This is an optimization exercise on Yosys and OpenROAD, whose aim is small area, not a production implementation.
Where RTL was checked, it was by simulation tests only, not by an equivalence proof against the original.
Some runs may be left out. An edit can pass the tests and still lose a function that they never use.
The RTL of run 2 was laid out without a check of its function.
The clock port is modelled as an ideal driver; clocking choices that lean on that would not hold on a real chip.
No activity file was given, so power comes from the tool's default toggle rates.

$ cat constraint.sdc
create_clock -name core_clock -period 10.0 [get_ports {clk}]
set_input_delay 2.0000 -clock core_clock [delete_from_list [all_inputs] [get_ports {clk}]]
set_output_delay 2.0000 -clock core_clock [all_outputs]
set_load 0.01 [all_outputs]
$ cat config.mk
export PLATFORM = sky130hd
export DESIGN_NAME = topModule
export DESIGN_NICKNAME = topModule
export VERILOG_FILES = /design/flow/design.v
export SDC_FILE = /design/flow/constraint.sdc
export NUM_CORES = 4
export LEC_CHECK = 0
export CAP_MARGIN = 20
export CORE_MARGIN = 2
export CORE_UTILIZATION = 40
export SLEW_MARGIN = 20
$ cat design.v
module keypad_scan(clk, rst, scan_rst, key_col, key_row, key_data);
  input clk, rst;  
  input scan_rst;
  input [3:0] key_row;
  output [2:0] key_col;
  output [11:0] key_data;
  reg [11:0] key_data;
  reg [2:0] state_q;
  wire [2:0] state;
  wire key_stop;
  parameter no_scan = 3'b000;
  parameter column1 = 3'b001;
  parameter column2 = 3'b010;
  parameter column3 = 3'b100;
  assign key_stop=key_row[0] | key_row[1] | key_row[2] | key_row[3];
  assign state = scan_rst ? no_scan : state_q;
  assign key_col = state;
  always @(posedge clk) begin
    if (rst) state_q <= no_scan;
    else begin
      if (!key_stop) begin
        case (state)
          no_scan: state_q <= column1;
          column1: state_q <= column2;
          column2: state_q <= column3;
          column3: state_q <= column1;
          default: state_q <= no_scan;
        endcase
      end
      else state_q <= state;
    end
  end
  always @ (posedge clk) begin
    if (rst) key_data <= 12'b0000_0000_0000;
    else
    case (state)
      column1: case(key_row)
        4'b0001: key_data <= 12'b0000_0000_0001;
        4'b0010: key_data <= 12'b0000_0000_1000;
        4'b0100: key_data <= 12'b0000_0100_0000;
        4'b1000: key_data <= 12'b0010_0000_0000;  
        default: key_data <= 12'b0000_0000_0000;
      endcase
      column2: case(key_row)
        4'b0001: key_data <= 12'b0000_0000_0010;
        4'b0010: key_data <= 12'b0000_0001_0000;
        4'b0100: key_data <= 12'b0000_1000_0000;
        4'b1000: key_data <= 12'b0100_0000_0000;  
        default: key_data <= 12'b0000_0000_0000;
      endcase
      column3: case(key_row)
        4'b0001: key_data <= 12'b0000_0000_0100;
        4'b0010: key_data <= 12'b0000_0010_0000;
        4'b0100: key_data <= 12'b0001_0000_0000;
        4'b1000: key_data <= 12'b1000_0000_0000;  
        default: key_data <= 12'b0000_0000_0000;
      endcase
      default: key_data <= 12'b0000_0000_0000;
    endcase
  end
endmodule
module demux(inData, switch, clk, rst, sw, t);
  input [11:0] inData;
  input switch, clk, rst;
  output [11:0] sw, t;
  reg [11:0] sw, t;
  always @ (posedge clk) begin
    if (rst) begin
      sw <= 0;
      t <= 0;
    end
    else if (switch) begin
      sw <= inData;
      t <= 0;
    end
    else begin
    sw <= 0;
    t <= inData;
    end
  end
endmodule
module mux(swData, tData, switch, clk, rst, O);
  input [23:0] swData, tData;
  input switch;
  input clk, rst;
  output [23:0] O;
  reg [23:0] O;
  always @ (posedge clk) begin
    if (rst) O <= 0;
    else if (switch) O <= swData;
    else O <= tData;
  end
endmodule
module smallMux(s, t, switch, clk, rst, out);
  input s, t, switch;
  input clk, rst;
  output out;
  reg out;
  always @ (posedge clk) begin
    if (rst) out <= 0;
    else if(switch == 0) out <= t;
    else out <= s;
  end
endmodule
module light_distributor(i, clk, rst, o);
  input i, clk, rst;
  output [7:0] o;
  reg [7:0] o;
  always @ (posedge clk) begin
    if (rst) o <= 8'b0;
    else if (i==1) begin
      o[0] <= 1;
      o[1] <= 1;
      o[2] <= 1;
      o[3] <= 1;
      o[4] <= 1;
      o[5] <= 1;
      o[6] <= 1;
      o[7] <= 1;
    end
    else begin
      o[0] <= 0;
      o[1] <= 0;
      o[2] <= 0;
      o[3] <= 0;
      o[4] <= 0;
      o[5] <= 0;
      o[6] <= 0;
      o[7] <= 0;
    end
  end
endmodule
module outBuffer(in_data, clk, rst, seg_data, seg_position);
  input [23:0] in_data;
  input clk, rst;
  output [7:0] seg_data;
  output [5:0] seg_position;
  reg		[13:0]	clk_counter;
	reg				slow_clk;
	reg				slow_rise;
	reg		[2:0]	state;
	reg [7:0] seg_data;
	reg [5:0] seg_position;
	reg		[3:0]	min_10, min_1, sec_10, sec_1, tm_10, tm_1;
  parameter tm_1_s = 0;
  parameter tm_10_s = 1;
  parameter sec_1_s = 2;
  parameter sec_10_s = 3;
  parameter min_1_s = 4;
  parameter min_10_s = 5;
  parameter SCAN_HALF = 8;
  parameter SCAN_FULL = 16;
  function [7:0] myfunc;
    input [3:0] digit;
    begin
      case (digit)
        0: myfunc = 8'b11111100;  
        1: myfunc = 8'b01100000; 
        2: myfunc = 8'b11011010;  
        3: myfunc = 8'b11110010;  
        4: myfunc = 8'b01100110;  
        5: myfunc = 8'b10110110;  
        6: myfunc = 8'b00111110;  
        7: myfunc = 8'b11100000;  
        8: myfunc = 8'b11111110;  
        9: myfunc = 8'b11100110;  
        default: myfunc = 8'b00000000;
      endcase 
    end
  endfunction
  always @(posedge clk) begin
		if (rst) begin
			clk_counter <= 0;
			slow_clk <= 0;
		end
		else begin
			slow_clk <= (clk_counter < SCAN_HALF);
			if (clk_counter + 14'd1 == SCAN_FULL) clk_counter <= 0;
			else clk_counter <= clk_counter + 14'd1;
		end
	end
	always @ (posedge clk) begin
	  if (rst) begin
	    tm_1 <= 0;
	    tm_10 <= 0;
	    sec_1 <= 0;
	    sec_10 <= 0;
	    min_1 <= 0;
	    min_10 <= 0;
	  end
	  else begin
	    tm_1 <= in_data[3:0];
	    tm_10 <= in_data[7:4];
	    sec_1 <= in_data[11:8];
	    sec_10 <= in_data[15:12];
	    min_1 <= in_data[19:16];
	    min_10 <= in_data[23:20];
	  end
	end
  always @(posedge clk) begin
		if (rst) begin
			seg_data <= 0;
			seg_position <= 0;
			state <= tm_1_s;
		end
		else if (!slow_clk && (clk_counter < SCAN_HALF)) begin
			case (state)
				tm_1_s: begin	seg_data <= myfunc(tm_1);	seg_position <= 6'b111110;	end
				tm_10_s: begin	seg_data <= myfunc(tm_10);	seg_position <= 6'b111101;	end
				sec_1_s: begin	seg_data <= myfunc(sec_1);	seg_position <= 6'b111011;	end
				sec_10_s: begin	seg_data <= myfunc(sec_10);	seg_position <= 6'b110111;	end
				min_1_s: begin	seg_data <= myfunc(min_1);	seg_position <= 6'b101111;	end
				min_10_s: begin	seg_data <= myfunc(min_10);	seg_position <= 6'b011111;	end
				default: ;
			endcase
			if (state == 3'd5 || state == 3'd6 || state == 3'd7) state <= 0;
			else state <= state + 3'd1;
		end
	end
endmodule
module stopWatch(clk, rst, switch, in_data, rst_out, out_data);
	input			clk;
	input rst;
	input switch;
	input [11:0] in_data;
	output rst_out;
	output [23:0] out_data;
	reg rst_out;
	reg [23:0] out_data;
	reg		[31:0]	cycle_cnt;
	reg		[6:0]	min;
	reg		[6:0]	sec;
	reg		[7:0]	tm_sec;
	reg		[12:0]	fnd_cnt;
	reg [1:0] state;
	reg [1:0] n_state;
	reg n_rst_out;
	reg [31:0] n_cycle_cnt;
	reg [12:0] n_fnd_cnt;
	reg [6:0] n_min, n_sec;
	reg [7:0] n_tm_sec;
	parameter disabled = 0;
	parameter reset_state = 1;
	parameter count_state = 2;
	parameter stop_state = 3;
	parameter CYC_HALF = 2;
	parameter CYC_FULL = 4;
	parameter TICK = 1;
	always @ (posedge clk) begin
	 if (rst) begin
	   state <= disabled;
	   rst_out <= 0;
	   out_data <= 0;
	   cycle_cnt <= 0;
	   fnd_cnt <= 0;
	   min <= 0;
	   sec <= 0;
	   tm_sec <= 0;
	 end
	 else begin
	 n_state = state;
	 n_rst_out = rst_out;
	 n_cycle_cnt = cycle_cnt;
	 n_fnd_cnt = fnd_cnt;
	 n_min = min;
	 n_sec = sec;
	 n_tm_sec = tm_sec;
	 if(switch == 1 && state == disabled) begin  
	   n_state = reset_state;
	 end
	 else if (switch == 0) begin
	   n_state = disabled;
	 end
	 if (in_data == 12'b0010_0000_0000) begin  
	   n_rst_out = 1;
	   n_state = reset_state;
	 end
	 else if (in_data == 12'b1000_0000_0000) begin  
	   n_rst_out = 1;
	   if (state == count_state)
	     n_state = stop_state;
	   else 
	     n_state = count_state;
	 end
	 else begin
	   n_rst_out = 0;
	 end
	 if (state == reset_state) begin
	   n_rst_out = 0;
	   n_cycle_cnt = 0;
	   n_fnd_cnt = 0;
	   n_min = 0;
	   n_sec = 0;
	   n_tm_sec = 0;
	 end
	 if (state == count_state) begin
		  if (n_cycle_cnt == CYC_HALF) n_fnd_cnt = n_fnd_cnt + 1;
		  n_cycle_cnt = n_cycle_cnt + 1;
		  if (n_cycle_cnt == CYC_FULL)		n_cycle_cnt = 0;
	   if (n_fnd_cnt == TICK)	begin	
		    n_tm_sec = n_tm_sec + 1;
		    n_fnd_cnt = 0;
	   end
	   if (n_tm_sec == 100) begin	
		    n_tm_sec = 0;	
		    n_sec = n_sec + 1;			
	   end
	   if (n_sec == 60) begin	
		    n_sec = 0;				
		    n_min = n_min + 1;			
	   end
	   if (n_min == 60) begin 	
		   n_min = 0;
	   end
	 end
	 state <= n_state;
	 rst_out <= n_rst_out;
	 cycle_cnt <= n_cycle_cnt;
	 fnd_cnt <= n_fnd_cnt;
	 min <= n_min;
	 sec <= n_sec;
	 tm_sec <= n_tm_sec;
	 out_data[3:0] <= n_tm_sec % 10; 
	 out_data[7:4] <= n_tm_sec / 10;
	 out_data[11:8] <= n_sec % 10;
	 out_data[15:12] <= n_sec / 10;
	 out_data[19:16] <= n_min % 10;
	 out_data[23:20] <= n_min / 10;
	 end
	end
endmodule
module timer(clk, rst, switch, in_data, rst_out, light_out, out_data);
  input clk;
  input rst;
  input switch;
  input [11:0] in_data;
  output rst_out;
  output light_out;
  output [23:0] out_data;
  reg rst_out;
  reg light_out;
  reg [23:0] out_data;
  reg		[31:0]	cycle_cnt;
  reg		[6:0]	min;
	reg		[6:0]	sec;
	reg		[7:0]	tm_sec;
	reg		[12:0]	fnd_cnt;
	reg [2:0] state;
	reg [2:0] n_state;
	reg n_rst_out, n_light_out, load;
	reg [23:0] n_out_data;
	reg [31:0] n_cycle_cnt;
	reg [12:0] n_fnd_cnt;
	reg [6:0] n_min, n_sec;
	reg [7:0] n_tm_sec;
	reg [3:0] digit;
	parameter disabled = 0;
  parameter reset_state = 1;
  parameter key_input_state = 2;
  parameter ready_state = 3;
  parameter countdown_state = 4;
  parameter zero_state = 5;
  parameter CYC_HALF = 2;
  parameter CYC_FULL = 4;
  parameter TICK = 1;
  parameter BLINK = 100;
	always @ (posedge clk) begin
	 if (rst) begin
	   state <= disabled;
	   rst_out <= 0;
	   light_out <= 0;
	   out_data <= 0;
	   cycle_cnt <= 0;
	   fnd_cnt <= 0;
	   min <= 0;
	   sec <= 0;
	   tm_sec <= 0;
	 end
	 else begin
	  n_state = state;
	  n_rst_out = rst_out;
	  n_light_out = light_out;
	  n_out_data = out_data;
	  n_cycle_cnt = cycle_cnt;
	  n_fnd_cnt = fnd_cnt;
	  n_min = min;
	  n_sec = sec;
	  n_tm_sec = tm_sec;
	  load = 0;
	  digit = 0;
	 if(switch == 0 && state==disabled) begin
	   n_state = reset_state;
	 end
	 else if (switch == 1) begin
	   n_state = disabled;
	 end
	 if (in_data == 12'b0010_0000_0000) begin  
	   n_rst_out = 1;
	   case (state)
	     reset_state: n_state = key_input_state;
	     key_input_state: begin
	       n_state = ready_state;
	       load = 1;
	     end
	     default: n_state = reset_state;
	   endcase  
	 end
	 else if (in_data == 12'b1000_0000_0000) begin  
	   n_rst_out = 1;
	   case (state)
	     ready_state: n_state = countdown_state;
	     countdown_state: n_state = ready_state;
	     default: n_state = reset_state;
	   endcase
	 end
	 else if (in_data == 12'b0000_0000_0000) begin  
	   n_rst_out = 0;
	 end
	 else begin  
	   if (state == key_input_state) begin
	     n_rst_out = 1;
	     case (in_data)
	       12'b0000_0000_0001: digit = 1;
	       12'b0000_0000_0010: digit = 2;
	       12'b0000_0000_0100: digit = 3;
	       12'b0000_0000_1000: digit = 4;
	       12'b0000_0001_0000: digit = 5;
	       12'b0000_0010_0000: digit = 6;
	       12'b0000_0100_0000: digit = 7;
	       12'b0000_1000_0000: digit = 8;
	       12'b0001_0000_0000: digit = 9;
	       default: digit = 0;
	     endcase
	     n_out_data = {out_data[19:0], digit};
	   end    
	  end
	  if (load) begin
	    n_min = out_data[23:20] * 7'd10 + out_data[19:16];
	    n_sec = out_data[15:12] * 7'd10 + out_data[11:8];
	    n_tm_sec = out_data[7:4] * 8'd10 + out_data[3:0];
	  end
	  if(state == reset_state) begin
	    n_rst_out = 0;
      n_light_out = 0;
      n_out_data = 0;
      n_cycle_cnt = 0;
      n_fnd_cnt = 0;
      n_min = 0;
      n_sec = 0;
      n_tm_sec = 0;
	  end
	  if (state == countdown_state || state == zero_state) begin
		  if (n_cycle_cnt == CYC_HALF) n_fnd_cnt = n_fnd_cnt + 1;
		  n_cycle_cnt = n_cycle_cnt + 1;
		  if (n_cycle_cnt == CYC_FULL)		n_cycle_cnt = 0;
	  end
	  if (state == countdown_state) begin
	    if (min==0 && sec==0 && tm_sec==0) begin
		    n_state = zero_state;
		    n_fnd_cnt = 0;
		    n_light_out = 1;
		  end
		  else if (n_fnd_cnt == TICK) begin
		    n_fnd_cnt = 0;
		    if (n_tm_sec != 0) n_tm_sec = n_tm_sec - 1;
		    else if (n_sec != 0) begin
		      n_sec = n_sec - 1;
		      n_tm_sec = 99;
		    end
		    else begin
		      n_min = n_min - 1;
		      n_sec = 59;
		      n_tm_sec = 99;
		    end
		  end
		end
		if (state == zero_state) begin
	   if (n_fnd_cnt == BLINK)	begin	
	     n_light_out = ~light_out;
		   n_fnd_cnt = 0;
		 end
	  end
	  if(state != key_input_state) begin
	   n_out_data[3:0] = n_tm_sec % 10; 
	   n_out_data[7:4] = n_tm_sec / 10;
	   n_out_data[11:8] = n_sec % 10;
	   n_out_data[15:12] = n_sec / 10;
	   n_out_data[19:16] = n_min % 10;
	   n_out_data[23:20] = n_min / 10;
	  end
	  state <= n_state;
	  rst_out <= n_rst_out;
	  light_out <= n_light_out;
	  out_data <= n_out_data;
	  cycle_cnt <= n_cycle_cnt;
	  fnd_cnt <= n_fnd_cnt;
	  min <= n_min;
	  sec <= n_sec;
	  tm_sec <= n_tm_sec;
	 end
	end
endmodule
module topModule(clk, rst, switch, key_row, key_col, seg_data, seg_position, light_out);
  input clk, rst, switch;
  input [3:0] key_row;
  output [2:0] key_col;
  output [7:0] seg_data;
  output [5:0] seg_position;
  output [7:0] light_out;
  wire [11:0] scannerToDemux;
  wire scannerRst;
  wire [11:0] toSWData, toTimerData;
  wire [23:0] fromSWData, fromTimerData, finalData;
  wire rst_out_s, rst_out_t;
  wire light;
  keypad_scan myks(clk, rst, scannerRst, key_col, key_row, scannerToDemux);
  demux mydemux(scannerToDemux, switch, clk, rst, toSWData, toTimerData);
  stopWatch mysw(clk, rst, switch, toSWData, rst_out_s, fromSWData);
  timer mytimer(clk, rst, switch, toTimerData, rst_out_t, light, fromTimerData);
  smallMux mysmallmux(rst_out_s, rst_out_t, switch, clk, rst, scannerRst);
  light_distributor myld(light, clk, rst, light_out);
  mux mymux(fromSWData, fromTimerData, switch, clk, rst, finalData);
  outBuffer mybuffer(finalData, clk, rst, seg_data, seg_position);
endmodule
$ cat run.sh
#!/bin/bash
# synth_recipe.tcl (not shown) runs the flow's synth.tcl, then flattens the netlist and writes it again
# the make line also repeats each setting of config.mk as NAME=value (left out here)
make -C /OpenROAD-flow-scripts/flow DESIGN_CONFIG=/design/flow/config.mk WORK_HOME=/design/flow/orfs CLKGATE_MAP_FILE= SYNTH_SCRIPT=/design/flow/synth_recipe.tcl finish
run_1/density.png
The bar under the picture is 50 um long. The die is cut into 24 by 24 equal tiles; dark blue is low, red is high, 0 to 100% covered.
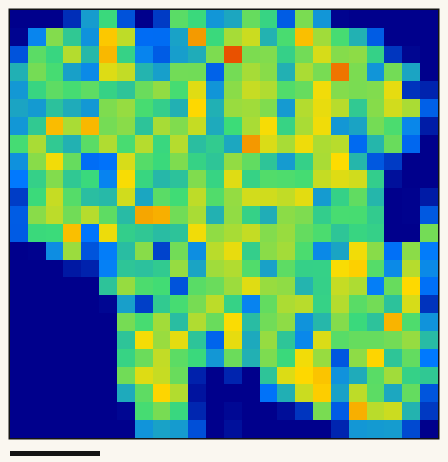
18% of the tiles are nearly empty. 3.8% of the tiles are over 75% full. The fullest tile reaches 91%.
Util after Layout: 0.437
Initial Util: 0.403
area inside the core boundary: 0.0548 mm2

run_1/final_routing.png
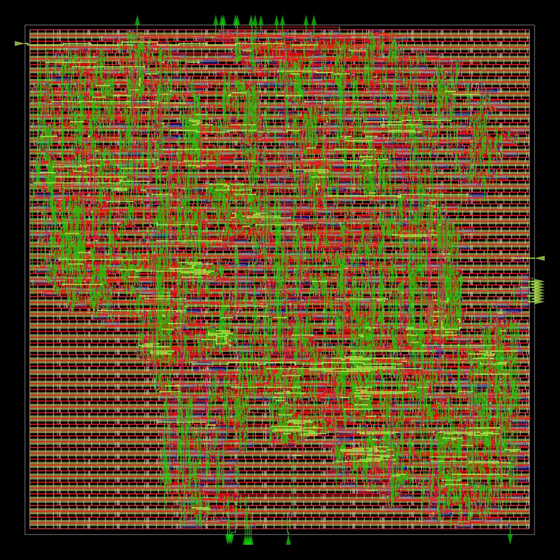
routed wire length on met3: 3190 um
routed wire length: 61100 um
average wire per cell in the routed design: 17.0 um
Max Used Layer: met4
via total after detailed routing: 21400

run_1/port_nets.png
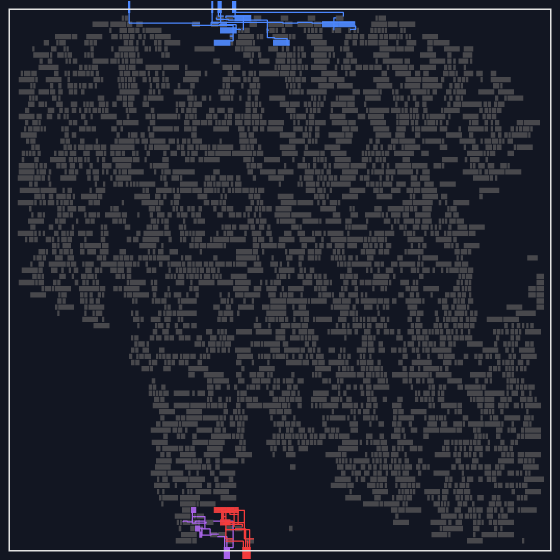
Red shows `key_row`, bits 4, direction input, edge bottom, end cells 8, buffers 4, wire 149 um. Blue shows `seg_position`, bits 6, direction output, edge top, end cells 6, buffers 6, wire 294 um. Purple shows `key_col`, bits 3, direction output, edge bottom, end cells 3, buffers 3, wire 89.5 um.
IO Port Bufs: 30
number of primary I/O pins: 32

==> notes.md, run 1 <==
met1 routed wirelength after detailed routing=27800 um; Worst Hold Slack=0.451 ns; number of buffer and inverter stages on the critical path=2; worst min-delay path startpoint=myks.key_data[5]; flop2flop setup slack=1.31 ns; depth of the critical timing path with buffers and inverters included=26; post-route cell area=0.0240 mm2; fraction of power spent switching nets=0.237; clock slew seen by the registers of the worst setup and hold paths=0.06 ns; TritonCTS clock tree=yes; final setup TNS=0 ns; fraction of standard cell area that is sequential=0.272; Async S/R FF share, synth=0; leading area contributor after synthesis=sky130_fd_sc_hd__dfxtp_1; clock group power=1.47 mW; capturing instance or port of the critical path=mytimer.out_data[18]; clock period minus final worst setup slack=8.69 ns; global-route wire length before repair=100000 um; synth top area cells=sky130_fd_sc_hd__dfxtp_1, sky130_fd_sc_hd__nor2_1, sky130_fd_sc_hd__nand2_1; first drt pass iteration count=7; synthesis-to-finish area growth=8.56%; cell area after synthesis=0.0221 mm2; final-report max-slew violation count=0; highest-utilization routing layer at the global route stage=met2; number of synthesized flops with an enable pin=0; setup skew after layout=0.0268 ns; number of tapcells=704; Least-Margin Pin Slew=1.07 ns; Inverters excl. clock=81; cell at the slowest stage of the critical path=sky130_fd_sc_hd__or3b_2; cell with the most instances on the worst path=sky130_fd_sc_hd__ha_1; fin crit share=0.869; cell group occupying the most layout area=multi-input gates; Die X-Extent=239 um; cell-internal power=2.22 mW; count of final hold-check violations=0; category of the critical setup timing path=flip-flop to flip-flop; Die Y=239 um; status=finished clean; largest family of logic cells by synthesized area=simple AND/OR/NAND/NOR gates; proportion of power drawn by the clock network=0.505; ANT cells=1; TritonCTS Buffers=41; post-synth net total=3055; largest fanout on the critical path=39; buffers inserted by post-CTS timing repair=0; adder and majority cell fraction of the synthesized area=0.0554; synthesized instance count=2958; area fraction in compound gates after synthesis=0.222; number of library cell types mapped by synthesis=112; power after layout=2.91 mW; number of antenna violations at the first check in global routing=0; maximum number of buffers from clock root to sink=3; FF-to-FF Start=mytimer.state[1]; net count reported at finish=2951; fraction of area in multi-input gates=0.603; DPL Wire Length=42600 um; share of post-route cells with drive strength above 1=0.0559; data arrival time of the critical path=9.14 ns; count of antenna-violating nets left after detailed routing=0; # setup viols final=0; clock buffer instance count of the final layout=60; post-synthesis share of cell area spent on and, or, nand and nor gates=0.295; final sequential cell count=325; Syn Area/Cell=7.46 um2; slew margin rel.=0.280; destination of the worst hold path=mydemux.sw[5]; PnR worst setup slack=1.31 ns; most common library cell in the layout ignoring fill and taps=sky130_fd_sc_hd__nor2_1
run_1/met1.png
Supply wires on this layer in gray.
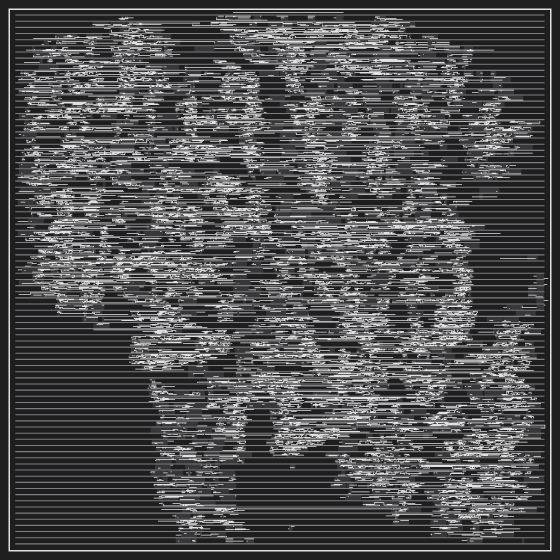

## Run 2: files that changed since run 1, shown whole
==> design.v <==
module keypad_scan(clk, rst, scan_rst, key_col, key_row, kc, kr);
  input clk, rst;
  input scan_rst;
  input [3:0] key_row;
  output [2:0] key_col;
  output reg [1:0] kc;
  output reg [1:0] kr;
  reg [1:0] sq;
  wire [1:0] s = scan_rst ? 2'd0 : sq;
  wire key_stop = |key_row;
  wire one_row = (key_row == 4'b0001) | (key_row == 4'b0010) |
                 (key_row == 4'b0100) | (key_row == 4'b1000);
  assign key_col = {s == 2'd3, s == 2'd2, s == 2'd1};
  always @(posedge clk) begin
    if (rst) sq <= 2'd0;
    else if (!key_stop) sq <= (s == 2'd3) ? 2'd1 : s + 2'd1;
    else sq <= s;
  end
  always @(posedge clk) begin
    if (rst) kc <= 2'd0;
    else kc <= one_row ? s : 2'd0;
    kr <= {key_row[3] | key_row[2], key_row[3] | key_row[1]};
  end
endmodule
module demux(clk, rst, switch, kc, kr, dc, dr, dsw);
  input clk, rst, switch;
  input [1:0] kc, kr;
  output reg [1:0] dc, dr;
  output reg dsw;
  always @(posedge clk) begin
    if (rst) dc <= 2'd0;
    else dc <= kc;
    dr <= kr;
    dsw <= switch;
  end
endmodule
module mux(switch, pos, sw_digits, t_digits, t_zero, digit);
  input switch;
  input [2:0] pos;
  input [21:0] sw_digits;
  input [23:0] t_digits;
  input t_zero;
  output reg [3:0] digit;
  always @(*) begin
    digit = 4'd0;
    if (switch) begin
      case (pos)
        3'd0: digit = sw_digits[3:0];
        3'd1: digit = sw_digits[7:4];
        3'd2: digit = sw_digits[11:8];
        3'd3: digit = {1'b0, sw_digits[14:12]};
        3'd4: digit = sw_digits[18:15];
        3'd5: digit = {1'b0, sw_digits[21:19]};
        default: digit = 4'd0;
      endcase
    end else begin
      case (pos)
        3'd0: digit = t_zero ? 4'd0 : t_digits[3:0];
        3'd1: digit = t_zero ? 4'd0 : t_digits[7:4];
        3'd2: digit = t_digits[11:8];
        3'd3: digit = t_digits[15:12];
        3'd4: digit = t_digits[19:16];
        3'd5: digit = t_digits[23:20];
        default: digit = 4'd0;
      endcase
    end
  end
endmodule
module smallMux(s, t, switch, clk, rst, out);
  input s, t, switch;
  input clk, rst;
  output reg out;
  always @(posedge clk) begin
    if (rst) out <= 1'b0;
    else out <= switch ? s : t;
  end
endmodule
module light_distributor(i, clk, rst, o);
  input i, clk, rst;
  output [7:0] o;
  reg l;
  always @(posedge clk) begin
    if (rst) l <= 1'b0;
    else l <= i;
  end
  assign o = {8{l}};
endmodule
module outBuffer(clk, rst, digit, pos, seg_data, seg_position);
  input clk, rst;
  input [3:0] digit;
  output [2:0] pos;
  output [7:0] seg_data;
  output [5:0] seg_position;
  reg [3:0] cnt;
  reg [2:0] q;
  reg [3:0] nd, sd;
  assign pos = (q == 3'd5 || q == 3'd7) ? 3'd0 : q + 3'd1;
  always @(posedge clk) begin
    if (rst) begin
      cnt <= 4'd0;
      q <= 3'd7;
      nd <= 4'd0;
      sd <= 4'd15;
    end else begin
      cnt <= cnt + 4'd1;
      if (cnt == 4'd14) nd <= digit;
      if (cnt == 4'd0) begin
        q <= pos;
        sd <= nd;
      end
    end
  end
  assign seg_position = {q != 3'd5 && q != 3'd7, q != 3'd4 && q != 3'd7, q != 3'd3 && q != 3'd7,
                         q != 3'd2 && q != 3'd7, q != 3'd1 && q != 3'd7, q != 3'd0 && q != 3'd7};
  wire s3 = sd[3], s2 = sd[2], s1 = sd[1], s0 = sd[0];
  assign seg_data[7] = ~(~s3 & ~s2 & ~s1 & s0 | s3 & s2 | s2 & ~s0);
  assign seg_data[6] = ~s3 & s1 & s0 | ~s2 | ~s1 & ~s0;
  assign seg_data[5] = ~s3 & s2 | ~s3 & s0 | ~s1;
  assign seg_data[4] = ~s2 & s1 | ~s2 & ~s0 | s2 & ~s1 & s0 | s1 & ~s0;
  assign seg_data[3] = ~(s2 & ~s1 | s0);
  assign seg_data[2] = ~(~s3 & ~s2 & s0 | ~s2 & s1 | s1 & s0);
  assign seg_data[1] = ~(~s3 & ~s2 & ~s1 | s2 & s1 & s0);
  assign seg_data[0] = 1'b0;
endmodule
module stopWatch(clk, rst, switch, k_star, k_hash, rst_out, t1, t10, s1, s10, m1, m10);
  input clk, rst, switch;
  input k_star, k_hash;
  output reg rst_out;
  output reg [3:0] t1, t10, s1, m1;
  output reg [2:0] s10, m10;
  localparam DIS = 2'd0, RST = 2'd1, CNT = 2'd2, STP = 2'd3;
  reg [1:0] state, n_state;
  reg [1:0] cyc;
  always @(*) begin
    n_state = state;
    if (switch && state == DIS) n_state = RST;
    else if (!switch) n_state = DIS;
    if (k_star) n_state = RST;
    else if (k_hash) n_state = (state == CNT) ? STP : CNT;
  end
  wire tick = (state == CNT) && (cyc == 2'd2);
  wire t1_9 = (t1 == 4'd9), t10_9 = (t10 == 4'd9);
  wire s1_9 = (s1 == 4'd9), s10_5 = (s10 == 3'd5);
  wire m1_9 = (m1 == 4'd9), m10_5 = (m10 == 3'd5);
  always @(posedge clk) begin
    if (rst) begin
      state <= DIS; rst_out <= 1'b0; cyc <= 2'd0;
      t1 <= 0; t10 <= 0; s1 <= 0; s10 <= 0; m1 <= 0; m10 <= 0;
    end else begin
      state <= n_state;
      rst_out <= (k_star | k_hash) && (state != RST);
      if (state == RST) begin
        cyc <= 2'd0;
        t1 <= 0; t10 <= 0; s1 <= 0; s10 <= 0; m1 <= 0; m10 <= 0;
      end else if (state == CNT) begin
        cyc <= cyc + 2'd1;
        if (tick) begin
          t1 <= t1_9 ? 4'd0 : t1 + 4'd1;
          if (t1_9) begin
            t10 <= t10_9 ? 4'd0 : t10 + 4'd1;
            if (t10_9) begin
              s1 <= s1_9 ? 4'd0 : s1 + 4'd1;
              if (s1_9) begin
                s10 <= s10_5 ? 3'd0 : s10 + 3'd1;
                if (s10_5) begin
                  m1 <= m1_9 ? 4'd0 : m1 + 4'd1;
                  if (m1_9) m10 <= m10_5 ? 3'd0 : m10 + 3'd1;
                end
              end
            end
          end
        end
      end
    end
  end
endmodule
module timer(clk, rst, switch, k_star, k_hash, k_dig, digit, rst_out, light_out, zero,
             t1, t10, s1, s10, m1, m10);
  input clk, rst, switch;
  input k_star, k_hash, k_dig;
  input [3:0] digit;
  output reg rst_out;
  output reg light_out;
  output zero;
  output reg [3:0] t1, t10, s1, s10, m1, m10;
  localparam DIS = 3'd0, RST = 3'd1, KEY = 3'd2, RDY = 3'd3, CD = 3'd4, ZRO = 3'd5, DIS2 = 3'd6;
  reg [2:0] state, n_state;
  reg [1:0] cyc;
  wire dis = (state == DIS) || (state == DIS2);
  assign zero = (state == ZRO);
  always @(*) begin
    n_state = state;
    if (!switch && dis) n_state = RST;
    else if (switch) n_state = DIS;
    if (k_star) begin
      case (state)
        RST: n_state = KEY;
        KEY: n_state = RDY;
        default: n_state = RST;
      endcase
    end else if (k_hash) begin
      case (state)
        RDY: n_state = CD;
        CD: n_state = RDY;
        default: n_state = RST;
      endcase
    end
    if (state == CD && t1 == 0 && t10 == 0 && s1 == 0 && s10 == 0 && m1 == 0 && m10 == 0)
      n_state = ZRO;
    if (state == KEY && n_state == DIS) n_state = DIS2;
  end
  wire run = (state == CD) || (state == ZRO);
  wire tick = run && (cyc == 2'd2);
  wire tm0 = (t1 == 0) && (t10 == 0);
  wire sc0 = (s1 == 0) && (s10 == 0);
  wire [3:0] t1_d = (t1 == 0) ? 4'd9 : t1 - 4'd1;
  wire [3:0] t10_d = (t10 == 0) ? 4'd9 : t10 - 4'd1;
  wire [3:0] s1_d = (s1 == 0) ? 4'd9 : s1 - 4'd1;
  wire [3:0] s10_d = (s10 == 0) ? 4'd5 : s10 - 4'd1;
  wire [3:0] m1_d = (m1 == 0) ? 4'd9 : m1 - 4'd1;
  wire [3:0] m10_d = m10 - 4'd1;
  always @(posedge clk) begin
    if (rst) begin
      state <= DIS; rst_out <= 1'b0; light_out <= 1'b0; cyc <= 2'd0;
      t1 <= 0; t10 <= 0; s1 <= 0; s10 <= 0; m1 <= 0; m10 <= 0;
    end else begin
      state <= n_state;
      if (k_star | k_hash | (k_dig & (state == KEY))) rst_out <= 1'b1;
      else if (!k_dig) rst_out <= 1'b0;
      if (run) cyc <= cyc + 2'd1;
      if (state == RST) begin
        rst_out <= 1'b0; light_out <= 1'b0; cyc <= 2'd0;
        t1 <= 0; t10 <= 0; s1 <= 0; s10 <= 0; m1 <= 0; m10 <= 0;
      end else if (state == KEY) begin
        if (k_dig) begin
          m10 <= m1; m1 <= s10; s10 <= s1; s1 <= t10; t10 <= t1; t1 <= digit;
        end
      end else if (state == CD) begin
        if (n_state == ZRO) light_out <= 1'b1;
        else if (tick) begin
          t1 <= t1_d;
          if (t1 == 0) t10 <= t10_d;
          if (tm0) begin
            s1 <= s1_d;
            if (s1 == 0) s10 <= s10_d;
            if (sc0) begin
              m1 <= m1_d;
              if (m1 == 0) m10 <= m10_d;
            end
          end
        end
      end else if (state == ZRO) begin
        if (tick) begin
          if (t1 == 4'd1 && t10 == 0) light_out <= ~light_out;
          t1 <= t1_d;
          if (t1 == 0) t10 <= t10_d;
        end
        if (n_state != ZRO) begin
          t1 <= 0; t10 <= 0;
        end
      end else if (state == DIS2) begin
        t1 <= 0; t10 <= 0; s1 <= 0; s10 <= 0; m1 <= 0; m10 <= 0;
      end
    end
  end
endmodule
module topModule(clk, rst, switch, key_row, key_col, seg_data, seg_position, light_out);
  input clk, rst, switch;
  input [3:0] key_row;
  output [2:0] key_col;
  output [7:0] seg_data;
  output [5:0] seg_position;
  output [7:0] light_out;
  wire scannerRst;
  wire [1:0] kc, kr, dc, dr;
  wire dsw;
  wire rst_out_s, rst_out_t, light, t_zero;
  wire [3:0] st1, st10, ss1, sm1;
  wire [2:0] ss10, sm10;
  wire [3:0] tt1, tt10, ts1, ts10, tm1, tm10;
  wire [2:0] pos;
  wire [3:0] digit;
  wire valid = (dc != 2'd0);
  wire star = valid && dr == 2'd3 && dc == 2'd1;
  wire hash = valid && dr == 2'd3 && dc == 2'd3;
  wire dig = valid && !star && !hash;
  wire [3:0] dval = (dr == 2'd3) ? 4'd0 : {2'b00, dr} * 4'd3 + {2'b00, dc};
  keypad_scan myks(clk, rst, scannerRst, key_col, key_row, kc, kr);
  demux mydemux(clk, rst, switch, kc, kr, dc, dr, dsw);
  stopWatch mysw(clk, rst, switch, star & dsw, hash & dsw, rst_out_s,
                 st1, st10, ss1, ss10, sm1, sm10);
  timer mytimer(clk, rst, switch, star & !dsw, hash & !dsw, dig & !dsw, dval,
                rst_out_t, light, t_zero, tt1, tt10, ts1, ts10, tm1, tm10);
  smallMux mysmallmux(rst_out_s, rst_out_t, switch, clk, rst, scannerRst);
  light_distributor myld(light, clk, rst, light_out);
  mux mymux(switch, pos, {sm10, sm1, ss10, ss1, st10, st1},
            {tm10, tm1, ts10, ts1, tt10, tt1}, t_zero, digit);
  outBuffer mybuffer(clk, rst, digit, pos, seg_data, seg_position);
endmodule
==> config.mk <==
export PLATFORM = sky130hd
export DESIGN_NAME = topModule
export DESIGN_NICKNAME = topModule
export VERILOG_FILES = /design/flow/design.v
export SDC_FILE = /design/flow/constraint.sdc
export NUM_CORES = 4
export LEC_CHECK = 0
export CAP_MARGIN = 20
export CORE_MARGIN = 2
export CORE_UTILIZATION = 70
export CTS_BUF_LIST = sky130_fd_sc_hd__clkbuf_8
export SLEW_MARGIN = 20
run_2/met1.png
Supply wires on this layer in gray.
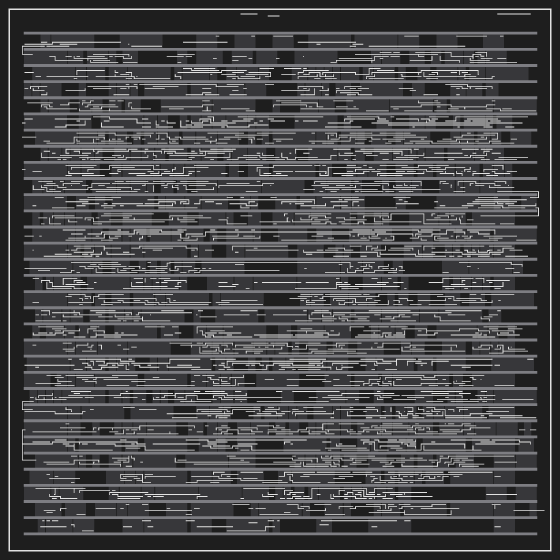
The wires run mostly horizontal. The layer carries 5450 um of wire. The layer holds 42% of the routed length. 631 nets have wire on it.
via total after detailed routing: 4977
routed wire length: 13100 um

==> notes.md, run 2 <==
status=finished clean; final sequential cell count=86; Residual DRC=0; setup skew after layout=0.0101 ns; number of library cell types mapped by synthesis=75; data arrival time of the critical path=2.65 ns; Die Y=90.9 um; chain of cells forming the critical path=ha_1 > ha_1 > a21oi_1 > clkdlybuf4s50_1; fraction of power spent switching nets=0.309; PnR worst setup slack=5.35 ns; clock group power=0.236 mW; worst supply voltage drop on vdd=0.109 mV; achievable clock frequency=215 MHz; area inside the core boundary=0.00729 mm2; Least-Margin Pin Slew=0.967 ns; post-synth net total=686; cell at the slowest stage of the critical path=sky130_fd_sc_hd__a21oi_1; final-report max-slew violation count=0; cell-internal power=0.502 mW; Initial Util=0.726; Syn Area/Cell=8.07 um2; TritonCTS clock tree=yes; vias per cell=6.62; most common library cell in the layout ignoring fill and taps=sky130_fd_sc_hd__dfxtp_1; flip-flop cell with the highest count after synthesis=sky130_fd_sc_hd__dfxtp_1; clock period minus final worst setup slack=4.65 ns; number of antenna violations at the first check in global routing=0; clock buffer instance count of the final layout=10; flop2flop setup slack=6.78 ns; Max Used Layer=met4; destination of the worst hold path=mydemux.dr[0]; power in sequential cells=0.361 mW; cell family with the largest share of critical-path delay=compound AO/OA/AOI/OAI gates; number of synthesized flops with an enable pin=0; Worst Hold Slack=0.334 ns; worst min-delay path startpoint=myks.kr[0]; leading area contributor after synthesis=sky130_fd_sc_hd__dfxtp_1; first drt pass iteration count=7; reported combinational group power=0.129 mW; synthesis-to-finish area growth=7.40%; most instantiated cells after synthesis=sky130_fd_sc_hd__dfxtp_1, sky130_fd_sc_hd__nor2_1, sky130_fd_sc_hd__a21oi_1, sky130_fd_sc_hd__nand2_1, sky130_fd_sc_hd__clkbuf_1; largest family of logic cells by synthesized area=simple AND/OR/NAND/NOR gates; Inverters excl. clock=33; Async S/R FF share, synth=0; aggregate global routing overflow=0; fraction of standard cell area that is sequential=0.303; final setup TNS=0 ns; area fraction in compound gates after synthesis=0.246; proportion of power drawn by the clock network=0.326; global-route wire length before repair=22200 um; bufs w/o clock=31; post-synthesis share of cell area spent on and, or, nand and nor gates=0.254; number of buffer and inverter stages on the critical path=1; highest-utilization routing layer at the global route stage=met2; synth top area cells=sky130_fd_sc_hd__dfxtp_1, sky130_fd_sc_hd__a21oi_1, sky130_fd_sc_hd__ha_1; ANT cells=0; IO Port Bufs=30; Die X-Extent=90.9 um; net count reported at finish=678; DPL Wire Length=9310 um; number of tapcells=99; final weighted congestion in routability-driven placement=0.976; depth of the critical timing path with buffers and inverters included=4; power after layout=0.726 mW; clock slew seen by the registers of the worst setup and hold paths=0.09 ns; proportion of power drawn by flip-flops and latches=0.497; number of primary I/O pins=32; fraction of area in multi-input gates=0.566; register area=0.00172 mm2; share of post-route cells with drive strength above 1=0.0628; # setup viols final=0; count of antenna-violating nets left after detailed routing=0; cell group occupying the most layout area=multi-input gates; largest fanout on the critical path=14; post-route cell area=0.00568 mm2; count of final hold-check violations=0; buffers inserted by post-CTS timing repair=0; routed wire length on met3=875 um; met1 global-route usage=0.406; adder and majority cell fraction of the synthesized area=0.0572; cell area after synthesis=0.00529 mm2; maximum number of buffers from clock root to sink=2; cell with the most instances on the worst path=sky130_fd_sc_hd__ha_1; fin crit share=0.465; Util after Layout=0.779; synthesized instance count=656; FF-to-FF Start=mybuffer.q[0]; slew margin rel.=0.350; TritonCTS Buffers=9; category of the critical setup timing path=flip-flop to output pin; capturing instance or port of the critical path=seg_position[5]
run_2/final_routing.png
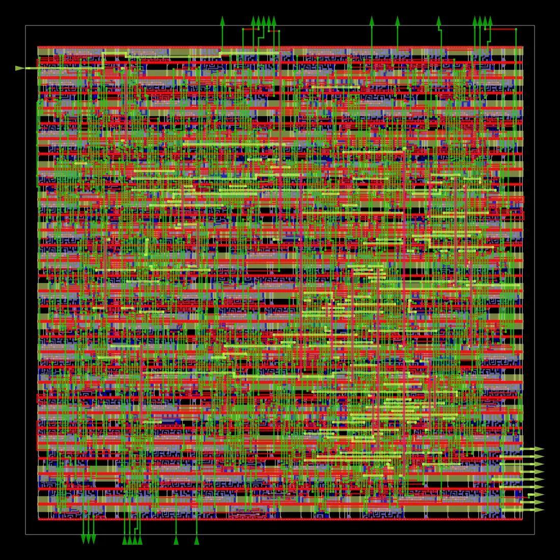
average wire per cell in the routed design: 17.4 um
total length of routed met2 wires: 6410 um
met1 routed wirelength after detailed routing: 5450 um

run_2/zoom.png
The bar under the picture is 10 um long. Region (33, 51) to (58, 76) um. Cells in gray, sequential cells in the stronger gray; small squares are vias.
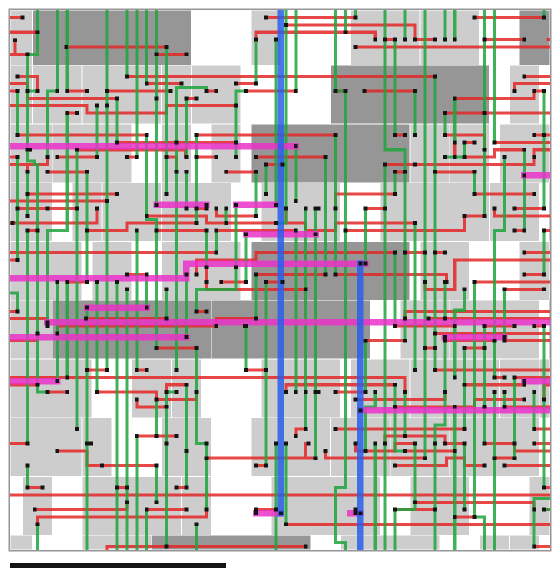

## Run 3: what changed since run 2
--- a/design.v
+++ b/design.v
@@ -91,3 +91,3 @@
   output [2:0] pos;
-  output [7:0] seg_data;
+  output reg [7:0] seg_data;
   output [5:0] seg_position;
@@ -114,11 +114,17 @@
                          q != 3'd2 && q != 3'd7, q != 3'd1 && q != 3'd7, q != 3'd0 && q != 3'd7};
-  wire s3 = sd[3], s2 = sd[2], s1 = sd[1], s0 = sd[0];
-  assign seg_data[7] = ~(~s3 & ~s2 & ~s1 & s0 | s3 & s2 | s2 & ~s0);
-  assign seg_data[6] = ~s3 & s1 & s0 | ~s2 | ~s1 & ~s0;
-  assign seg_data[5] = ~s3 & s2 | ~s3 & s0 | ~s1;
-  assign seg_data[4] = ~s2 & s1 | ~s2 & ~s0 | s2 & ~s1 & s0 | s1 & ~s0;
-  assign seg_data[3] = ~(s2 & ~s1 | s0);
-  assign seg_data[2] = ~(~s3 & ~s2 & s0 | ~s2 & s1 | s1 & s0);
-  assign seg_data[1] = ~(~s3 & ~s2 & ~s1 | s2 & s1 & s0);
-  assign seg_data[0] = 1'b0;
+  always @(*) begin
+    case (sd)
+      4'd0: seg_data = 8'b11111100;
+      4'd1: seg_data = 8'b01100000;
+      4'd2: seg_data = 8'b11011010;
+      4'd3: seg_data = 8'b11110010;
+      4'd4: seg_data = 8'b01100110;
+      4'd5: seg_data = 8'b10110110;
+      4'd6: seg_data = 8'b00111110;
+      4'd7: seg_data = 8'b11100000;
+      4'd8: seg_data = 8'b11111110;
+      4'd9: seg_data = 8'b11100110;
+      default: seg_data = 8'b00000000;
+    endcase
+  end
 endmodule
--- a/config.mk
+++ b/config.mk
@@ -9,4 +9,3 @@
 export CORE_MARGIN = 2
-export CORE_UTILIZATION = 70
-export CTS_BUF_LIST = sky130_fd_sc_hd__clkbuf_8
+export CORE_UTILIZATION = 40
 export SLEW_MARGIN = 20
run_3/zoom.png
The bar under the picture is 10 um long. Region (48, 72) to (73, 97) um. Cells in gray, sequential cells in the stronger gray; small squares are vias.
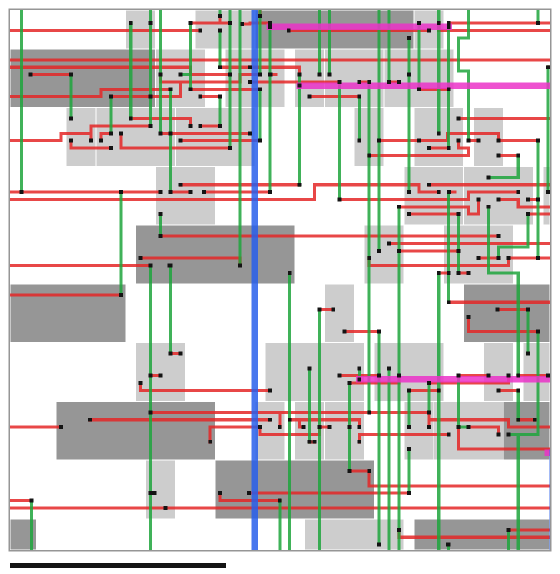
Blue shows met4. Green shows met2. Red shows met1. Magenta shows met3.
Netlist names of flops here include `mybuffer.cnt` (3), `mybuffer.nd` (2). Sequential cells in the window: 8. 39 logic cells have their middle in the window. Most frequent: dfxtp_1 (8), nor2_1 (7), a22oi_1 (4).

==> notes.md, run 3 <==
status=finished clean; TritonCTS Buffers=9; number of tapcells=176; fraction of standard cell area that is sequential=0.305; cell group occupying the most layout area=multi-input gates; fraction of power spent switching nets=0.285; power after layout=0.854 mW; FF-to-FF Start=mytimer.m1[0]; Initial Util=0.413; final setup TNS=0 ns; IO Port Bufs=30; post-route cell area=0.00611 mm2; highest-utilization routing layer at the global route stage=met2; cell family with the largest share of critical-path delay=buffers and inverters; DPL Wire Length=9670 um; final weighted congestion in routability-driven placement=0.876; global-route wire length before repair=23100 um; synthesis-to-finish area growth=10.8%; data arrival time of the critical path=2.30 ns; share of post-route cells with drive strength above 1=0.0642; cell with the most instances on the worst path=sky130_fd_sc_hd__ha_1; cell-internal power=0.611 mW; PnR worst setup slack=5.70 ns; Worst Hold Slack=0.327 ns; cell area after synthesis=0.00551 mm2; fraction of area in multi-input gates=0.533; post-synth net total=720; adder and majority cell fraction of the synthesized area=0.0663; Util after Layout=0.458; clock period minus final worst setup slack=4.30 ns; chain of cells forming the critical path=ha_1 > ha_1 > a21oi_1 > clkdlybuf4s50_1; worst slack after detailed placement=5.87 ns; routed wire length on met3=713 um; synthesized instance count=685; met1 routed wirelength after detailed routing=6530 um; Max Used Layer=met4; depth of the critical timing path with buffers and inverters included=4; Max-Cap Viols=0; aggregate global routing overflow=0; TritonCTS clock tree=yes; bufs w/o clock=35; final-report max-slew violation count=0; synth top area cells=sky130_fd_sc_hd__dfxtp_1, sky130_fd_sc_hd__a21oi_1, sky130_fd_sc_hd__ha_1; number of synthesized flops with an enable pin=0; area fraction in compound gates after synthesis=0.249; number of antenna violations at the first check in global routing=0; capturing instance or port of the critical path=seg_position[5]; Die Y=121 um; switching power summed over all nets=0.243 mW; category of the critical setup timing path=flip-flop to output pin; area inside the core boundary=0.0133 mm2; slew margin rel.=0.360; largest fanout on the critical path=8; count of final hold-check violations=0; worst min-delay path startpoint=myks.kr[1]; vias per cell=5.82; Inverters excl. clock=42; clock slew seen by the registers of the worst setup and hold paths=0.07 ns; destination of the worst hold path=mydemux.dr[1]; ANT cells=0; flip-flop cell with the highest count after synthesis=sky130_fd_sc_hd__dfxtp_1; post-synth top area share=0.338; maximum number of buffers from clock root to sink=2; register area=0.00186 mm2; reported combinational group power=0.137 mW; average wire per cell in the routed design=16.1 um; classification of the worst-slack hold path=flip-flop to flip-flop; flop2flop setup slack=6.84 ns; largest family of logic cells by synthesized area=compound AO/OA/AOI/OAI gates; clock group power=0.326 mW; proportion of power drawn by flip-flops and latches=0.458; # setup viols final=0; Least-Margin Pin Slew=0.958 ns; buffers inserted by post-CTS timing repair=0; most instantiated cells after synthesis=sky130_fd_sc_hd__dfxtp_1, sky130_fd_sc_hd__a21oi_1, sky130_fd_sc_hd__nor2_1, sky130_fd_sc_hd__nand2_1, sky130_fd_sc_hd__inv_1; first drt pass iteration count=5; Syn Area/Cell=8.05 um2; required time of the critical path=8.00 ns; total length of routed met2 wires=6360 um; fin crit share=0.430; number of buffer and inverter stages on the critical path=1; power in sequential cells=0.391 mW; Async S/R FF share, synth=0; number of primary I/O pins=32
run_3/met1.png
Supply wires on this layer in gray.
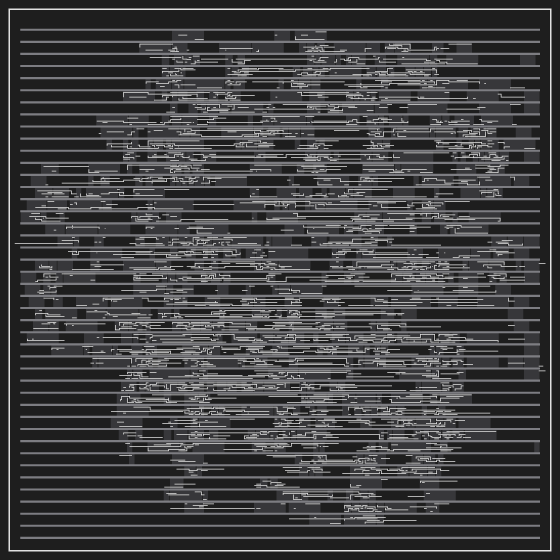
The wires run mostly horizontal. 658 nets have wire on it. The layer carries 6530 um of wire. The longest straight run is 38.6 um.
met1 global-route usage: 0.268
via total after detailed routing: 5015
routed wire length: 13800 um

run_3/final_routing.png
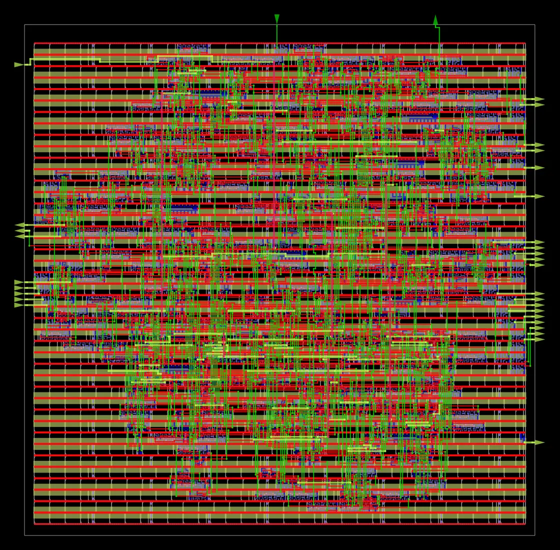

--- run 4 (changed files replaced; the others as in run 3) ---
removed: run.sh
==> design.v <==
module keypad_scan(clk, rst, scan_rst, key_col, key_row, kc, kr);
  input clk, rst;
  input scan_rst;
  input [3:0] key_row;
  output [2:0] key_col;
  output reg [1:0] kc;
  output reg [1:0] kr;
  reg [1:0] sq;
  wire [1:0] s = scan_rst ? 2'd0 : sq;
  wire key_stop = |key_row;
  wire one_row = (key_row == 4'b0001) | (key_row == 4'b0010) |
                 (key_row == 4'b0100) | (key_row == 4'b1000);
  assign key_col = {s == 2'd3, s == 2'd2, s == 2'd1};
  always @(posedge clk) begin
    if (rst) sq <= 2'd0;
    else if (!key_stop) sq <= (s == 2'd3) ? 2'd1 : s + 2'd1;
    else sq <= s;
  end
  always @(posedge clk) begin
    if (rst) kc <= 2'd0;
    else kc <= one_row ? s : 2'd0;
    kr <= {key_row[3] | key_row[2], key_row[3] | key_row[1]};
  end
endmodule
module demux(clk, rst, switch, kc, kr, dc, dr, dsw);
  input clk, rst, switch;
  input [1:0] kc, kr;
  output reg [1:0] dc, dr;
  output reg dsw;
  always @(posedge clk) begin
    if (rst) dc <= 2'd0;
    else dc <= kc;
    dr <= kr;
    dsw <= switch;
  end
endmodule
module mux(switch, pos, sw_digits, t_digits, t_zero, digit);
  input switch;
  input [2:0] pos;
  input [21:0] sw_digits;
  input [23:0] t_digits;
  input t_zero;
  output reg [3:0] digit;
  always @(*) begin
    digit = 4'd0;
    if (switch) begin
      case (pos)
        3'd0: digit = sw_digits[3:0];
        3'd1: digit = sw_digits[7:4];
        3'd2: digit = sw_digits[11:8];
        3'd3: digit = {1'b0, sw_digits[14:12]};
        3'd4: digit = sw_digits[18:15];
        3'd5: digit = {1'b0, sw_digits[21:19]};
        default: digit = 4'd0;
      endcase
    end else begin
      case (pos)
        3'd0: digit = t_zero ? 4'd0 : t_digits[3:0];
        3'd1: digit = t_zero ? 4'd0 : t_digits[7:4];
        3'd2: digit = t_digits[11:8];
        3'd3: digit = t_digits[15:12];
        3'd4: digit = t_digits[19:16];
        3'd5: digit = t_digits[23:20];
        default: digit = 4'd0;
      endcase
    end
  end
endmodule
module smallMux(s, t, switch, clk, rst, out);
  input s, t, switch;
  input clk, rst;
  output reg out;
  always @(posedge clk) begin
    if (rst) out <= 1'b0;
    else out <= switch ? s : t;
  end
endmodule
module light_distributor(i, clk, rst, o);
  input i, clk, rst;
  output [7:0] o;
  reg l;
  always @(posedge clk) begin
    if (rst) l <= 1'b0;
    else l <= i;
  end
  assign o = {8{l}};
endmodule
module outBuffer(clk, rst, digit, pos, seg_data, seg_position);
  input clk, rst;
  input [3:0] digit;
  output [2:0] pos;
  output [7:0] seg_data;
  output [5:0] seg_position;
  reg [3:0] cnt;
  reg [2:0] q;
  reg [3:0] nd, sd;
  assign pos = (q == 3'd5 || q == 3'd7) ? 3'd0 : q + 3'd1;
  always @(posedge clk) begin
    if (rst) begin
      cnt <= 4'd0;
      q <= 3'd7;
      nd <= 4'd0;
      sd <= 4'd15;
    end else begin
      cnt <= cnt + 4'd1;
      if (cnt == 4'd14) nd <= digit;
      if (cnt == 4'd0) begin
        q <= pos;
        sd <= nd;
      end
    end
  end
  assign seg_position = {q != 3'd5 && q != 3'd7, q != 3'd4 && q != 3'd7, q != 3'd3 && q != 3'd7,
                         q != 3'd2 && q != 3'd7, q != 3'd1 && q != 3'd7, q != 3'd0 && q != 3'd7};
  wire s3 = sd[3], s2 = sd[2], s1 = sd[1], s0 = sd[0];
  assign seg_data[7] = ~(~s3 & ~s2 & ~s1 & s0 | s3 & s2 | s2 & ~s0);
  assign seg_data[6] = ~s3 & s1 & s0 | ~s2 | ~s1 & ~s0;
  assign seg_data[5] = ~s3 & s2 | ~s3 & s0 | ~s1;
  assign seg_data[4] = ~s2 & s1 | ~s2 & ~s0 | s2 & ~s1 & s0 | s1 & ~s0;
  assign seg_data[3] = ~(s2 & ~s1 | s0);
  assign seg_data[2] = ~(~s3 & ~s2 & s0 | ~s2 & s1 | s1 & s0);
  assign seg_data[1] = ~(~s3 & ~s2 & ~s1 | s2 & s1 & s0);
  assign seg_data[0] = 1'b0;
endmodule
module stopWatch(clk, rst, switch, k_star, k_hash, rst_out, t1, t10, s1, s10, m1, m10);
  input clk, rst, switch;
  input k_star, k_hash;
  output reg rst_out;
  output reg [3:0] t1, t10, s1, m1;
  output reg [2:0] s10, m10;
  localparam DIS = 2'd0, RST = 2'd1, CNT = 2'd2, STP = 2'd3;
  reg [1:0] state, n_state;
  reg [1:0] cyc;
  always @(*) begin
    n_state = state;
    if (switch && state == DIS) n_state = RST;
    else if (!switch) n_state = DIS;
    if (k_star) n_state = RST;
    else if (k_hash) n_state = (state == CNT) ? STP : CNT;
  end
  wire tick = (state == CNT) && (cyc == 2'd2);
  function [3:0] inc9;
    input [3:0] b;
    inc9 = {b[3] & ~b[0] | b[2] & b[1] & b[0], b[2] ^ (b[1] & b[0]), ~b[3] & (b[1] ^ b[0]), ~b[0]};
  endfunction
  function [2:0] inc5;
    input [2:0] b;
    inc5 = {b[2] & ~b[0] | b[1] & b[0], ~b[2] & (b[1] ^ b[0]), ~b[0]};
  endfunction
  wire t1_9 = t1[3] & t1[0], t10_9 = t10[3] & t10[0];
  wire s1_9 = s1[3] & s1[0], s10_5 = s10[2] & s10[0];
  wire m1_9 = m1[3] & m1[0], m10_5 = m10[2] & m10[0];
  wire clr = (state == RST);
  wire inc_t10 = tick && t1_9;
  wire inc_s1 = inc_t10 && t10_9;
  wire inc_s10 = inc_s1 && s1_9;
  wire inc_m1 = inc_s10 && s10_5;
  wire inc_m10 = inc_m1 && m1_9;
  always @(posedge clk) begin
    if (rst) begin
      state <= DIS; rst_out <= 1'b0;
    end else begin
      state <= n_state;
      rst_out <= (k_star | k_hash) && !clr;
    end
  end
  always @(posedge clk) begin
    if (rst || clr) cyc <= 2'd0; else if (state == CNT) cyc <= cyc + 2'd1;
    if (rst || clr) t1 <= 0; else if (tick) t1 <= inc9(t1);
    if (rst || clr) t10 <= 0; else if (inc_t10) t10 <= inc9(t10);
    if (rst || clr) s1 <= 0; else if (inc_s1) s1 <= inc9(s1);
    if (rst || clr) s10 <= 0; else if (inc_s10) s10 <= inc5(s10);
    if (rst || clr) m1 <= 0; else if (inc_m1) m1 <= inc9(m1);
    if (rst || clr) m10 <= 0; else if (inc_m10) m10 <= inc5(m10);
  end
endmodule
module timer(clk, rst, switch, k_star, k_hash, k_dig, digit, rst_out, light_out, zero,
             t1, t10, s1, s10, m1, m10);
  input clk, rst, switch;
  input k_star, k_hash, k_dig;
  input [3:0] digit;
  output reg rst_out;
  output reg light_out;
  output zero;
  output reg [3:0] t1, t10, s1, s10, m1, m10;
  localparam DIS = 3'd0, RST = 3'd1, KEY = 3'd2, RDY = 3'd3, CD = 3'd4, ZRO = 3'd5, DIS2 = 3'd6;
  reg [2:0] state, n_state;
  reg [1:0] cyc;
  wire dis = (state == DIS) || (state == DIS2);
  assign zero = (state == ZRO);
  always @(*) begin
    n_state = state;
    if (!switch && dis) n_state = RST;
    else if (switch) n_state = DIS;
    if (k_star) begin
      case (state)
        RST: n_state = KEY;
        KEY: n_state = RDY;
        default: n_state = RST;
      endcase
    end else if (k_hash) begin
      case (state)
        RDY: n_state = CD;
        CD: n_state = RDY;
        default: n_state = RST;
      endcase
    end
    if (state == CD && t1 == 0 && t10 == 0 && s1 == 0 && s10 == 0 && m1 == 0 && m10 == 0)
      n_state = ZRO;
    if (state == KEY && n_state == DIS) n_state = DIS2;
  end
  wire run = (state == CD) || (state == ZRO);
  wire tick = run && (cyc == 2'd2);
  wire tm0 = (t1 == 0) && (t10 == 0);
  wire sc0 = (s1 == 0) && (s10 == 0);
  function [3:0] dec9;
    input [3:0] b;
    reg z;
    begin
      z = ~(b[3] | b[2] | b[1] | b[0]);
      dec9 = {b[3] & b[0] | z, b[2] & (b[1] | b[0]) | b[3] & ~b[0],
              b[1] & b[0] | ~b[1] & ~b[0] & (b[2] | b[3]), ~b[0]};
    end
  endfunction
  function [3:0] dec5;
    input [3:0] b;
    reg z;
    begin
      z = ~(b[3] | b[2] | b[1] | b[0]);
      dec5 = {b[3] & b[0], b[2] & (b[1] | b[0]) | b[3] & ~b[0] | z,
              b[1] & b[0] | ~b[1] & ~b[0] & (b[2] | b[3]), ~b[0]};
    end
  endfunction
  wire [3:0] t1_d = dec9(t1), t10_d = dec9(t10), s1_d = dec9(s1), s10_d = dec5(s10);
  wire [3:0] m1_d = dec9(m1), m10_d = dec9(m10);
  wire st_rst = (state == RST), st_key = (state == KEY), st_cd = (state == CD), st_zro = (state == ZRO);
  wire allz = tm0 && sc0 && (m1 == 0) && (m10 == 0);
  wire clr = st_rst || (state == DIS2);
  wire clr_t = clr || (st_zro && (switch || k_star || k_hash));
  wire shift = st_key && k_dig;
  wire dec_t1 = tick && !(st_cd && allz);
  wire dec_t10 = dec_t1 && (t1 == 0);
  wire dec_s1 = tick && st_cd && tm0 && !allz;
  wire dec_s10 = dec_s1 && (s1 == 0);
  wire dec_m1 = dec_s1 && sc0;
  wire dec_m10 = dec_m1 && (m1 == 0);
  always @(posedge clk) begin
    if (rst) begin
      state <= DIS; rst_out <= 1'b0; light_out <= 1'b0; cyc <= 2'd0;
    end else begin
      state <= n_state;
      if (st_rst) rst_out <= 1'b0;
      else if (k_star | k_hash | (k_dig & st_key)) rst_out <= 1'b1;
      else if (!k_dig) rst_out <= 1'b0;
      if (st_rst) cyc <= 2'd0;
      else if (run) cyc <= cyc + 2'd1;
      if (st_rst) light_out <= 1'b0;
      else if (st_cd && allz) light_out <= 1'b1;
      else if (st_zro && tick && t1 == 4'd1 && t10 == 0) light_out <= ~light_out;
    end
  end
  always @(posedge clk) begin
    if (rst || clr_t) t1 <= 0; else if (shift) t1 <= digit; else if (dec_t1) t1 <= t1_d;
    if (rst || clr_t) t10 <= 0; else if (shift) t10 <= t1; else if (dec_t10) t10 <= t10_d;
    if (rst || clr) s1 <= 0; else if (shift) s1 <= t10; else if (dec_s1) s1 <= s1_d;
    if (rst || clr) s10 <= 0; else if (shift) s10 <= s1; else if (dec_s10) s10 <= s10_d;
    if (rst || clr) m1 <= 0; else if (shift) m1 <= s10; else if (dec_m1) m1 <= m1_d;
    if (rst || clr) m10 <= 0; else if (shift) m10 <= m1; else if (dec_m10) m10 <= m10_d;
  end
endmodule
module topModule(clk, rst, switch, key_row, key_col, seg_data, seg_position, light_out);
  input clk, rst, switch;
  input [3:0] key_row;
  output [2:0] key_col;
  output [7:0] seg_data;
  output [5:0] seg_position;
  output [7:0] light_out;
  wire scannerRst;
  wire [1:0] kc, kr, dc, dr;
  wire dsw;
  wire rst_out_s, rst_out_t, light, t_zero;
  wire [3:0] st1, st10, ss1, sm1;
  wire [2:0] ss10, sm10;
  wire [3:0] tt1, tt10, ts1, ts10, tm1, tm10;
  wire [2:0] pos;
  wire [3:0] digit;
  wire valid = (dc != 2'd0);
  wire star = valid && dr == 2'd3 && dc == 2'd1;
  wire hash = valid && dr == 2'd3 && dc == 2'd3;
  wire dig = valid && !star && !hash;
  wire [3:0] dval = (dr == 2'd3) ? 4'd0 : {2'b00, dr} * 4'd3 + {2'b00, dc};
  keypad_scan myks(clk, rst, scannerRst, key_col, key_row, kc, kr);
  demux mydemux(clk, rst, switch, kc, kr, dc, dr, dsw);
  stopWatch mysw(clk, rst, switch, star & dsw, hash & dsw, rst_out_s,
                 st1, st10, ss1, ss10, sm1, sm10);
  timer mytimer(clk, rst, switch, star & !dsw, hash & !dsw, dig & !dsw, dval,
                rst_out_t, light, t_zero, tt1, tt10, ts1, ts10, tm1, tm10);
  smallMux mysmallmux(rst_out_s, rst_out_t, switch, clk, rst, scannerRst);
  light_distributor myld(light, clk, rst, light_out);
  mux mymux(switch, pos, {sm10, sm1, ss10, ss1, st10, st1},
            {tm10, tm1, ts10, ts1, tt10, tt1}, t_zero, digit);
  outBuffer mybuffer(clk, rst, digit, pos, seg_data, seg_position);
endmodule
==> flow/run.sh <==
#!/bin/bash
# Standard layout, with the smallest buffer on the ports and a clock tree
# of few large buffers without dummy loads.
export BUFFER_PORTS_ARGS="-buffer_cell sky130_fd_sc_hd__buf_1"
export CTS_ARGS="-sink_clustering_enable -repair_clock_nets -dont_use_dummy_load -buf_list sky130_fd_sc_hd__clkbuf_16 -sink_clustering_size 50 -sink_clustering_max_diameter 300"
bash standard.sh > standard.log 2>&1
==> standard.sh <==
#!/bin/bash
# synth_recipe.tcl (not shown) runs the flow's synth.tcl, then flattens the netlist and writes it again
# the make line also repeats each setting of config.mk as NAME=value (left out here)
make -C /OpenROAD-flow-scripts/flow DESIGN_CONFIG=/design/flow/config.mk WORK_HOME=/design/flow/orfs CLKGATE_MAP_FILE= SYNTH_SCRIPT=/design/flow/synth_recipe.tcl "${@:-finish}"
==> config.mk <==
export PLATFORM = sky130hd
export DESIGN_NAME = topModule
export DESIGN_NICKNAME = topModule
export VERILOG_FILES = /design/flow/design.v
export SDC_FILE = /design/flow/constraint.sdc
export NUM_CORES = 4
export LEC_CHECK = 0
export CAP_MARGIN = 20
export CORE_MARGIN = 2
export CORE_UTILIZATION = 70
export SLEW_MARGIN = 20
run_4/final_routing.png
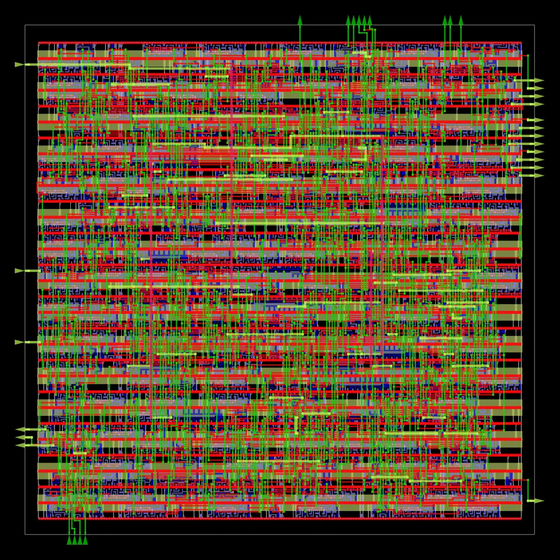
met1 routed wirelength after detailed routing: 4830 um
routed wire length: 10700 um
total length of routed met2 wires: 5260 um
Global Route Usage Sum: 0.302

==> notes.md, run 4 <==
count of final hold-check violations=0; FF-to-FF Start=mybuffer.q[0]; TritonCTS clock tree=yes; worst slack after detailed placement=6.18 ns; cell group occupying the most layout area=multi-input gates; Least-Margin Pin Slew=1.07 ns; Residual DRC=0; synthesized instance count=582; area inside the core boundary=0.00676 mm2; flip-flop cell with the highest count after synthesis=sky130_fd_sc_hd__dfxtp_1; cell with the most instances on the worst path=sky130_fd_sc_hd__ha_1; proportion of power drawn by the clock network=0.369; most instantiated cells after synthesis=sky130_fd_sc_hd__dfxtp_1, sky130_fd_sc_hd__nor2_1, sky130_fd_sc_hd__nand2_1, sky130_fd_sc_hd__o21ai_0, sky130_fd_sc_hd__a21oi_1; global-route wire length before repair=18600 um; largest fanout on the critical path=15; Max Used Layer=met4; PnR worst setup slack=5.75 ns; Async S/R FF share, synth=0; Initial Util=0.720; area fraction in compound gates after synthesis=0.215; status=finished clean; cell-internal power=0.543 mW; TritonCTS Buffers=9; count of antenna-violating nets left after detailed routing=0; worst supply voltage drop on vdd=0.110 mV; highest-utilization routing layer at the global route stage=met2; final setup TNS=0 ns; switching power summed over all nets=0.206 mW; setup skew after layout=0.0138 ns; post-synth net total=612; clock period minus final worst setup slack=4.25 ns; slew margin rel.=0.284; aggregate global routing overflow=0; final-report max-slew violation count=0; first drt pass iteration count=5; cell family with the largest share of critical-path delay=compound AO/OA/AOI/OAI gates; flop2flop setup slack=6.42 ns; Util after Layout=0.756; Die X-Extent=87.4 um; IO Port Bufs=30; required time of the critical path=8.00 ns; Inverters excl. clock=25; # setup viols final=0; ANT cells=0; clock group power=0.276 mW; category of the critical setup timing path=flip-flop to output pin; post-synthesis share of cell area spent on and, or, nand and nor gates=0.238; average wire per cell in the routed design=16.2 um; bufs w/o clock=33; final sequential cell count=86; synthesis-to-finish area growth=5.04%; Worst Hold Slack=0.331 ns; cell at the slowest stage of the critical path=sky130_fd_sc_hd__a21oi_1; power after layout=0.749 mW; classification of the worst-slack hold path=flip-flop to flip-flop; fraction of area in multi-input gates=0.555; Max-Cap Viols=0; number of antenna violations at the first check in global routing=0; final weighted congestion in routability-driven placement=0.870; adder and majority cell fraction of the synthesized area=0.0622; leading area contributor after synthesis=sky130_fd_sc_hd__dfxtp_1; number of synthesized flops with an enable pin=0; DPL Wire Length=7540 um; clock buffer instance count of the final layout=9; most common library cell in the layout ignoring fill and taps=sky130_fd_sc_hd__dfxtp_1; vias per cell=6.47; routed wire length on met3=469 um; power in sequential cells=0.361 mW; clock slew seen by the registers of the worst setup and hold paths=0.05 ns; data arrival time of the critical path=2.25 ns; number of tapcells=80; register area=0.00172 mm2; buffers inserted by post-CTS timing repair=0; achievable clock frequency=235 MHz; number of primary I/O pins=32; maximum number of buffers from clock root to sink=2; worst min-delay path startpoint=myks.kr[1]; met1 global-route usage=0.389; proportion of power drawn by flip-flops and latches=0.481
run_4/zoom.png
The bar under the picture is 10 um long. Region (31, 49) to (56, 74) um. Cells in gray, sequential cells in the stronger gray; small squares are vias.
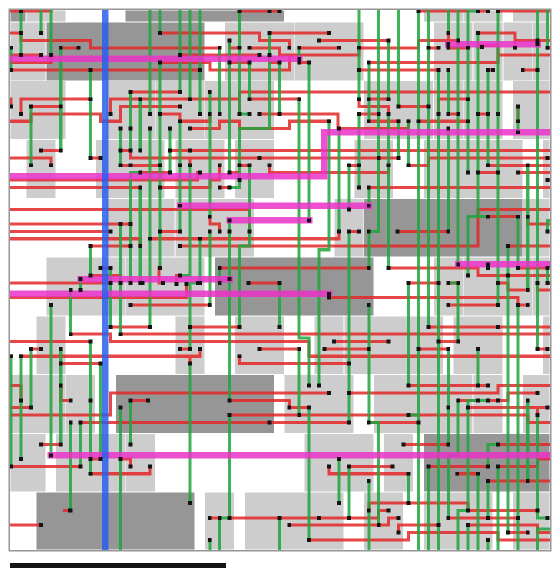
Red shows met1. Green shows met2. Blue shows met4. Magenta shows met3.
Most frequent: nand2_1 (6), dfxtp_1 (6), nor2_1 (5). Netlist names of flops here include `mybuffer.cnt` (2), `mysw.t10` (2). 54 logic cells have their middle in the window. Sequential cells in the window: 6.

run_4/density.png
The bar under the picture is 20 um long. The die is cut into 9 by 9 equal tiles; dark blue is low, red is high, 0 to 100% covered.
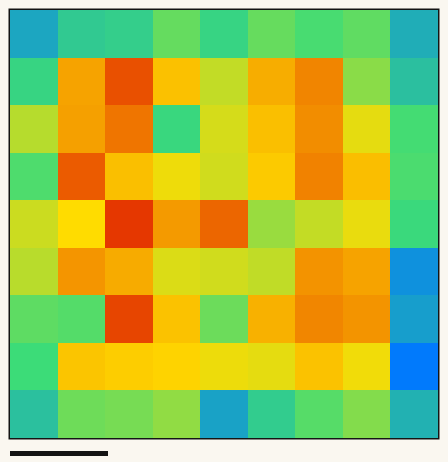

## Run 5: what changed since run 4
==> flow/run.sh (replaced) <==
#!/bin/bash
# Standard layout, with the smallest buffer on the ports and a clock tree
# of small clusters without dummy loads.
export BUFFER_PORTS_ARGS="-buffer_cell sky130_fd_sc_hd__buf_1"
export CTS_ARGS="-sink_clustering_enable -repair_clock_nets -dont_use_dummy_load -buf_list {sky130_fd_sc_hd__clkbuf_4 sky130_fd_sc_hd__clkbuf_8} -sink_clustering_size 12"
bash standard.sh > standard.log 2>&1
run_5/density.png
The bar under the picture is 20 um long. The die is cut into 9 by 9 equal tiles; dark blue is low, red is high, 0 to 100% covered.
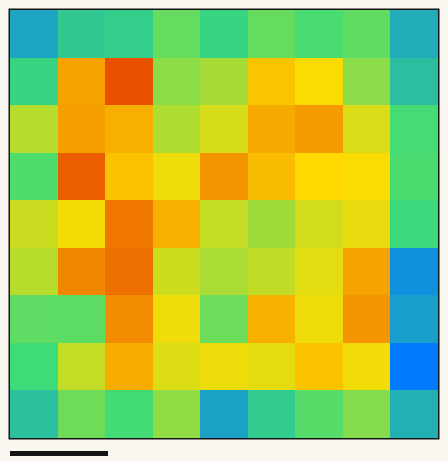
The mean over all tiles is 64%. The fullest tile reaches 91%. 27% of the tiles are over 75% full.
Util after Layout: 0.741
area inside the core boundary: 0.00676 mm2
Initial Util: 0.720

run_5/met1.png
Supply wires on this layer in gray.
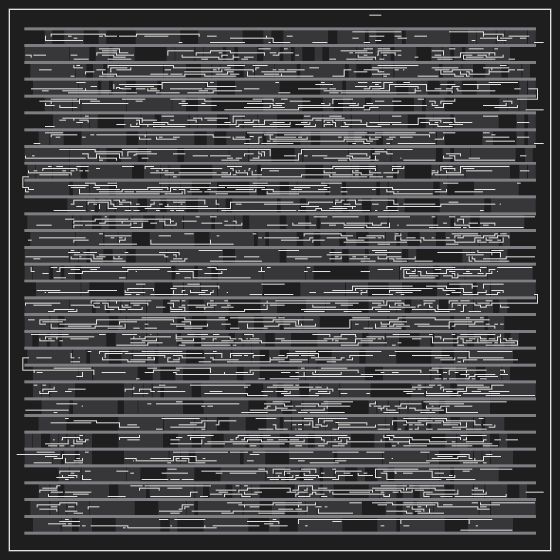
561 nets have wire on it. The layer carries 4760 um of wire.
met1 global-route usage: 0.382
via total after detailed routing: 4267
routed wire length: 10500 um

==> notes.md, run 5 <==
chain of cells forming the critical path=ha_1 > ha_1 > a21oi_1 > buf_1; most common library cell in the layout ignoring fill and taps=sky130_fd_sc_hd__dfxtp_1; switching power summed over all nets=0.195 mW; Max-Cap Viols=0; PnR worst setup slack=5.70 ns; TritonCTS clock tree=yes; DPL Wire Length=7540 um; first drt pass iteration count=5; highest-utilization routing layer at the global route stage=met2; most instantiated cells after synthesis=sky130_fd_sc_hd__dfxtp_1, sky130_fd_sc_hd__nor2_1, sky130_fd_sc_hd__nand2_1, sky130_fd_sc_hd__o21ai_0, sky130_fd_sc_hd__a21oi_1; slew margin rel.=0.262; destination of the worst hold path=mydemux.dr[0]; average wire per cell in the routed design=15.9 um; share of post-route cells with drive strength above 1=0.0518; number of library cell types mapped by synthesis=70; achievable clock frequency=232 MHz; cell family with the largest share of critical-path delay=compound AO/OA/AOI/OAI gates; required time of the critical path=8.00 ns; worst supply voltage drop on vdd=0.0985 mV; power after layout=0.660 mW; fraction of power spent switching nets=0.295; cell-internal power=0.465 mW; cell area after synthesis=0.00486 mm2; depth of the critical timing path with buffers and inverters included=4; final sequential cell count=86; synth top area cells=sky130_fd_sc_hd__dfxtp_1, sky130_fd_sc_hd__ha_1, sky130_fd_sc_hd__nor2_1; reported combinational group power=0.112 mW; post-synth top area share=0.354; buffers inserted by post-CTS timing repair=0; worst slack after detailed placement=6.18 ns; largest family of logic cells by synthesized area=simple AND/OR/NAND/NOR gates; clock period minus final worst setup slack=4.30 ns; status=finished clean; Least-Margin Pin Slew=1.11 ns; bufs w/o clock=33; Die Y=87.4 um; clock group power=0.187 mW; total length of routed met2 wires=5080 um; FF-to-FF Start=mybuffer.q[0]; proportion of power drawn by the clock network=0.284; flip-flop cell with the highest count after synthesis=sky130_fd_sc_hd__dfxtp_1; fraction of standard cell area that is sequential=0.344; number of primary I/O pins=32; leading area contributor after synthesis=sky130_fd_sc_hd__dfxtp_1; number of tapcells=80; Syn Area/Cell=8.36 um2; synthesized instance count=582; number of antenna violations at the first check in global routing=0; largest fanout on the critical path=15; Async S/R FF share, synth=0; post-route cell area=0.00501 mm2; maximum number of buffers from clock root to sink=2; Residual DRC=0; met1 routed wirelength after detailed routing=4760 um; cell group occupying the most layout area=multi-input gates; synthesis-to-finish area growth=2.96%; number of synthesized flops with an enable pin=0; cell at the slowest stage of the critical path=sky130_fd_sc_hd__a21oi_1; power in sequential cells=0.360 mW; final setup TNS=0 ns; flop2flop setup slack=6.35 ns; final weighted congestion in routability-driven placement=0.870; Max Used Layer=met4; proportion of power drawn by flip-flops and latches=0.546
run_5/final_all.png
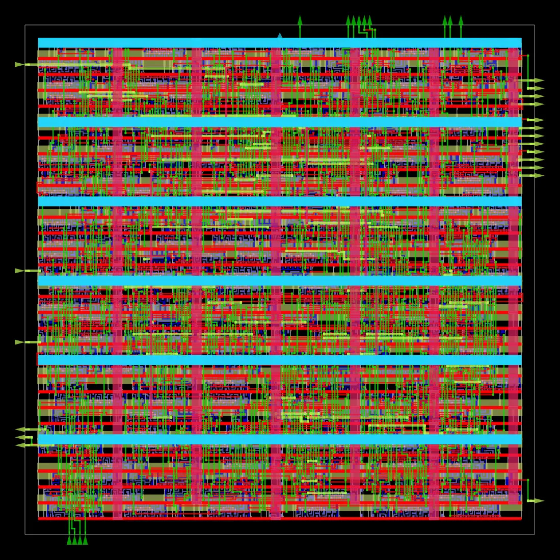

## Run 6: what changed since run 5
--- a/design.v
+++ b/design.v
@@ -130,3 +130,3 @@
   output reg [2:0] s10, m10;
-  localparam DIS = 2'd0, RST = 2'd1, CNT = 2'd2, STP = 2'd3;
+  localparam DIS = 2'd0, RST = 2'd3, CNT = 2'd1, STP = 2'd2;
   reg [1:0] state, n_state;
@@ -185,3 +185,3 @@
   output reg [3:0] t1, t10, s1, s10, m1, m10;
-  localparam DIS = 3'd0, RST = 3'd1, KEY = 3'd2, RDY = 3'd3, CD = 3'd4, ZRO = 3'd5, DIS2 = 3'd6;
+  localparam DIS = 3'd0, RST = 3'd1, KEY = 3'd3, RDY = 3'd2, CD = 3'd6, ZRO = 3'd7, DIS2 = 3'd5;
   reg [2:0] state, n_state;
==> flow/run.sh (replaced) <==
#!/bin/bash
# Synthesis: the standard script with an area-oriented ABC recipe
# (flow/abc_area.script) and no adder extraction; registers are then given
# the instance names the standard synthesis gives them. Layout: the standard
# flow with the smallest buffer on the ports and a clock tree of small
# clusters without dummy loads.
set -euo pipefail
W=$PWD
R=$W/orfs/results/$FLOW_PLATFORM/topModule/base
# 1. standard synthesis, kept for its register names
bash standard.sh synth > $W/synth_standard.log 2>&1
cp $R/1_2_yosys.v $W/standard_synth.v
rm -f $R/1_2_yosys.v $R/1_synth.odb $R/1_synth.sdc
# 2. area-oriented synthesis
rm -rf $W/scripts_area
cp -r $FLOW_HOME/scripts $W/scripts_area
cp $W/flow/abc_area.script $W/scripts_area/abc_area.script
SCRIPTS_DIR=$W/scripts_area ABC_AREA=1 ADDER_MAP_FILE= bash standard.sh $R/1_2_yosys.v > $W/synth_area.log 2>&1
python3 $W/flow/rename_regs.py $W/standard_synth.v $R/1_2_yosys.v > $W/rename_regs.log 2>&1
# 3. layout
export BUFFER_PORTS_ARGS="-buffer_cell sky130_fd_sc_hd__buf_1"
export CTS_ARGS="-sink_clustering_enable -repair_clock_nets -dont_use_dummy_load -buf_list {sky130_fd_sc_hd__clkbuf_4 sky130_fd_sc_hd__clkbuf_8} -sink_clustering_size 12"
bash standard.sh > $W/layout.log 2>&1
==> flow/abc_area.script (new file) <==
strash
&get -n
&deepsyn -T 30
&put
dch -f
&get -n
&nf -R 1000 -p -F 8 -A 4 -a
&put
==> flow/rename_regs.py (new file) <==
import re, sys

cell_re = re.compile(r'^(\s*)(sky130_fd_sc_hd__\w+)\s+(\\\S+\s|\S+)\s*\(', re.M)

def cells(text):
    # yields (start, end, cell type, instance name, body) for each instance
    out = []
    for m in cell_re.finditer(text):
        end = text.index(');', m.end())
        out.append((m.start(3), m.end(3), m.group(2), m.group(3).strip(), text[m.end():end]))
    return out

def q_net(body):
    m = re.search(r'\.Q\((.*?)\)\s*(,|$)', body, re.S)
    return m.group(1).strip() if m else None

ref = open(sys.argv[1]).read()
net = open(sys.argv[2]).read()
ref_names = {}
for s, e, typ, name, body in cells(ref):
    if '__df' in typ:
        ref_names[q_net(body)] = name
wanted = set(ref_names.values())
new = []
pos = 0
n_reg = 0
for s, e, typ, name, body in cells(net):
    if '__df' in typ:
        q = q_net(body)
        if q not in ref_names:
            sys.exit('register %s (Q %s) has no match in the reference' % (name, q))
        repl = ref_names[q]
        n_reg += 1
    elif name in wanted:
        repl = name.rstrip() + '_c' if not name.startswith('\\') else name + '_c'
    else:
        continue
    new.append(net[pos:s])
    new.append(repl + ' ')
    pos = e
new.append(net[pos:])
if n_reg != len(ref_names):
    sys.exit('register count differs: %d vs %d' % (n_reg, len(ref_names)))
open(sys.argv[2], 'w').write(''.join(new))
print('renamed %d registers' % n_reg)
run_6/final_all.png
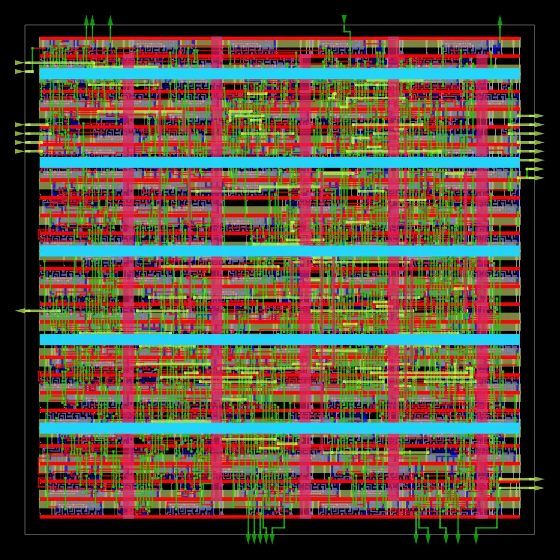
post-route cell area: 0.00414 mm2
routed wire length: 8880 um
Util after Layout: 0.767
Die Y: 78.2 um

==> notes.md, run 6 <==
status=finished clean; final sequential cell count=86; clock buffer instance count of the final layout=9; via total after detailed routing=3651; Residual DRC=0; count of final hold-check violations=0; post-synth top area share=0.447; net count reported at finish=498; Least-Margin Pin Slew=1.04 ns; first drt pass iteration count=6; adder and majority cell fraction of the synthesized area=0; Initial Util=0.713; achievable clock frequency=243 MHz; switching power summed over all nets=0.154 mW; largest family of logic cells by synthesized area=simple AND/OR/NAND/NOR gates; Worst Hold Slack=0.353 ns; IO Port Bufs=30; synthesized instance count=455; cell family with the largest share of critical-path delay=simple AND/OR/NAND/NOR gates; proportion of power drawn by flip-flops and latches=0.597; global-route wire length before repair=14900 um; depth of the critical timing path with buffers and inverters included=13; vias per cell=6.51; Async S/R FF share, synth=0; fraction of standard cell area that is sequential=0.415; number of primary I/O pins=32; Inverters excl. clock=12; leading area contributor after synthesis=sky130_fd_sc_hd__dfxtp_1; Max-Cap Viols=0; routed wire length on met3=552 um; final-report max-slew violation count=0; largest fanout on the critical path=9; cell group occupying the most layout area=multi-input gates; category of the critical setup timing path=flip-flop to flip-flop; setup skew after layout=0.0217 ns; power in sequential cells=0.361 mW; ANT cells=0; DPL Wire Length=6260 um; Global Route Usage Sum=0.302; fraction of area in multi-input gates=0.488; FF-to-FF Start=mytimer.t1[1]; clock group power=0.185 mW; final setup TNS=0 ns; destination of the worst hold path=mydemux.dr[0]; bufs w/o clock=34; TritonCTS Buffers=9; power after layout=0.606 mW; register area=0.00172 mm2; most common library cell in the layout ignoring fill and taps=sky130_fd_sc_hd__dfxtp_1; total length of routed met2 wires=4170 um; number of tapcells=72; chain of cells forming the critical path=nor4_1 > nand3b_1 > nor3_1 > or4_1 > or4_1 > nor4_1 > nand2b_1 > nor2_1 > nand3b_1 > nor2_1 > nand2_1 > o311ai_0 > o311ai_0; required time of the critical path=10.19 ns; PnR worst setup slack=5.89 ns; Die X-Extent=78.2 um; highest-utilization routing layer at the global route stage=met2
run_6/port_nets.png
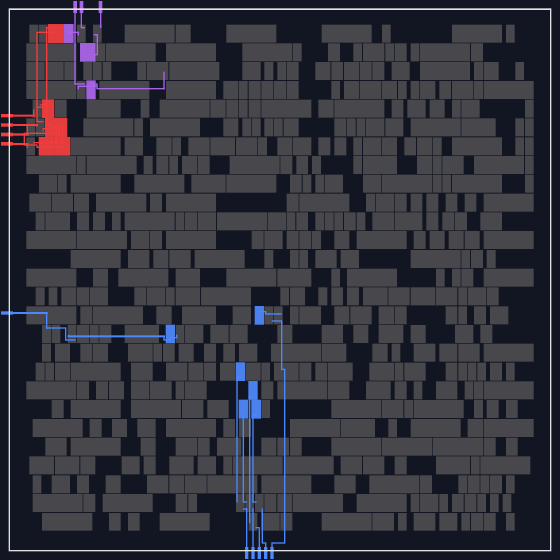
Purple shows `key_col`, bits 3, direction output, edge top, end cells 3, buffers 3, wire 39.4 um. Red shows `key_row`, bits 4, direction input, edge left, end cells 5, buffers 4, wire 72.6 um. Blue shows `seg_position`, bits 6, direction output, edge 5 bottom, 1 left, end cells 6, buffers 6, wire 154 um.

## Run 7: what changed since run 6
--- a/flow/run.sh
+++ b/flow/run.sh
@@ -5,3 +5,4 @@
 # flow with the smallest buffer on the ports and a clock tree of small
-# clusters without dummy loads.
+# clusters without dummy loads, whose buffers are then downsized as far as the
+# flip-flop clock-pin slew allows (flow/downsize_clk.tcl).
 set -euo pipefail
@@ -21,2 +22,3 @@
 export BUFFER_PORTS_ARGS="-buffer_cell sky130_fd_sc_hd__buf_1"
+export POST_CTS_TCL=$W/flow/downsize_clk.tcl
 export CTS_ARGS="-sink_clustering_enable -repair_clock_nets -dont_use_dummy_load -buf_list {sky130_fd_sc_hd__clkbuf_4 sky130_fd_sc_hd__clkbuf_8} -sink_clustering_size 12"
==> flow/downsize_clk.tcl (new file) <==
# Downsize each clock-tree buffer to the smallest clkbuf that keeps every
# flip-flop clock pin's slew (placement-estimated) under a limit.
proc my_clk_max_slew {} {
  estimate_parasitics -placement
  set mx 0
  foreach pin [get_pins -hierarchical */CLK] {
    set s [get_property $pin slew_max]
    if {$s > $mx} { set mx $s }
  }
  return $mx
}
set my_slew_limit 0.110
set my_block [ord::get_db_block]
foreach my_inst [$my_block getInsts] {
  set my_name [$my_inst getName]
  if {![string match clkbuf_* $my_name]} continue
  set my_orig [[$my_inst getMaster] getName]
  foreach my_size {2 4 8 16} {
    set my_try sky130_fd_sc_hd__clkbuf_$my_size
    if {$my_try == $my_orig} break
    replace_cell $my_name $my_try
    if {[my_clk_max_slew] <= $my_slew_limit} break
    replace_cell $my_name $my_orig
  }
  puts "clock buffer $my_name: $my_orig -> [[$my_inst getMaster] getName]"
}
puts "clock pin slew after downsizing: [my_clk_max_slew]"
--- a/config.mk
+++ b/config.mk
@@ -7,5 +7,5 @@
 export LEC_CHECK = 0
-export CAP_MARGIN = 20
+export CAP_MARGIN = 0
 export CORE_MARGIN = 2
-export CORE_UTILIZATION = 70
-export SLEW_MARGIN = 20
+export CORE_UTILIZATION = 85
+export SLEW_MARGIN = 0
==> notes.md, run 7 <==
status=did not finish; stage where the run ended=3_1_place_gp_skip_io; first error=[ERROR GPL-0301] Utilization 102.584 % exceeds 100%.; cell area after synthesis=0.00385 mm2; number of synthesized flops with an enable pin=0; Async S/R FF share, synth=0; flip-flop cell with the highest count after synthesis=sky130_fd_sc_hd__dfxtp_1; post-synth net total=462; post-synth top area share=0.447; most instantiated cells after synthesis=sky130_fd_sc_hd__dfxtp_1, sky130_fd_sc_hd__nor2_1, sky130_fd_sc_hd__nand2_1, sky130_fd_sc_hd__a21oi_1, sky130_fd_sc_hd__o21ai_0; post-synthesis share of cell area spent on and, or, nand and nor gates=0.250; synth top area cells=sky130_fd_sc_hd__dfxtp_1, sky130_fd_sc_hd__nor2_1, sky130_fd_sc_hd__a21oi_1; cell with the most instances after synthesis=sky130_fd_sc_hd__dfxtp_1; mux share of post-synthesis cell area=0.0107; Die Y=71.3 um; portion of the post-synthesis area used by sequential elements=0.447; leading area contributor after synthesis=sky130_fd_sc_hd__dfxtp_1; number of library cell types mapped by synthesis=50; Initial Util=0.885; largest family of logic cells by synthesized area=simple AND/OR/NAND/NOR gates; parity-gate share of the synthesized area counting xor and xnor cells=0.0136; synthesized instance count=455; area fraction in compound gates after synthesis=0.249; Syn Area/Cell=8.47 um2; adder and majority cell fraction of the synthesized area=0; total number of placement rows=24; flip-flop and latch count after synthesis=86; number of synthesis warnings=8; Die X-Extent=71.3 um
## Run 8: what changed since run 7
--- a/config.mk
+++ b/config.mk
@@ -9,3 +9,3 @@
 export CORE_MARGIN = 2
-export CORE_UTILIZATION = 85
+export CORE_UTILIZATION = 70
 export SLEW_MARGIN = 0
run_8/port_nets.png
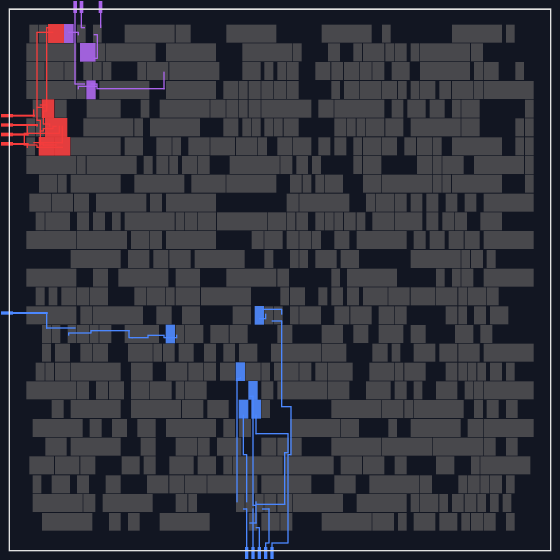
Red shows `key_row`, bits 4, direction input, edge left, end cells 5, buffers 4, wire 76.5 um. Purple shows `key_col`, bits 3, direction output, edge top, end cells 3, buffers 3, wire 39.4 um. Blue shows `seg_position`, bits 6, direction output, edge 5 bottom, 1 left, end cells 6, buffers 6, wire 169 um.

==> notes.md, run 8 <==
capturing instance or port of the critical path=mytimer.m10[2]; TritonCTS clock tree=yes; clock slew seen by the registers of the worst setup and hold paths=0.10 ns; leading area contributor after synthesis=sky130_fd_sc_hd__dfxtp_1; proportion of power drawn by the clock network=0.267; final-report max-slew violation count=0; destination of the worst hold path=mydemux.dr[0]; synthesized instance count=455; Async S/R FF share, synth=0; bufs w/o clock=34; Global Route Usage Sum=0.302; via total after detailed routing=3680; PnR worst setup slack=5.90 ns; Max-Cap Viols=0; flip-flop cell with the highest count after synthesis=sky130_fd_sc_hd__dfxtp_1; total number of placement rows=27; post-synthesis share of cell area spent on and, or, nand and nor gates=0.250; maximum number of pins on one net before global-route repair=26; number of tapcells=72; average wire per cell in the routed design=15.8 um; category of the critical setup timing path=flip-flop to flip-flop; routed wire length on met3=594 um; # setup viols final=0; worst min-delay path startpoint=myks.kr[0]; power after layout=0.575 mW; flop2flop setup slack=5.90 ns; slew margin rel.=0.319; first drt pass iteration count=6; clock latency on the worst-skew pair=0.52 ns; final weighted congestion in routability-driven placement=0.903; synth top area cells=sky130_fd_sc_hd__dfxtp_1, sky130_fd_sc_hd__nor2_1, sky130_fd_sc_hd__a21oi_1; parity-gate share of the synthesized area counting xor and xnor cells=0.0136; FF-to-FF Start=mytimer.state[2]; cell family with the largest share of critical-path delay=simple AND/OR/NAND/NOR gates; largest fanout on the critical path=9; status=finished clean; worst supply voltage drop on vdd=0.135 mV; most common library cell in the layout ignoring fill and taps=sky130_fd_sc_hd__dfxtp_1; via count of the first global-routing pass=3319; achievable clock frequency=244 MHz; register area=0.00172 mm2; Max Used Layer=met4; worst slack after detailed placement=6.02 ns; net count reported at finish=498; ANT cells=0; count of antenna-violating nets left after detailed routing=0; data arrival time of the critical path=4.47 ns; final setup TNS=0 ns; number of library cell types mapped by synthesis=50; number of primary I/O pins=32; cell-internal power=0.423 mW; cell with the most instances after synthesis=sky130_fd_sc_hd__dfxtp_1; met1 routed wirelength after detailed routing=3900 um; vias per cell=6.56; clock period minus final worst setup slack=4.10 ns; Residual DRC=0; flip-flop and latch count after synthesis=86; fraction of area in multi-input gates=0.492; kind of launch point of the worst setup path=flip-flop; post-synth net total=462; synthesis-to-finish area growth=6.46%; Die X-Extent=78.2 um; count of final hold-check violations=0; routed wire length=8870 um; fraction of standard cell area that is sequential=0.420; IO Port Bufs=30; depth of the critical timing path with buffers and inverters included=13; post-synth top area share=0.447; reported combinational group power=0.0597 mW; number of synthesized flops with an enable pin=0; number of synthesis warnings=8; switching power summed over all nets=0.152 mW; cell group occupying the most layout area=multi-input gates; number of buffer and inverter stages on the critical path=0; required time of the critical path=10.37 ns; mux share of post-synthesis cell area=0.0107; number of antenna violations at the first check in global routing=0; clock group power=0.154 mW; classification of the worst-slack hold path=flip-flop to flip-flop; clock buffer instance count of the final layout=9; Worst Hold Slack=0.354 ns; adder and majority cell fraction of the synthesized area=0; chain of cells forming the critical path=nand2_1 > nand4b_1 > nor3_1 > or4_1 > or4_1 > nor4_1 > nand2b_1 > nor2_1 > nand3b_1 > nor2_1 > nand2_1 > o311ai_0 > o311ai_0; global-route wire length before repair=14900 um; DPL Wire Length=6260 um; total length of routed met2 wires=4190 um; met1 global-route usage=0.395; portion of the post-synthesis area used by sequential elements=0.447; fraction of power spent switching nets=0.264; setup skew after layout=0.0326 ns; Inverters excl. clock=12; cell at the slowest stage of the critical path=sky130_fd_sc_hd__or4_1; highest-utilization routing layer at the global route stage=met2; power in sequential cells=0.361 mW; most instantiated cells after synthesis=sky130_fd_sc_hd__dfxtp_1, sky130_fd_sc_hd__nor2_1, sky130_fd_sc_hd__nand2_1, sky130_fd_sc_hd__a21oi_1, sky130_fd_sc_hd__o21ai_0; share of post-route cells with drive strength above 1=0.0266; proportion of power drawn by flip-flops and latches=0.629; post-route cell area=0.00410 mm2; Syn Area/Cell=8.47 um2
run_8/density.png
The bar under the picture is 20 um long. The die is cut into 8 by 8 equal tiles; dark blue is low, red is high, 0 to 100% covered.
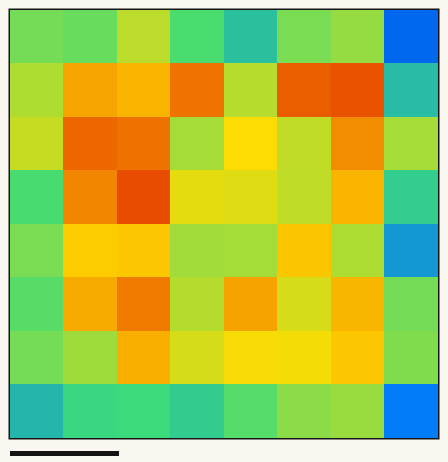
The mean over all tiles is 66%. 31% of the tiles are over 75% full. The fullest tile reaches 91%.
area inside the core boundary: 0.00541 mm2
Util after Layout: 0.759
Initial Util: 0.713

run_8/final_all.png
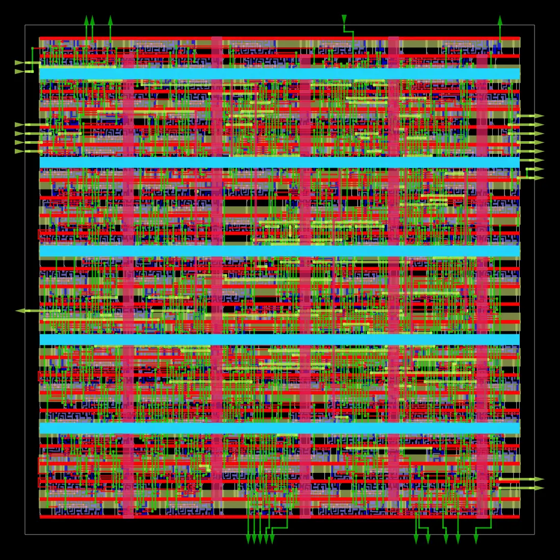

## Run 9: what changed since run 8
--- a/config.mk
+++ b/config.mk
@@ -7,5 +7,5 @@
 export LEC_CHECK = 0
-export CAP_MARGIN = 0
+export CAP_MARGIN = 20
 export CORE_MARGIN = 2
 export CORE_UTILIZATION = 70
-export SLEW_MARGIN = 0
+export SLEW_MARGIN = 20
run_9/final_all.png
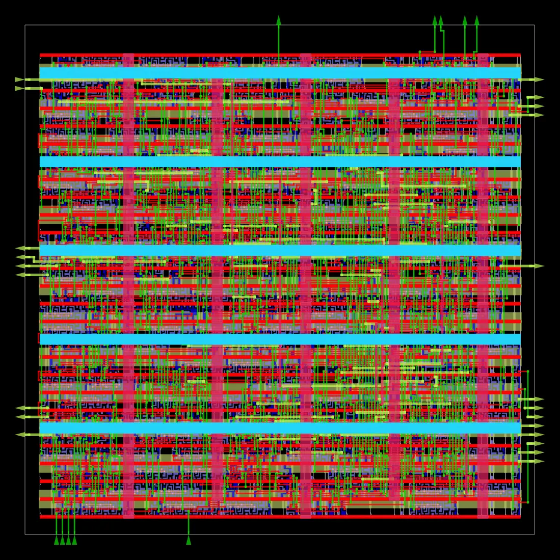
total number of placement rows: 26
Die Y: 78.1 um
Die X-Extent: 78.1 um
Final Non-Filler Cells: 551

run_9/final_routing.png
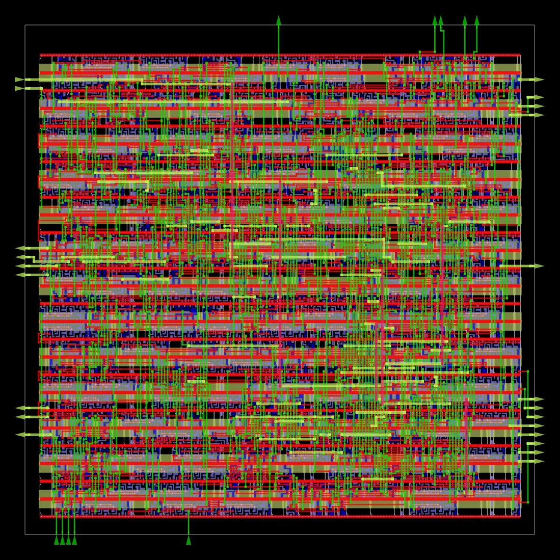
average wire per cell in the routed design: 15.4 um
routed wire length: 8470 um

==> notes.md, run 9 <==
status=finished clean; most instantiated cells after synthesis=sky130_fd_sc_hd__dfxtp_1, sky130_fd_sc_hd__nor2_1, sky130_fd_sc_hd__nand2_1, sky130_fd_sc_hd__a21oi_1, sky130_fd_sc_hd__o21ai_0; required time of the critical path=8.00 ns; Inverters excl. clock=6; cell area after synthesis=0.00384 mm2; fraction of area in multi-input gates=0.496; mux share of post-synthesis cell area=0.0156; cell at the slowest stage of the critical path=sky130_fd_sc_hd__nor3b_1; Max Used Layer=met4; achievable clock frequency=237 MHz; post-synth top area share=0.448; destination of the worst hold path=mydemux.dr[1]; via count of the first global-routing pass=3167; largest family of logic cells by synthesized area=simple AND/OR/NAND/NOR gates; switching power summed over all nets=0.150 mW; number of library cell types mapped by synthesis=46; net count reported at finish=490; cell with the most instances after synthesis=sky130_fd_sc_hd__dfxtp_1; aggregate global routing overflow=0; vias per cell=6.38; final setup TNS=0 ns; worst supply voltage drop on vdd=0.125 mV; total length of routed met2 wires=3930 um; DPL Wire Length=6040 um; Async S/R FF share, synth=0; proportion of power drawn by flip-flops and latches=0.622; final weighted congestion in routability-driven placement=0.922; via total after detailed routing=3515; reported combinational group power=0.0590 mW; synthesis-to-finish area growth=6.55%; bufs w/o clock=33; proportion of power drawn by the clock network=0.277; category of the critical setup timing path=flip-flop to output pin; Initial Util=0.738; fin crit share=0.422; routed wire length on met3=524 um; Max-Cap Viols=0; number of primary I/O pins=32; final-report max-slew violation count=0; clock buffer instance count of the final layout=9; flip-flop and latch count after synthesis=86; largest fanout on the critical path=12; Util after Layout=0.786; TritonCTS clock tree=yes; capturing instance or port of the critical path=seg_position[4]; classification of the worst-slack hold path=flip-flop to flip-flop; register area=0.00172 mm2; fraction of standard cell area that is sequential=0.421; # setup viols final=0; count of antenna-violating nets left after detailed routing=0; adder and majority cell fraction of the synthesized area=0; met1 routed wirelength after detailed routing=3890 um; fraction of power spent switching nets=0.258; leading area contributor after synthesis=sky130_fd_sc_hd__dfxtp_1; flip-flop cell with the highest count after synthesis=sky130_fd_sc_hd__dfxtp_1; worst min-delay path startpoint=myks.kr[1]; Syn Area/Cell=8.57 um2; portion of the post-synthesis area used by sequential elements=0.448; first drt pass iteration count=7; share of post-route cells with drive strength above 1=0.0249; number of synthesized flops with an enable pin=0; number of buffer and inverter stages on the critical path=1; ANT cells=0; kind of launch point of the worst setup path=flip-flop; clock slew seen by the registers of the worst setup and hold paths=0.08 ns; count of clock tree sinks=86; chain of cells forming the critical path=nor3b_1 > nor2_1 > buf_1; launching element of the worst setup path=mybuffer.q[2]; met2 global-route usage=0.484; Least-Margin Pin Slew=1.05 ns; highest-utilization routing layer at the global route stage=met2; worst slack after detailed placement=6.26 ns; global-route wire length before repair=14600 um; cell family with the largest share of critical-path delay=simple AND/OR/NAND/NOR gates; setup skew after layout=0.0234 ns; area inside the core boundary=0.00520 mm2; met1 global-route usage=0.401; clock latency on the worst-skew pair=0.49 ns; power after layout=0.581 mW; clock group power=0.161 mW; number of antenna violations at the first check in global routing=0; maximum number of pins on one net before global-route repair=26; flop2flop setup slack=6.09 ns; data arrival time of the critical path=2.22 ns; most common library cell in the layout ignoring fill and taps=sky130_fd_sc_hd__dfxtp_1; count of final hold-check violations=0; post-synth net total=455; synthesized instance count=448; IO Port Bufs=30; slew margin rel.=0.301; post-synthesis share of cell area spent on and, or, nand and nor gates=0.267; number of synthesis warnings=8; final sequential cell count=86; number of tapcells=70; PnR worst setup slack=5.78 ns; power in sequential cells=0.361 mW; parity-gate share of the synthesized area counting xor and xnor cells=0.0274; post-route cell area=0.00409 mm2; clock period minus final worst setup slack=4.22 ns; Global Route Usage Sum=0.295; FF-to-FF Start=mytimer.t10[1]; depth of the critical timing path with buffers and inverters included=3; cell group occupying the most layout area=multi-input gates; area fraction in compound gates after synthesis=0.217
run_9/met1.png
Supply wires on this layer in gray.
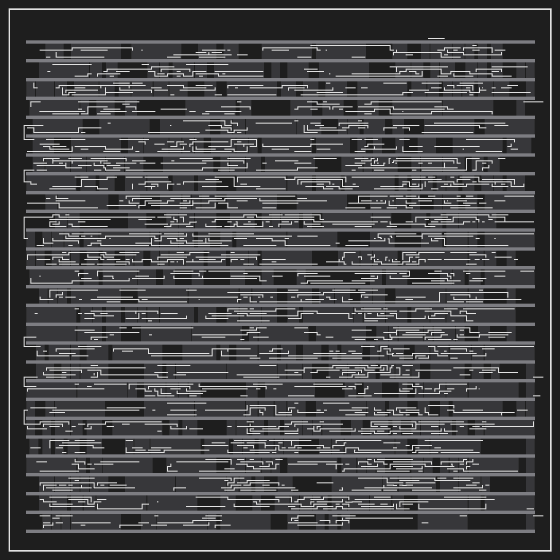

## Run 10: what changed since run 9
--- a/config.mk
+++ b/config.mk
@@ -10,2 +10,4 @@
 export CORE_UTILIZATION = 70
+export GPL_ROUTABILITY_DRIVEN = 0
+export GPL_TIMING_DRIVEN = 0
 export SLEW_MARGIN = 20
run_10/met1.png
Supply wires on this layer in gray.
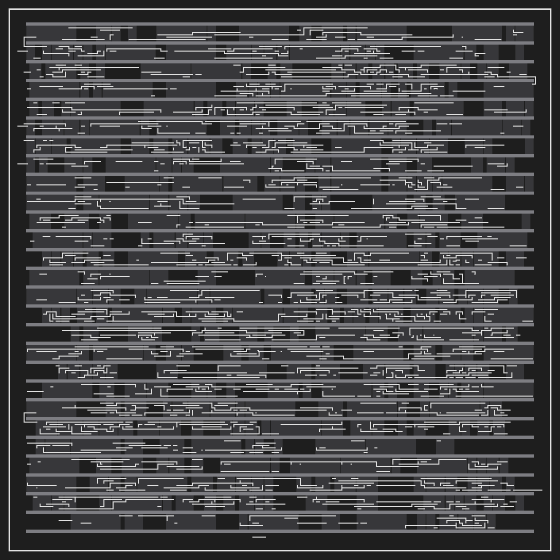
473 nets have wire on it. The layer carries 3840 um of wire. The longest straight run is 22.5 um. The wires run mostly horizontal. The layer holds 45% of the routed length.
via total after detailed routing: 3584
routed wire length: 8470 um
met1 global-route usage: 0.386

==> notes.md, run 10 <==
status=finished clean; setup skew after layout=0.0372 ns; proportion of power drawn by the clock network=0.266; flip-flop cell with the highest count after synthesis=sky130_fd_sc_hd__dfxtp_1; Worst Hold Slack=0.317 ns; final setup TNS=0 ns; chain of cells forming the critical path=nor3b_1 > nor2_1 > buf_1; number of library cell types mapped by synthesis=50; Inverters excl. clock=12; number of filler cells placed in the layout=433; portion of the post-synthesis area used by sequential elements=0.447; # setup viols final=0; Global Route Usage Sum=0.290; Initial Util=0.713; switching power summed over all nets=0.151 mW; final-report max-slew violation count=0; data arrival time of the critical path=2.24 ns; reported combinational group power=0.0593 mW; area fraction in compound gates after synthesis=0.249; number of synthesized flops with an enable pin=0; cell with the most instances after synthesis=sky130_fd_sc_hd__dfxtp_1; maximum number of pins on one net before global-route repair=26; bufs w/o clock=39; most common library cell in the layout ignoring fill and taps=sky130_fd_sc_hd__dfxtp_1; met1 routed wirelength after detailed routing=3840 um; fraction of area in multi-input gates=0.489; power in sequential cells=0.361 mW; fraction of power spent switching nets=0.263; fraction of standard cell area that is sequential=0.415; cell-internal power=0.423 mW; achievable clock frequency=236 MHz; aggregate global routing overflow=0; post-synth net total=462; worst slack after detailed placement=5.79 ns; DPL Wire Length=5980 um; synth top area cells=sky130_fd_sc_hd__dfxtp_1, sky130_fd_sc_hd__nor2_1, sky130_fd_sc_hd__a21oi_1; clock latency on the worst-skew pair=0.49 ns; vias per cell=6.33; synthesized instance count=455; flip-flop and latch count after synthesis=86; clock buffer instance count of the final layout=9; PnR worst setup slack=5.76 ns; mux share of post-synthesis cell area=0.0107; count of clock tree sinks=86; fin crit share=0.424; area inside the core boundary=0.00541 mm2; Residual DRC=0; number of synthesis warnings=8; met2 global-route usage=0.467; net count reported at finish=503; worst min-delay path startpoint=myks.kr[1]; number of primary I/O pins=32; leading cell types in the layout, fill and taps excluded=sky130_fd_sc_hd__dfxtp_1, sky130_fd_sc_hd__nor2_1, sky130_fd_sc_hd__nand2_1; leading area contributor after synthesis=sky130_fd_sc_hd__dfxtp_1; proportion of power drawn by flip-flops and latches=0.631; routed wire length on met3=497 um; first drt pass iteration count=5; number of tapcells=72; global-route wire length before repair=14400 um; classification of the worst-slack hold path=flip-flop to flip-flop; average wire per cell in the routed design=15.0 um; most instantiated cells after synthesis=sky130_fd_sc_hd__dfxtp_1, sky130_fd_sc_hd__nor2_1, sky130_fd_sc_hd__nand2_1, sky130_fd_sc_hd__a21oi_1, sky130_fd_sc_hd__o21ai_0; total length of routed met2 wires=4030 um; largest family of logic cells by synthesized area=simple AND/OR/NAND/NOR gates; ANT cells=0; clock slew seen by the registers of the worst setup and hold paths=0.09 ns; Die Footprint=0.00612 mm2; worst supply voltage drop on vdd=0.112 mV; Final Non-Filler Cells=566; number of antenna violations at the first check in global routing=0; launching element of the worst setup path=mybuffer.q[2]; endpoint type of the worst setup path=output pin; share of post-route cells with drive strength above 1=0.0405; capturing instance or port of the critical path=seg_position[4]; cell group occupying the most layout area=multi-input gates; flop2flop setup slack=5.79 ns; cell area after synthesis=0.00385 mm2; Least-Margin Pin Slew=1.09 ns; kind of launch point of the worst setup path=flip-flop; cell family with the largest share of critical-path delay=simple AND/OR/NAND/NOR gates; TritonCTS clock tree=yes; depth of the critical timing path with buffers and inverters included=3; category of the critical setup timing path=flip-flop to output pin; IO Port Bufs=30; count of antenna-violating nets left after detailed routing=0; largest fanout on the critical path=12; power after layout=0.573 mW; post-synthesis share of cell area spent on and, or, nand and nor gates=0.250; Max-Cap Viols=0; count of final hold-check violations=0; parity-gate share of the synthesized area counting xor and xnor cells=0.0136; Die Y=78.2 um; required time of the critical path=8.00 ns; Die X-Extent=78.2 um; clock period minus final worst setup slack=4.24 ns; Max Used Layer=met4; post-synth top area share=0.447; Syn Area/Cell=8.47 um2; total number of placement rows=27; adder and majority cell fraction of the synthesized area=0
run_10/zoom.png
The bar under the picture is 10 um long. Region (27, 42) to (52, 67) um. Cells in gray, sequential cells in the stronger gray; small squares are vias.
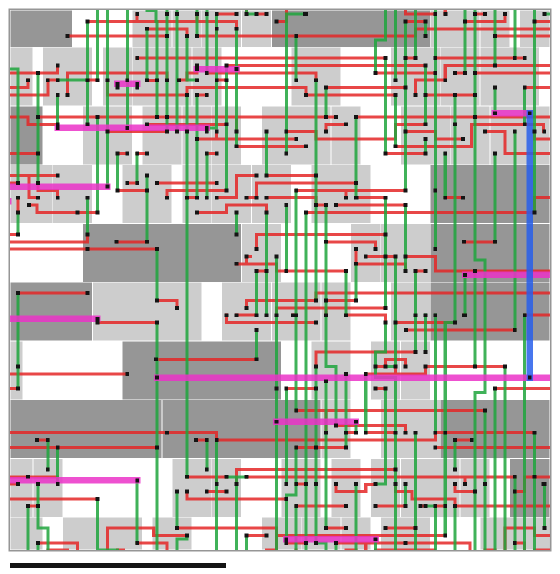
Green shows met2. Blue shows met4. Red shows met1. Magenta shows met3.
Netlist names of flops here include `mytimer.t1` (3), `mybuffer.cnt` (2), `mytimer.t10` (2). 69 logic cells have their middle in the window. Most frequent: nor2_1 (10), nand2_1 (10), dfxtp_1 (10). Sequential cells in the window: 10.

run_10/density.png
The bar under the picture is 20 um long. The die is cut into 8 by 8 equal tiles; dark blue is low, red is high, 0 to 100% covered.
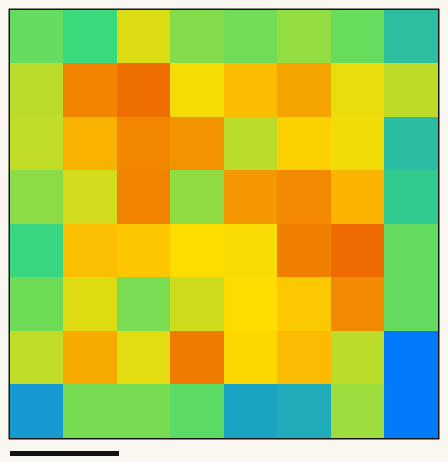

## Run 11: what changed since run 10
==> flow/run.sh (replaced) <==
#!/bin/bash
# Synthesis: the standard script run with each of several area-oriented ABC
# recipes (flow/abc_*.script) and no adder extraction; the smallest result is
# kept, and its registers are given the instance names the standard synthesis
# gives them. Layout: the standard flow with the smallest buffer on the ports
# and a clock tree of small clusters without dummy loads, whose buffers are
# then downsized as far as the flip-flop clock-pin slew allows
# (flow/downsize_clk.tcl).
set -euo pipefail
W=$PWD
P=results/$FLOW_PLATFORM/topModule/base
R=$W/orfs/$P
# 1. standard synthesis, kept for its register names
bash standard.sh synth > $W/synth_standard.log 2>&1
cp $R/1_2_yosys.v $W/standard_synth.v
rm -f $R/1_2_yosys.v $R/1_synth.odb $R/1_synth.sdc
# 2. area-oriented syntheses, four at a time
MK=$(grep '^make -C' standard.sh | sed 's/ "\${@:-finish}"$//')
variant() {
  local k=$1 d=$W/syn_$1
  rm -rf $d; mkdir -p $d
  cp -r $FLOW_HOME/scripts $d/scripts
  cp $W/flow/abc_$k.script $d/scripts/abc_area.script
  local cmd=$(echo "$MK" | sed "s#WORK_HOME=[^ ]*#WORK_HOME=$d/orfs#")
  SCRIPTS_DIR=$d/scripts ABC_AREA=1 ADDER_MAP_FILE= bash -c "$cmd $d/orfs/$P/1_2_yosys.v" > $W/synth_$k.log 2>&1 || true
}
n=0
for f in $W/flow/abc_*.script; do
  k=$(basename $f .script); k=${k#abc_}
  variant $k &
  n=$((n+1))
  if (( n % 4 == 0 )); then wait; fi
done
wait
best=""; best_area=""
for f in $W/flow/abc_*.script; do
  k=$(basename $f .script); k=${k#abc_}
  s=$W/syn_$k/orfs/reports/$FLOW_PLATFORM/topModule/base/synth_stat.txt
  [[ -f $s && -f $W/syn_$k/orfs/$P/1_2_yosys.v ]] || continue
  a=$(sed -n "s/.*Chip area for module.*: *\([0-9.]*\).*/\1/p" $s | tail -1)
  echo "variant $k area $a" >> $W/synth_variants.log
  if [[ -z "$best" ]] || awk "BEGIN {exit !($a < $best_area)}"; then best=$k; best_area=$a; fi
done
echo "kept variant $best area $best_area" >> $W/synth_variants.log
cp $W/syn_$best/orfs/$P/1_2_yosys.v $R/1_2_yosys.v
python3 $W/flow/rename_regs.py $W/standard_synth.v $R/1_2_yosys.v > $W/rename_regs.log 2>&1
# 3. layout
export BUFFER_PORTS_ARGS="-buffer_cell sky130_fd_sc_hd__buf_1"
export POST_CTS_TCL=$W/flow/downsize_clk.tcl
export CTS_ARGS="-sink_clustering_enable -repair_clock_nets -dont_use_dummy_load -buf_list {sky130_fd_sc_hd__clkbuf_4 sky130_fd_sc_hd__clkbuf_8} -sink_clustering_size 12"
bash standard.sh > $W/layout.log 2>&1
==> flow/abc_a0.script (new file) <==
strash
&get -n
&deepsyn -T 30 -S 0
&put
dch -f
&get -n
&nf -R 1000 -p -F 8 -A 4 -a
&put
==> flow/abc_a1.script (new file) <==
strash
&get -n
&deepsyn -T 30 -S 1
&put
dch -f
&get -n
&nf -R 1000 -p -F 8 -A 4 -a
&put
==> flow/abc_a2.script (new file) <==
strash
&get -n
&deepsyn -T 30 -S 2
&put
dch -f
&get -n
&nf -R 1000 -p -F 8 -A 4 -a
&put
==> flow/abc_a3.script (new file) <==
strash
&get -n
&deepsyn -T 30 -S 3
&put
dch -f
&get -n
&nf -R 1000 -p -F 8 -A 4 -a
&put
==> flow/abc_b0.script (new file) <==
strash
&get -n
&deepsyn -T 30 -S 0
&put
dch -f
&get -n
&nf -R 1000 -p
&put
==> flow/abc_b1.script (new file) <==
strash
&get -n
&deepsyn -T 30 -S 1
&put
dch -f
&get -n
&nf -R 1000 -p
&put
==> flow/abc_b2.script (new file) <==
strash
&get -n
&deepsyn -T 30 -S 2
&put
dch -f
&get -n
&nf -R 1000 -p
&put
==> flow/abc_b3.script (new file) <==
strash
&get -n
&deepsyn -T 30 -S 3
&put
dch -f
&get -n
&nf -R 1000 -p
&put
--- a/config.mk
+++ b/config.mk
@@ -10,4 +10,2 @@
 export CORE_UTILIZATION = 70
-export GPL_ROUTABILITY_DRIVEN = 0
-export GPL_TIMING_DRIVEN = 0
 export SLEW_MARGIN = 20
removed: flow/abc_area.script
run_11/density.png
The bar under the picture is 20 um long. The die is cut into 8 by 8 equal tiles; dark blue is low, red is high, 0 to 100% covered.
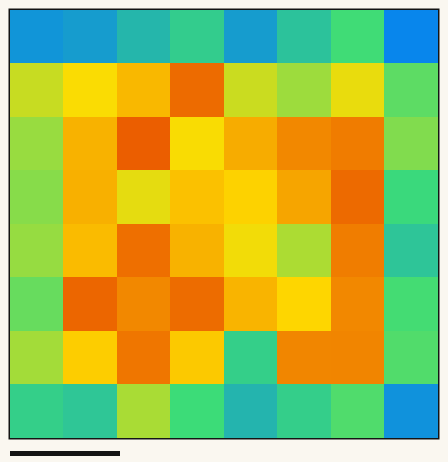
The mean over all tiles is 66%. 42% of the tiles are over 75% full. The fullest tile reaches 89%.
Initial Util: 0.738
Util after Layout: 0.786
area inside the core boundary: 0.00520 mm2

==> notes.md, run 11 <==
count of antenna-violating nets left after detailed routing=0; most common library cell in the layout ignoring fill and taps=sky130_fd_sc_hd__dfxtp_1; cell area after synthesis=0.00384 mm2; leading cell types in the layout, fill and taps excluded=sky130_fd_sc_hd__dfxtp_1, sky130_fd_sc_hd__nor2_1, sky130_fd_sc_hd__nand2_1; reported combinational group power=0.0591 mW; final weighted congestion in routability-driven placement=0.871; cell family with the largest share of critical-path delay=simple AND/OR/NAND/NOR gates; depth of the critical timing path with buffers and inverters included=3; final setup TNS=0 ns; Die Y=78.1 um; IO Port Bufs=30; achievable clock frequency=234 MHz; setup skew after layout=0.0353 ns; clock period minus final worst setup slack=4.28 ns; status=finished clean; classification of the worst-slack hold path=flip-flop to flip-flop; Global Route Usage Sum=0.305; number of filler cells placed in the layout=398; TritonCTS clock tree=yes; proportion of power drawn by the clock network=0.281; clock slew seen by the registers of the worst setup and hold paths=0.09 ns; count of clock tree sinks=86; DPL Wire Length=6170 um; Final Non-Filler Cells=558; data arrival time of the critical path=2.28 ns; ANT cells=0; Max Used Layer=met4; met1 routed wirelength after detailed routing=3820 um; first drt pass iteration count=6; fin crit share=0.428; worst slack after detailed placement=6.29 ns; Die Footprint=0.00610 mm2; routed wire length on met3=531 um; worst min-delay path startpoint=myks.kr[1]; # setup viols final=0; Syn Area/Cell=8.44 um2; chain of cells forming the critical path=nor3b_1 > nor2_1 > buf_1; net count reported at finish=497; largest fanout on the critical path=12; Worst Hold Slack=0.336 ns; endpoint type of the worst setup path=output pin; clock group power=0.164 mW; post-synth net total=462; cell group occupying the most layout area=multi-input gates; vias per cell=6.36; aggregate global routing overflow=0; cell-internal power=0.430 mW; PnR worst setup slack=5.72 ns; clock latency on the worst-skew pair=0.54 ns; global-route wire length before repair=14900 um; Residual DRC=0; via total after detailed routing=3551; synthesis-to-finish area growth=6.55%; maximum number of pins on one net before global-route repair=26; final sequential cell count=86; met2 global-route usage=0.506; number of tapcells=70; category of the critical setup timing path=flip-flop to output pin; met1 global-route usage=0.388; worst supply voltage drop on vdd=0.130 mV; launching element of the worst setup path=mybuffer.q[2]; required time of the critical path=8.00 ns; power in sequential cells=0.361 mW; count of final hold-check violations=0; share of post-route cells with drive strength above 1=0.0246; capturing instance or port of the critical path=seg_position[4]; final-report max-slew violation count=0; post-route cell area=0.00409 mm2; slew margin rel.=0.254; kind of launch point of the worst setup path=flip-flop; Die X-Extent=78.1 um; register area=0.00172 mm2; number of synthesis warnings=8; clock buffer instance count of the final layout=9; FF-to-FF Start=mytimer.t10[0]; via count of the first global-routing pass=3217
run_11/port_nets.png
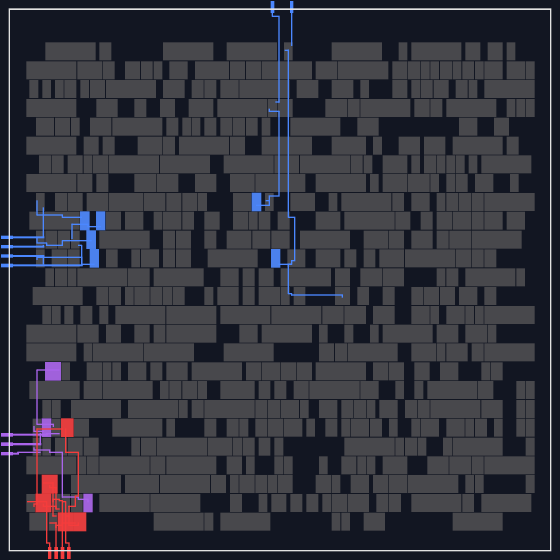
Purple shows `key_col`, bits 3, direction output, edge left, end cells 3, buffers 3, wire 47.8 um. Blue shows `seg_position`, bits 6, direction output, edge 4 left, 2 top, end cells 6, buffers 6, wire 153 um. Red shows `key_row`, bits 4, direction input, edge bottom, end cells 5, buffers 4, wire 82.6 um.

run_11/final_routing.png
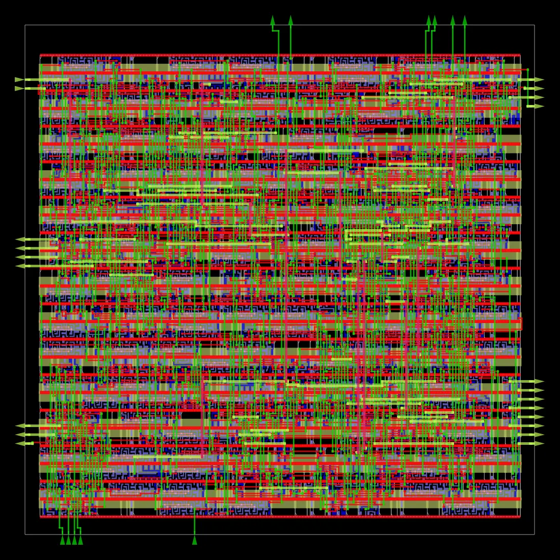

## Run 12: what changed since run 11
--- a/flow/run.sh
+++ b/flow/run.sh
@@ -4,6 +4,7 @@
 # kept, and its registers are given the instance names the standard synthesis
-# gives them. Layout: the standard flow with the smallest buffer on the ports
-# and a clock tree of small clusters without dummy loads, whose buffers are
-# then downsized as far as the flip-flop clock-pin slew allows
-# (flow/downsize_clk.tcl).
+# gives them. Layout: the standard flow with the smallest buffer on the ports,
+# without the buffers timing-driven placement adds where no design rule needs
+# them (flow/pre_resize.tcl), and a clock tree of small clusters without
+# dummy loads, whose buffers are then downsized as far as the flip-flop
+# clock-pin slew allows (flow/downsize_clk.tcl).
 set -euo pipefail
@@ -48,2 +49,3 @@
 export BUFFER_PORTS_ARGS="-buffer_cell sky130_fd_sc_hd__buf_1"
+export PRE_RESIZE_TCL=$W/flow/pre_resize.tcl
 export POST_CTS_TCL=$W/flow/downsize_clk.tcl
==> flow/pre_resize.tcl (new file) <==
# Remove the buffers timing-driven global placement inserted (named place*);
# the repair_design that follows adds back any that a design rule needs.
set my_names {}
foreach my_inst [get_cells place*] {
  if {[string match sky130_fd_sc_hd__buf_* [get_property $my_inst ref_name]]} {
    lappend my_names [get_full_name $my_inst]
  }
}
puts "removing [llength $my_names] placement buffers: $my_names"
if {[llength $my_names] > 0} { remove_buffers {*}$my_names }
run_12/final_routing.png
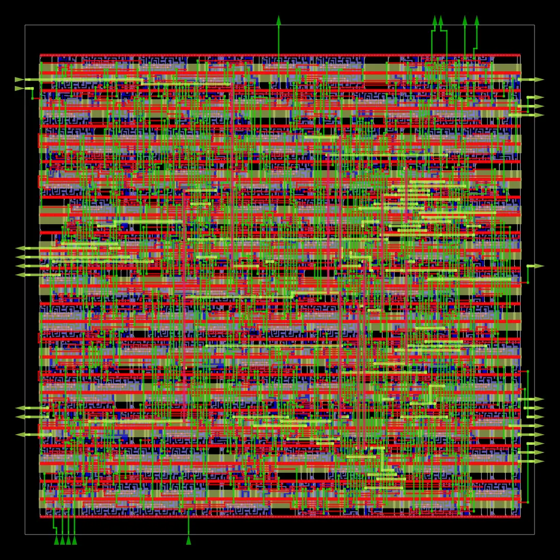
routed wire length on met3: 535 um
average wire per cell in the routed design: 15.9 um

==> notes.md, run 12 <==
depth of the critical timing path with buffers and inverters included=3; switching power summed over all nets=0.158 mW; routed wire length=8730 um; final weighted congestion in routability-driven placement=0.922; number of synthesis warnings=8; via total after detailed routing=3525; final setup TNS=0 ns; kind of launch point of the worst setup path=flip-flop; TritonCTS clock tree=yes; classification of the worst-slack hold path=flip-flop to flip-flop; met1 global-route usage=0.374; status=finished clean; largest fanout on the critical path=12; PnR worst setup slack=5.67 ns; register area=0.00172 mm2; count of antenna-violating nets left after detailed routing=0; proportion of power drawn by the clock network=0.285; ANT cells=0; final sequential cell count=86; total length of routed met2 wires=4140 um; power density cells=144 mW/mm2; power after layout=0.589 mW; capturing instance or port of the critical path=seg_position[4]; count of final hold-check violations=0; post-synth net total=455; final-report max-slew violation count=0; clock latency on the worst-skew pair=0.54 ns; cell-internal power=0.431 mW; aggregate global routing overflow=0; Die Y=78.1 um; highest-utilization routing layer at the global route stage=met2; flop2flop setup slack=6.16 ns; number of buffer and inverter stages on the critical path=1; achievable clock frequency=231 MHz; fraction of standard cell area that is sequential=0.421; Syn Area/Cell=8.57 um2; fraction of area in multi-input gates=0.499; number of tapcells=70; area inside the core boundary=0.00520 mm2; number of filler cells placed in the layout=408; Initial Util=0.738; category of the critical setup timing path=flip-flop to output pin; Least-Margin Pin Slew=1.06 ns; worst supply voltage drop on vdd=0.0992 mV; met1 routed wirelength after detailed routing=3840 um; most common library cell in the layout ignoring fill and taps=sky130_fd_sc_hd__dfxtp_1; cell area after synthesis=0.00384 mm2; DPL Wire Length=6060 um; clock slew seen by the registers of the worst setup and hold paths=0.08 ns; fraction of power spent switching nets=0.268; total number of placement rows=26; endpoint type of the worst setup path=output pin; met2 global-route usage=0.492; Max Used Layer=met4; power in sequential cells=0.362 mW; worst slack after detailed placement=5.92 ns; worst stage delay on the critical path=0.90 ns; synthesized instance count=448; IO Port Bufs=30; chain of cells forming the critical path=nor3b_1 > nor2_1 > buf_1; Worst Hold Slack=0.329 ns; clock buffer instance count of the final layout=9; initial DRC count=197; launching element of the worst setup path=mybuffer.q[2]; Util after Layout=0.786; Max-Cap Viols=0; worst min-delay path startpoint=myks.kr[0]; cell family with the largest share of critical-path delay=simple AND/OR/NAND/NOR gates; cell group occupying the most layout area=multi-input gates; global-route wire length before repair=14500 um; Inverters excl. clock=6; net count reported at finish=488; vias per cell=6.42; number of antenna violations at the first check in global routing=0; bufs w/o clock=31; Global Route Usage Sum=0.297; clock group power=0.168 mW; proportion of power drawn by flip-flops and latches=0.614; via count of the first global-routing pass=3191; Residual DRC=0; share of post-route cells with drive strength above 1=0.0271; required time of the critical path=8.00 ns; setup skew after layout=0.0251 ns; Comb power frac=0.101; fin crit share=0.433; area taken by multi-input logic gates=0.00204 mm2; clock period minus final worst setup slack=4.33 ns; slew margin rel.=0.294; first drt pass iteration count=6; # setup viols final=0; Die X-Extent=78.1 um; count of clock tree sinks=86; FF-to-FF Start=mytimer.t1[1]; maximum number of pins on one net before global-route repair=26; number of primary I/O pins=32; leading cell types in the layout, fill and taps excluded=sky130_fd_sc_hd__dfxtp_1, sky130_fd_sc_hd__nor2_1, sky130_fd_sc_hd__nand2_1; destination of the worst hold path=mydemux.dr[0]; reported combinational group power=0.0597 mW; cell at the slowest stage of the critical path=sky130_fd_sc_hd__nor3b_1; data arrival time of the critical path=2.33 ns; synthesis-to-finish area growth=6.58%
run_12/final_all.png
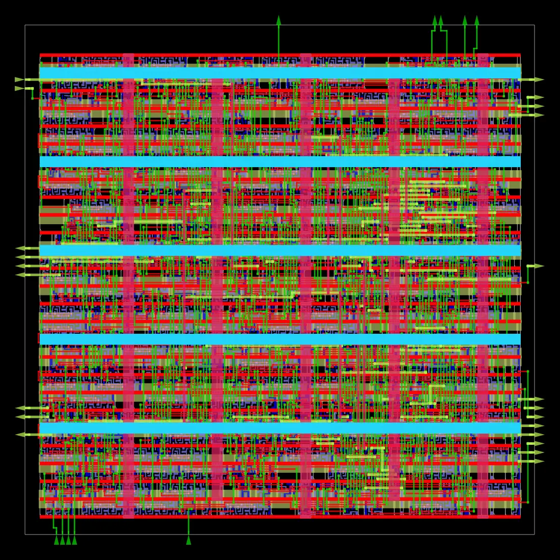
Die Footprint: 0.00609 mm2
post-route cell area: 0.00409 mm2
Final Non-Filler Cells: 549

run_12/zoom.png
The bar under the picture is 10 um long. Region (27, 42) to (52, 67) um. Cells in gray, sequential cells in the stronger gray; small squares are vias.
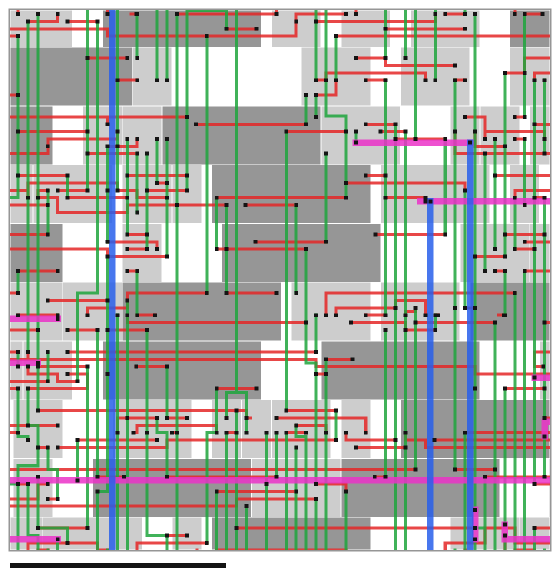

## Run 13: what changed since run 12
--- a/flow/downsize_clk.tcl
+++ b/flow/downsize_clk.tcl
@@ -11,3 +11,3 @@
 }
-set my_slew_limit 0.110
+set my_slew_limit 0.118
 set my_block [ord::get_db_block]
run_13/zoom.png
The bar under the picture is 10 um long. Region (27, 42) to (52, 67) um. Cells in gray, sequential cells in the stronger gray; small squares are vias.
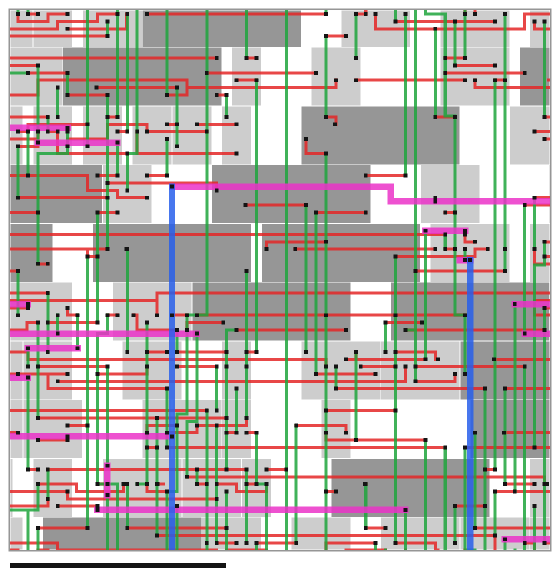
Blue shows met4. Red shows met1. Green shows met2. Magenta shows met3.
Netlist names of flops here include `mybuffer.nd` (4), `mybuffer.q` (2). Sequential cells in the window: 13. 54 logic cells have their middle in the window. Most frequent: dfxtp_1 (13), nand2_1 (4), a32o_1 (4).

run_13/final_all.png
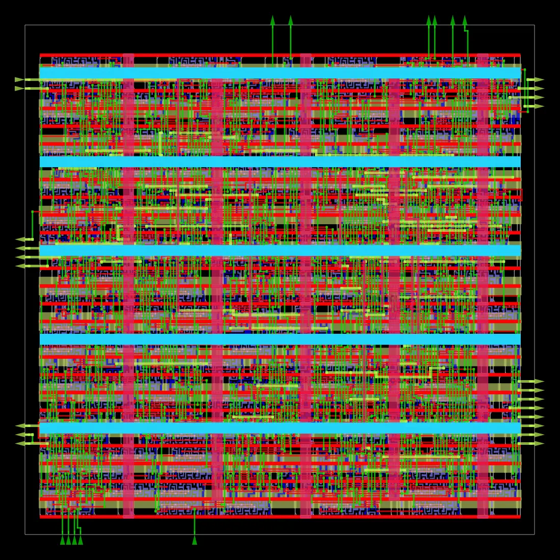
Die Y: 78.1 um
post-route cell area: 0.00406 mm2
routed wire length: 8640 um

==> notes.md, run 13 <==
proportion of power drawn by the clock network=0.265; reported combinational group power=0.0584 mW; switching power summed over all nets=0.151 mW; power density cells=141 mW/mm2; IO Port Bufs=30; Max-Cap Viols=0; vias per cell=6.39; proportion of power drawn by flip-flops and latches=0.632; met2 global-route usage=0.506; Initial Util=0.738; power in sequential cells=0.361 mW; clock slew seen by the registers of the worst setup and hold paths=0.11 ns; share of post-route cells with drive strength above 1=0.0247; slew margin rel.=0.203; classification of the worst-slack hold path=flip-flop to flip-flop; number of primary I/O pins=32; cell at the slowest stage of the critical path=sky130_fd_sc_hd__nor3b_1; final setup TNS=0 ns; area taken by multi-input logic gates=0.00204 mm2; maximum number of pins on one net before global-route repair=26; PnR worst setup slack=5.85 ns; FF-to-FF Start=mytimer.s1[1]; ANT cells=0; number of tapcells=70; cell-internal power=0.421 mW; fraction of power spent switching nets=0.264; Inverters excl. clock=4; synthesized instance count=455; status=finished clean; kind of launch point of the worst setup path=flip-flop; DPL Wire Length=6110 um; Die X-Extent=78.1 um; leading cell types in the layout, fill and taps excluded=sky130_fd_sc_hd__dfxtp_1, sky130_fd_sc_hd__nor2_1, sky130_fd_sc_hd__nand2_1; total length of routed met2 wires=4170 um; Final Non-Filler Cells=555; required time of the critical path=8.00 ns; synthesis-to-finish area growth=5.77%; number of synthesis warnings=8; global-route wire length before repair=14500 um; area inside the core boundary=0.00520 mm2; chain of cells forming the critical path=nor3b_1 > nor2_1 > buf_1; Die Footprint=0.00610 mm2; Global Route Usage Sum=0.298; # setup viols final=0; clock buffer instance count of the final layout=9; via count of the first global-routing pass=3181; via total after detailed routing=3548; achievable clock frequency=241 MHz; register area=0.00172 mm2

==> separate check: timing with driven ports <==
The results above use ideal ports. As a check the final layouts listed here were re-extracted and re-timed, cells and wires unchanged.
Step 1 sets driving cells, clkbuf_16 on the clock port and buf_2 on the other inputs (assumed; they add their load-dependent delay and slew).
Step 2 also shifts input and output timing later by t, the mid clock arrival at the registers, as if the neighbouring blocks saw the same clock.
Three values: no drivers, after step 1, after step 2; two values: the first two.
run	shift t [ns]	slack for setup (ns)	latest minus earliest clock arrival (ns)
run 1	0.623	1.306 / 1.306 / 1.306	0.030 / 0.031
run 2	0.394	5.354 / 5.322 / 5.716	0.011 / 0.011
run 3	0.384	5.699 / 5.659 / 5.866	0.006 / 0.006
run 4	0.366	5.747 / 5.711 / 6.077	0.020 / 0.019
run 5	0.366	5.696 / 5.667 / 6.034	0.025 / 0.025
run 6	0.374	5.892 / 5.892 / 5.892	0.026 / 0.026
run 8	0.533	5.898 / 5.898 / 5.898	0.033 / 0.032
run 9	0.511	5.783 / 5.755 / 6.091	0.024 / 0.024
run 10	0.502	5.761 / 5.735 / 5.634	0.037 / 0.037
run 11	0.544	5.721 / 5.695 / 6.177	0.035 / 0.035
run 12	0.560	5.672 / 5.644 / 6.092	0.025 / 0.025
run 13	0.432	5.851 / 5.819 / 6.135	0.037 / 0.036
After both steps setup and hold are still met in every run listed. For run 10, which loses most, drivers alone change the setup slack by -0.026 ns; drivers and shift together by -0.127 ns.
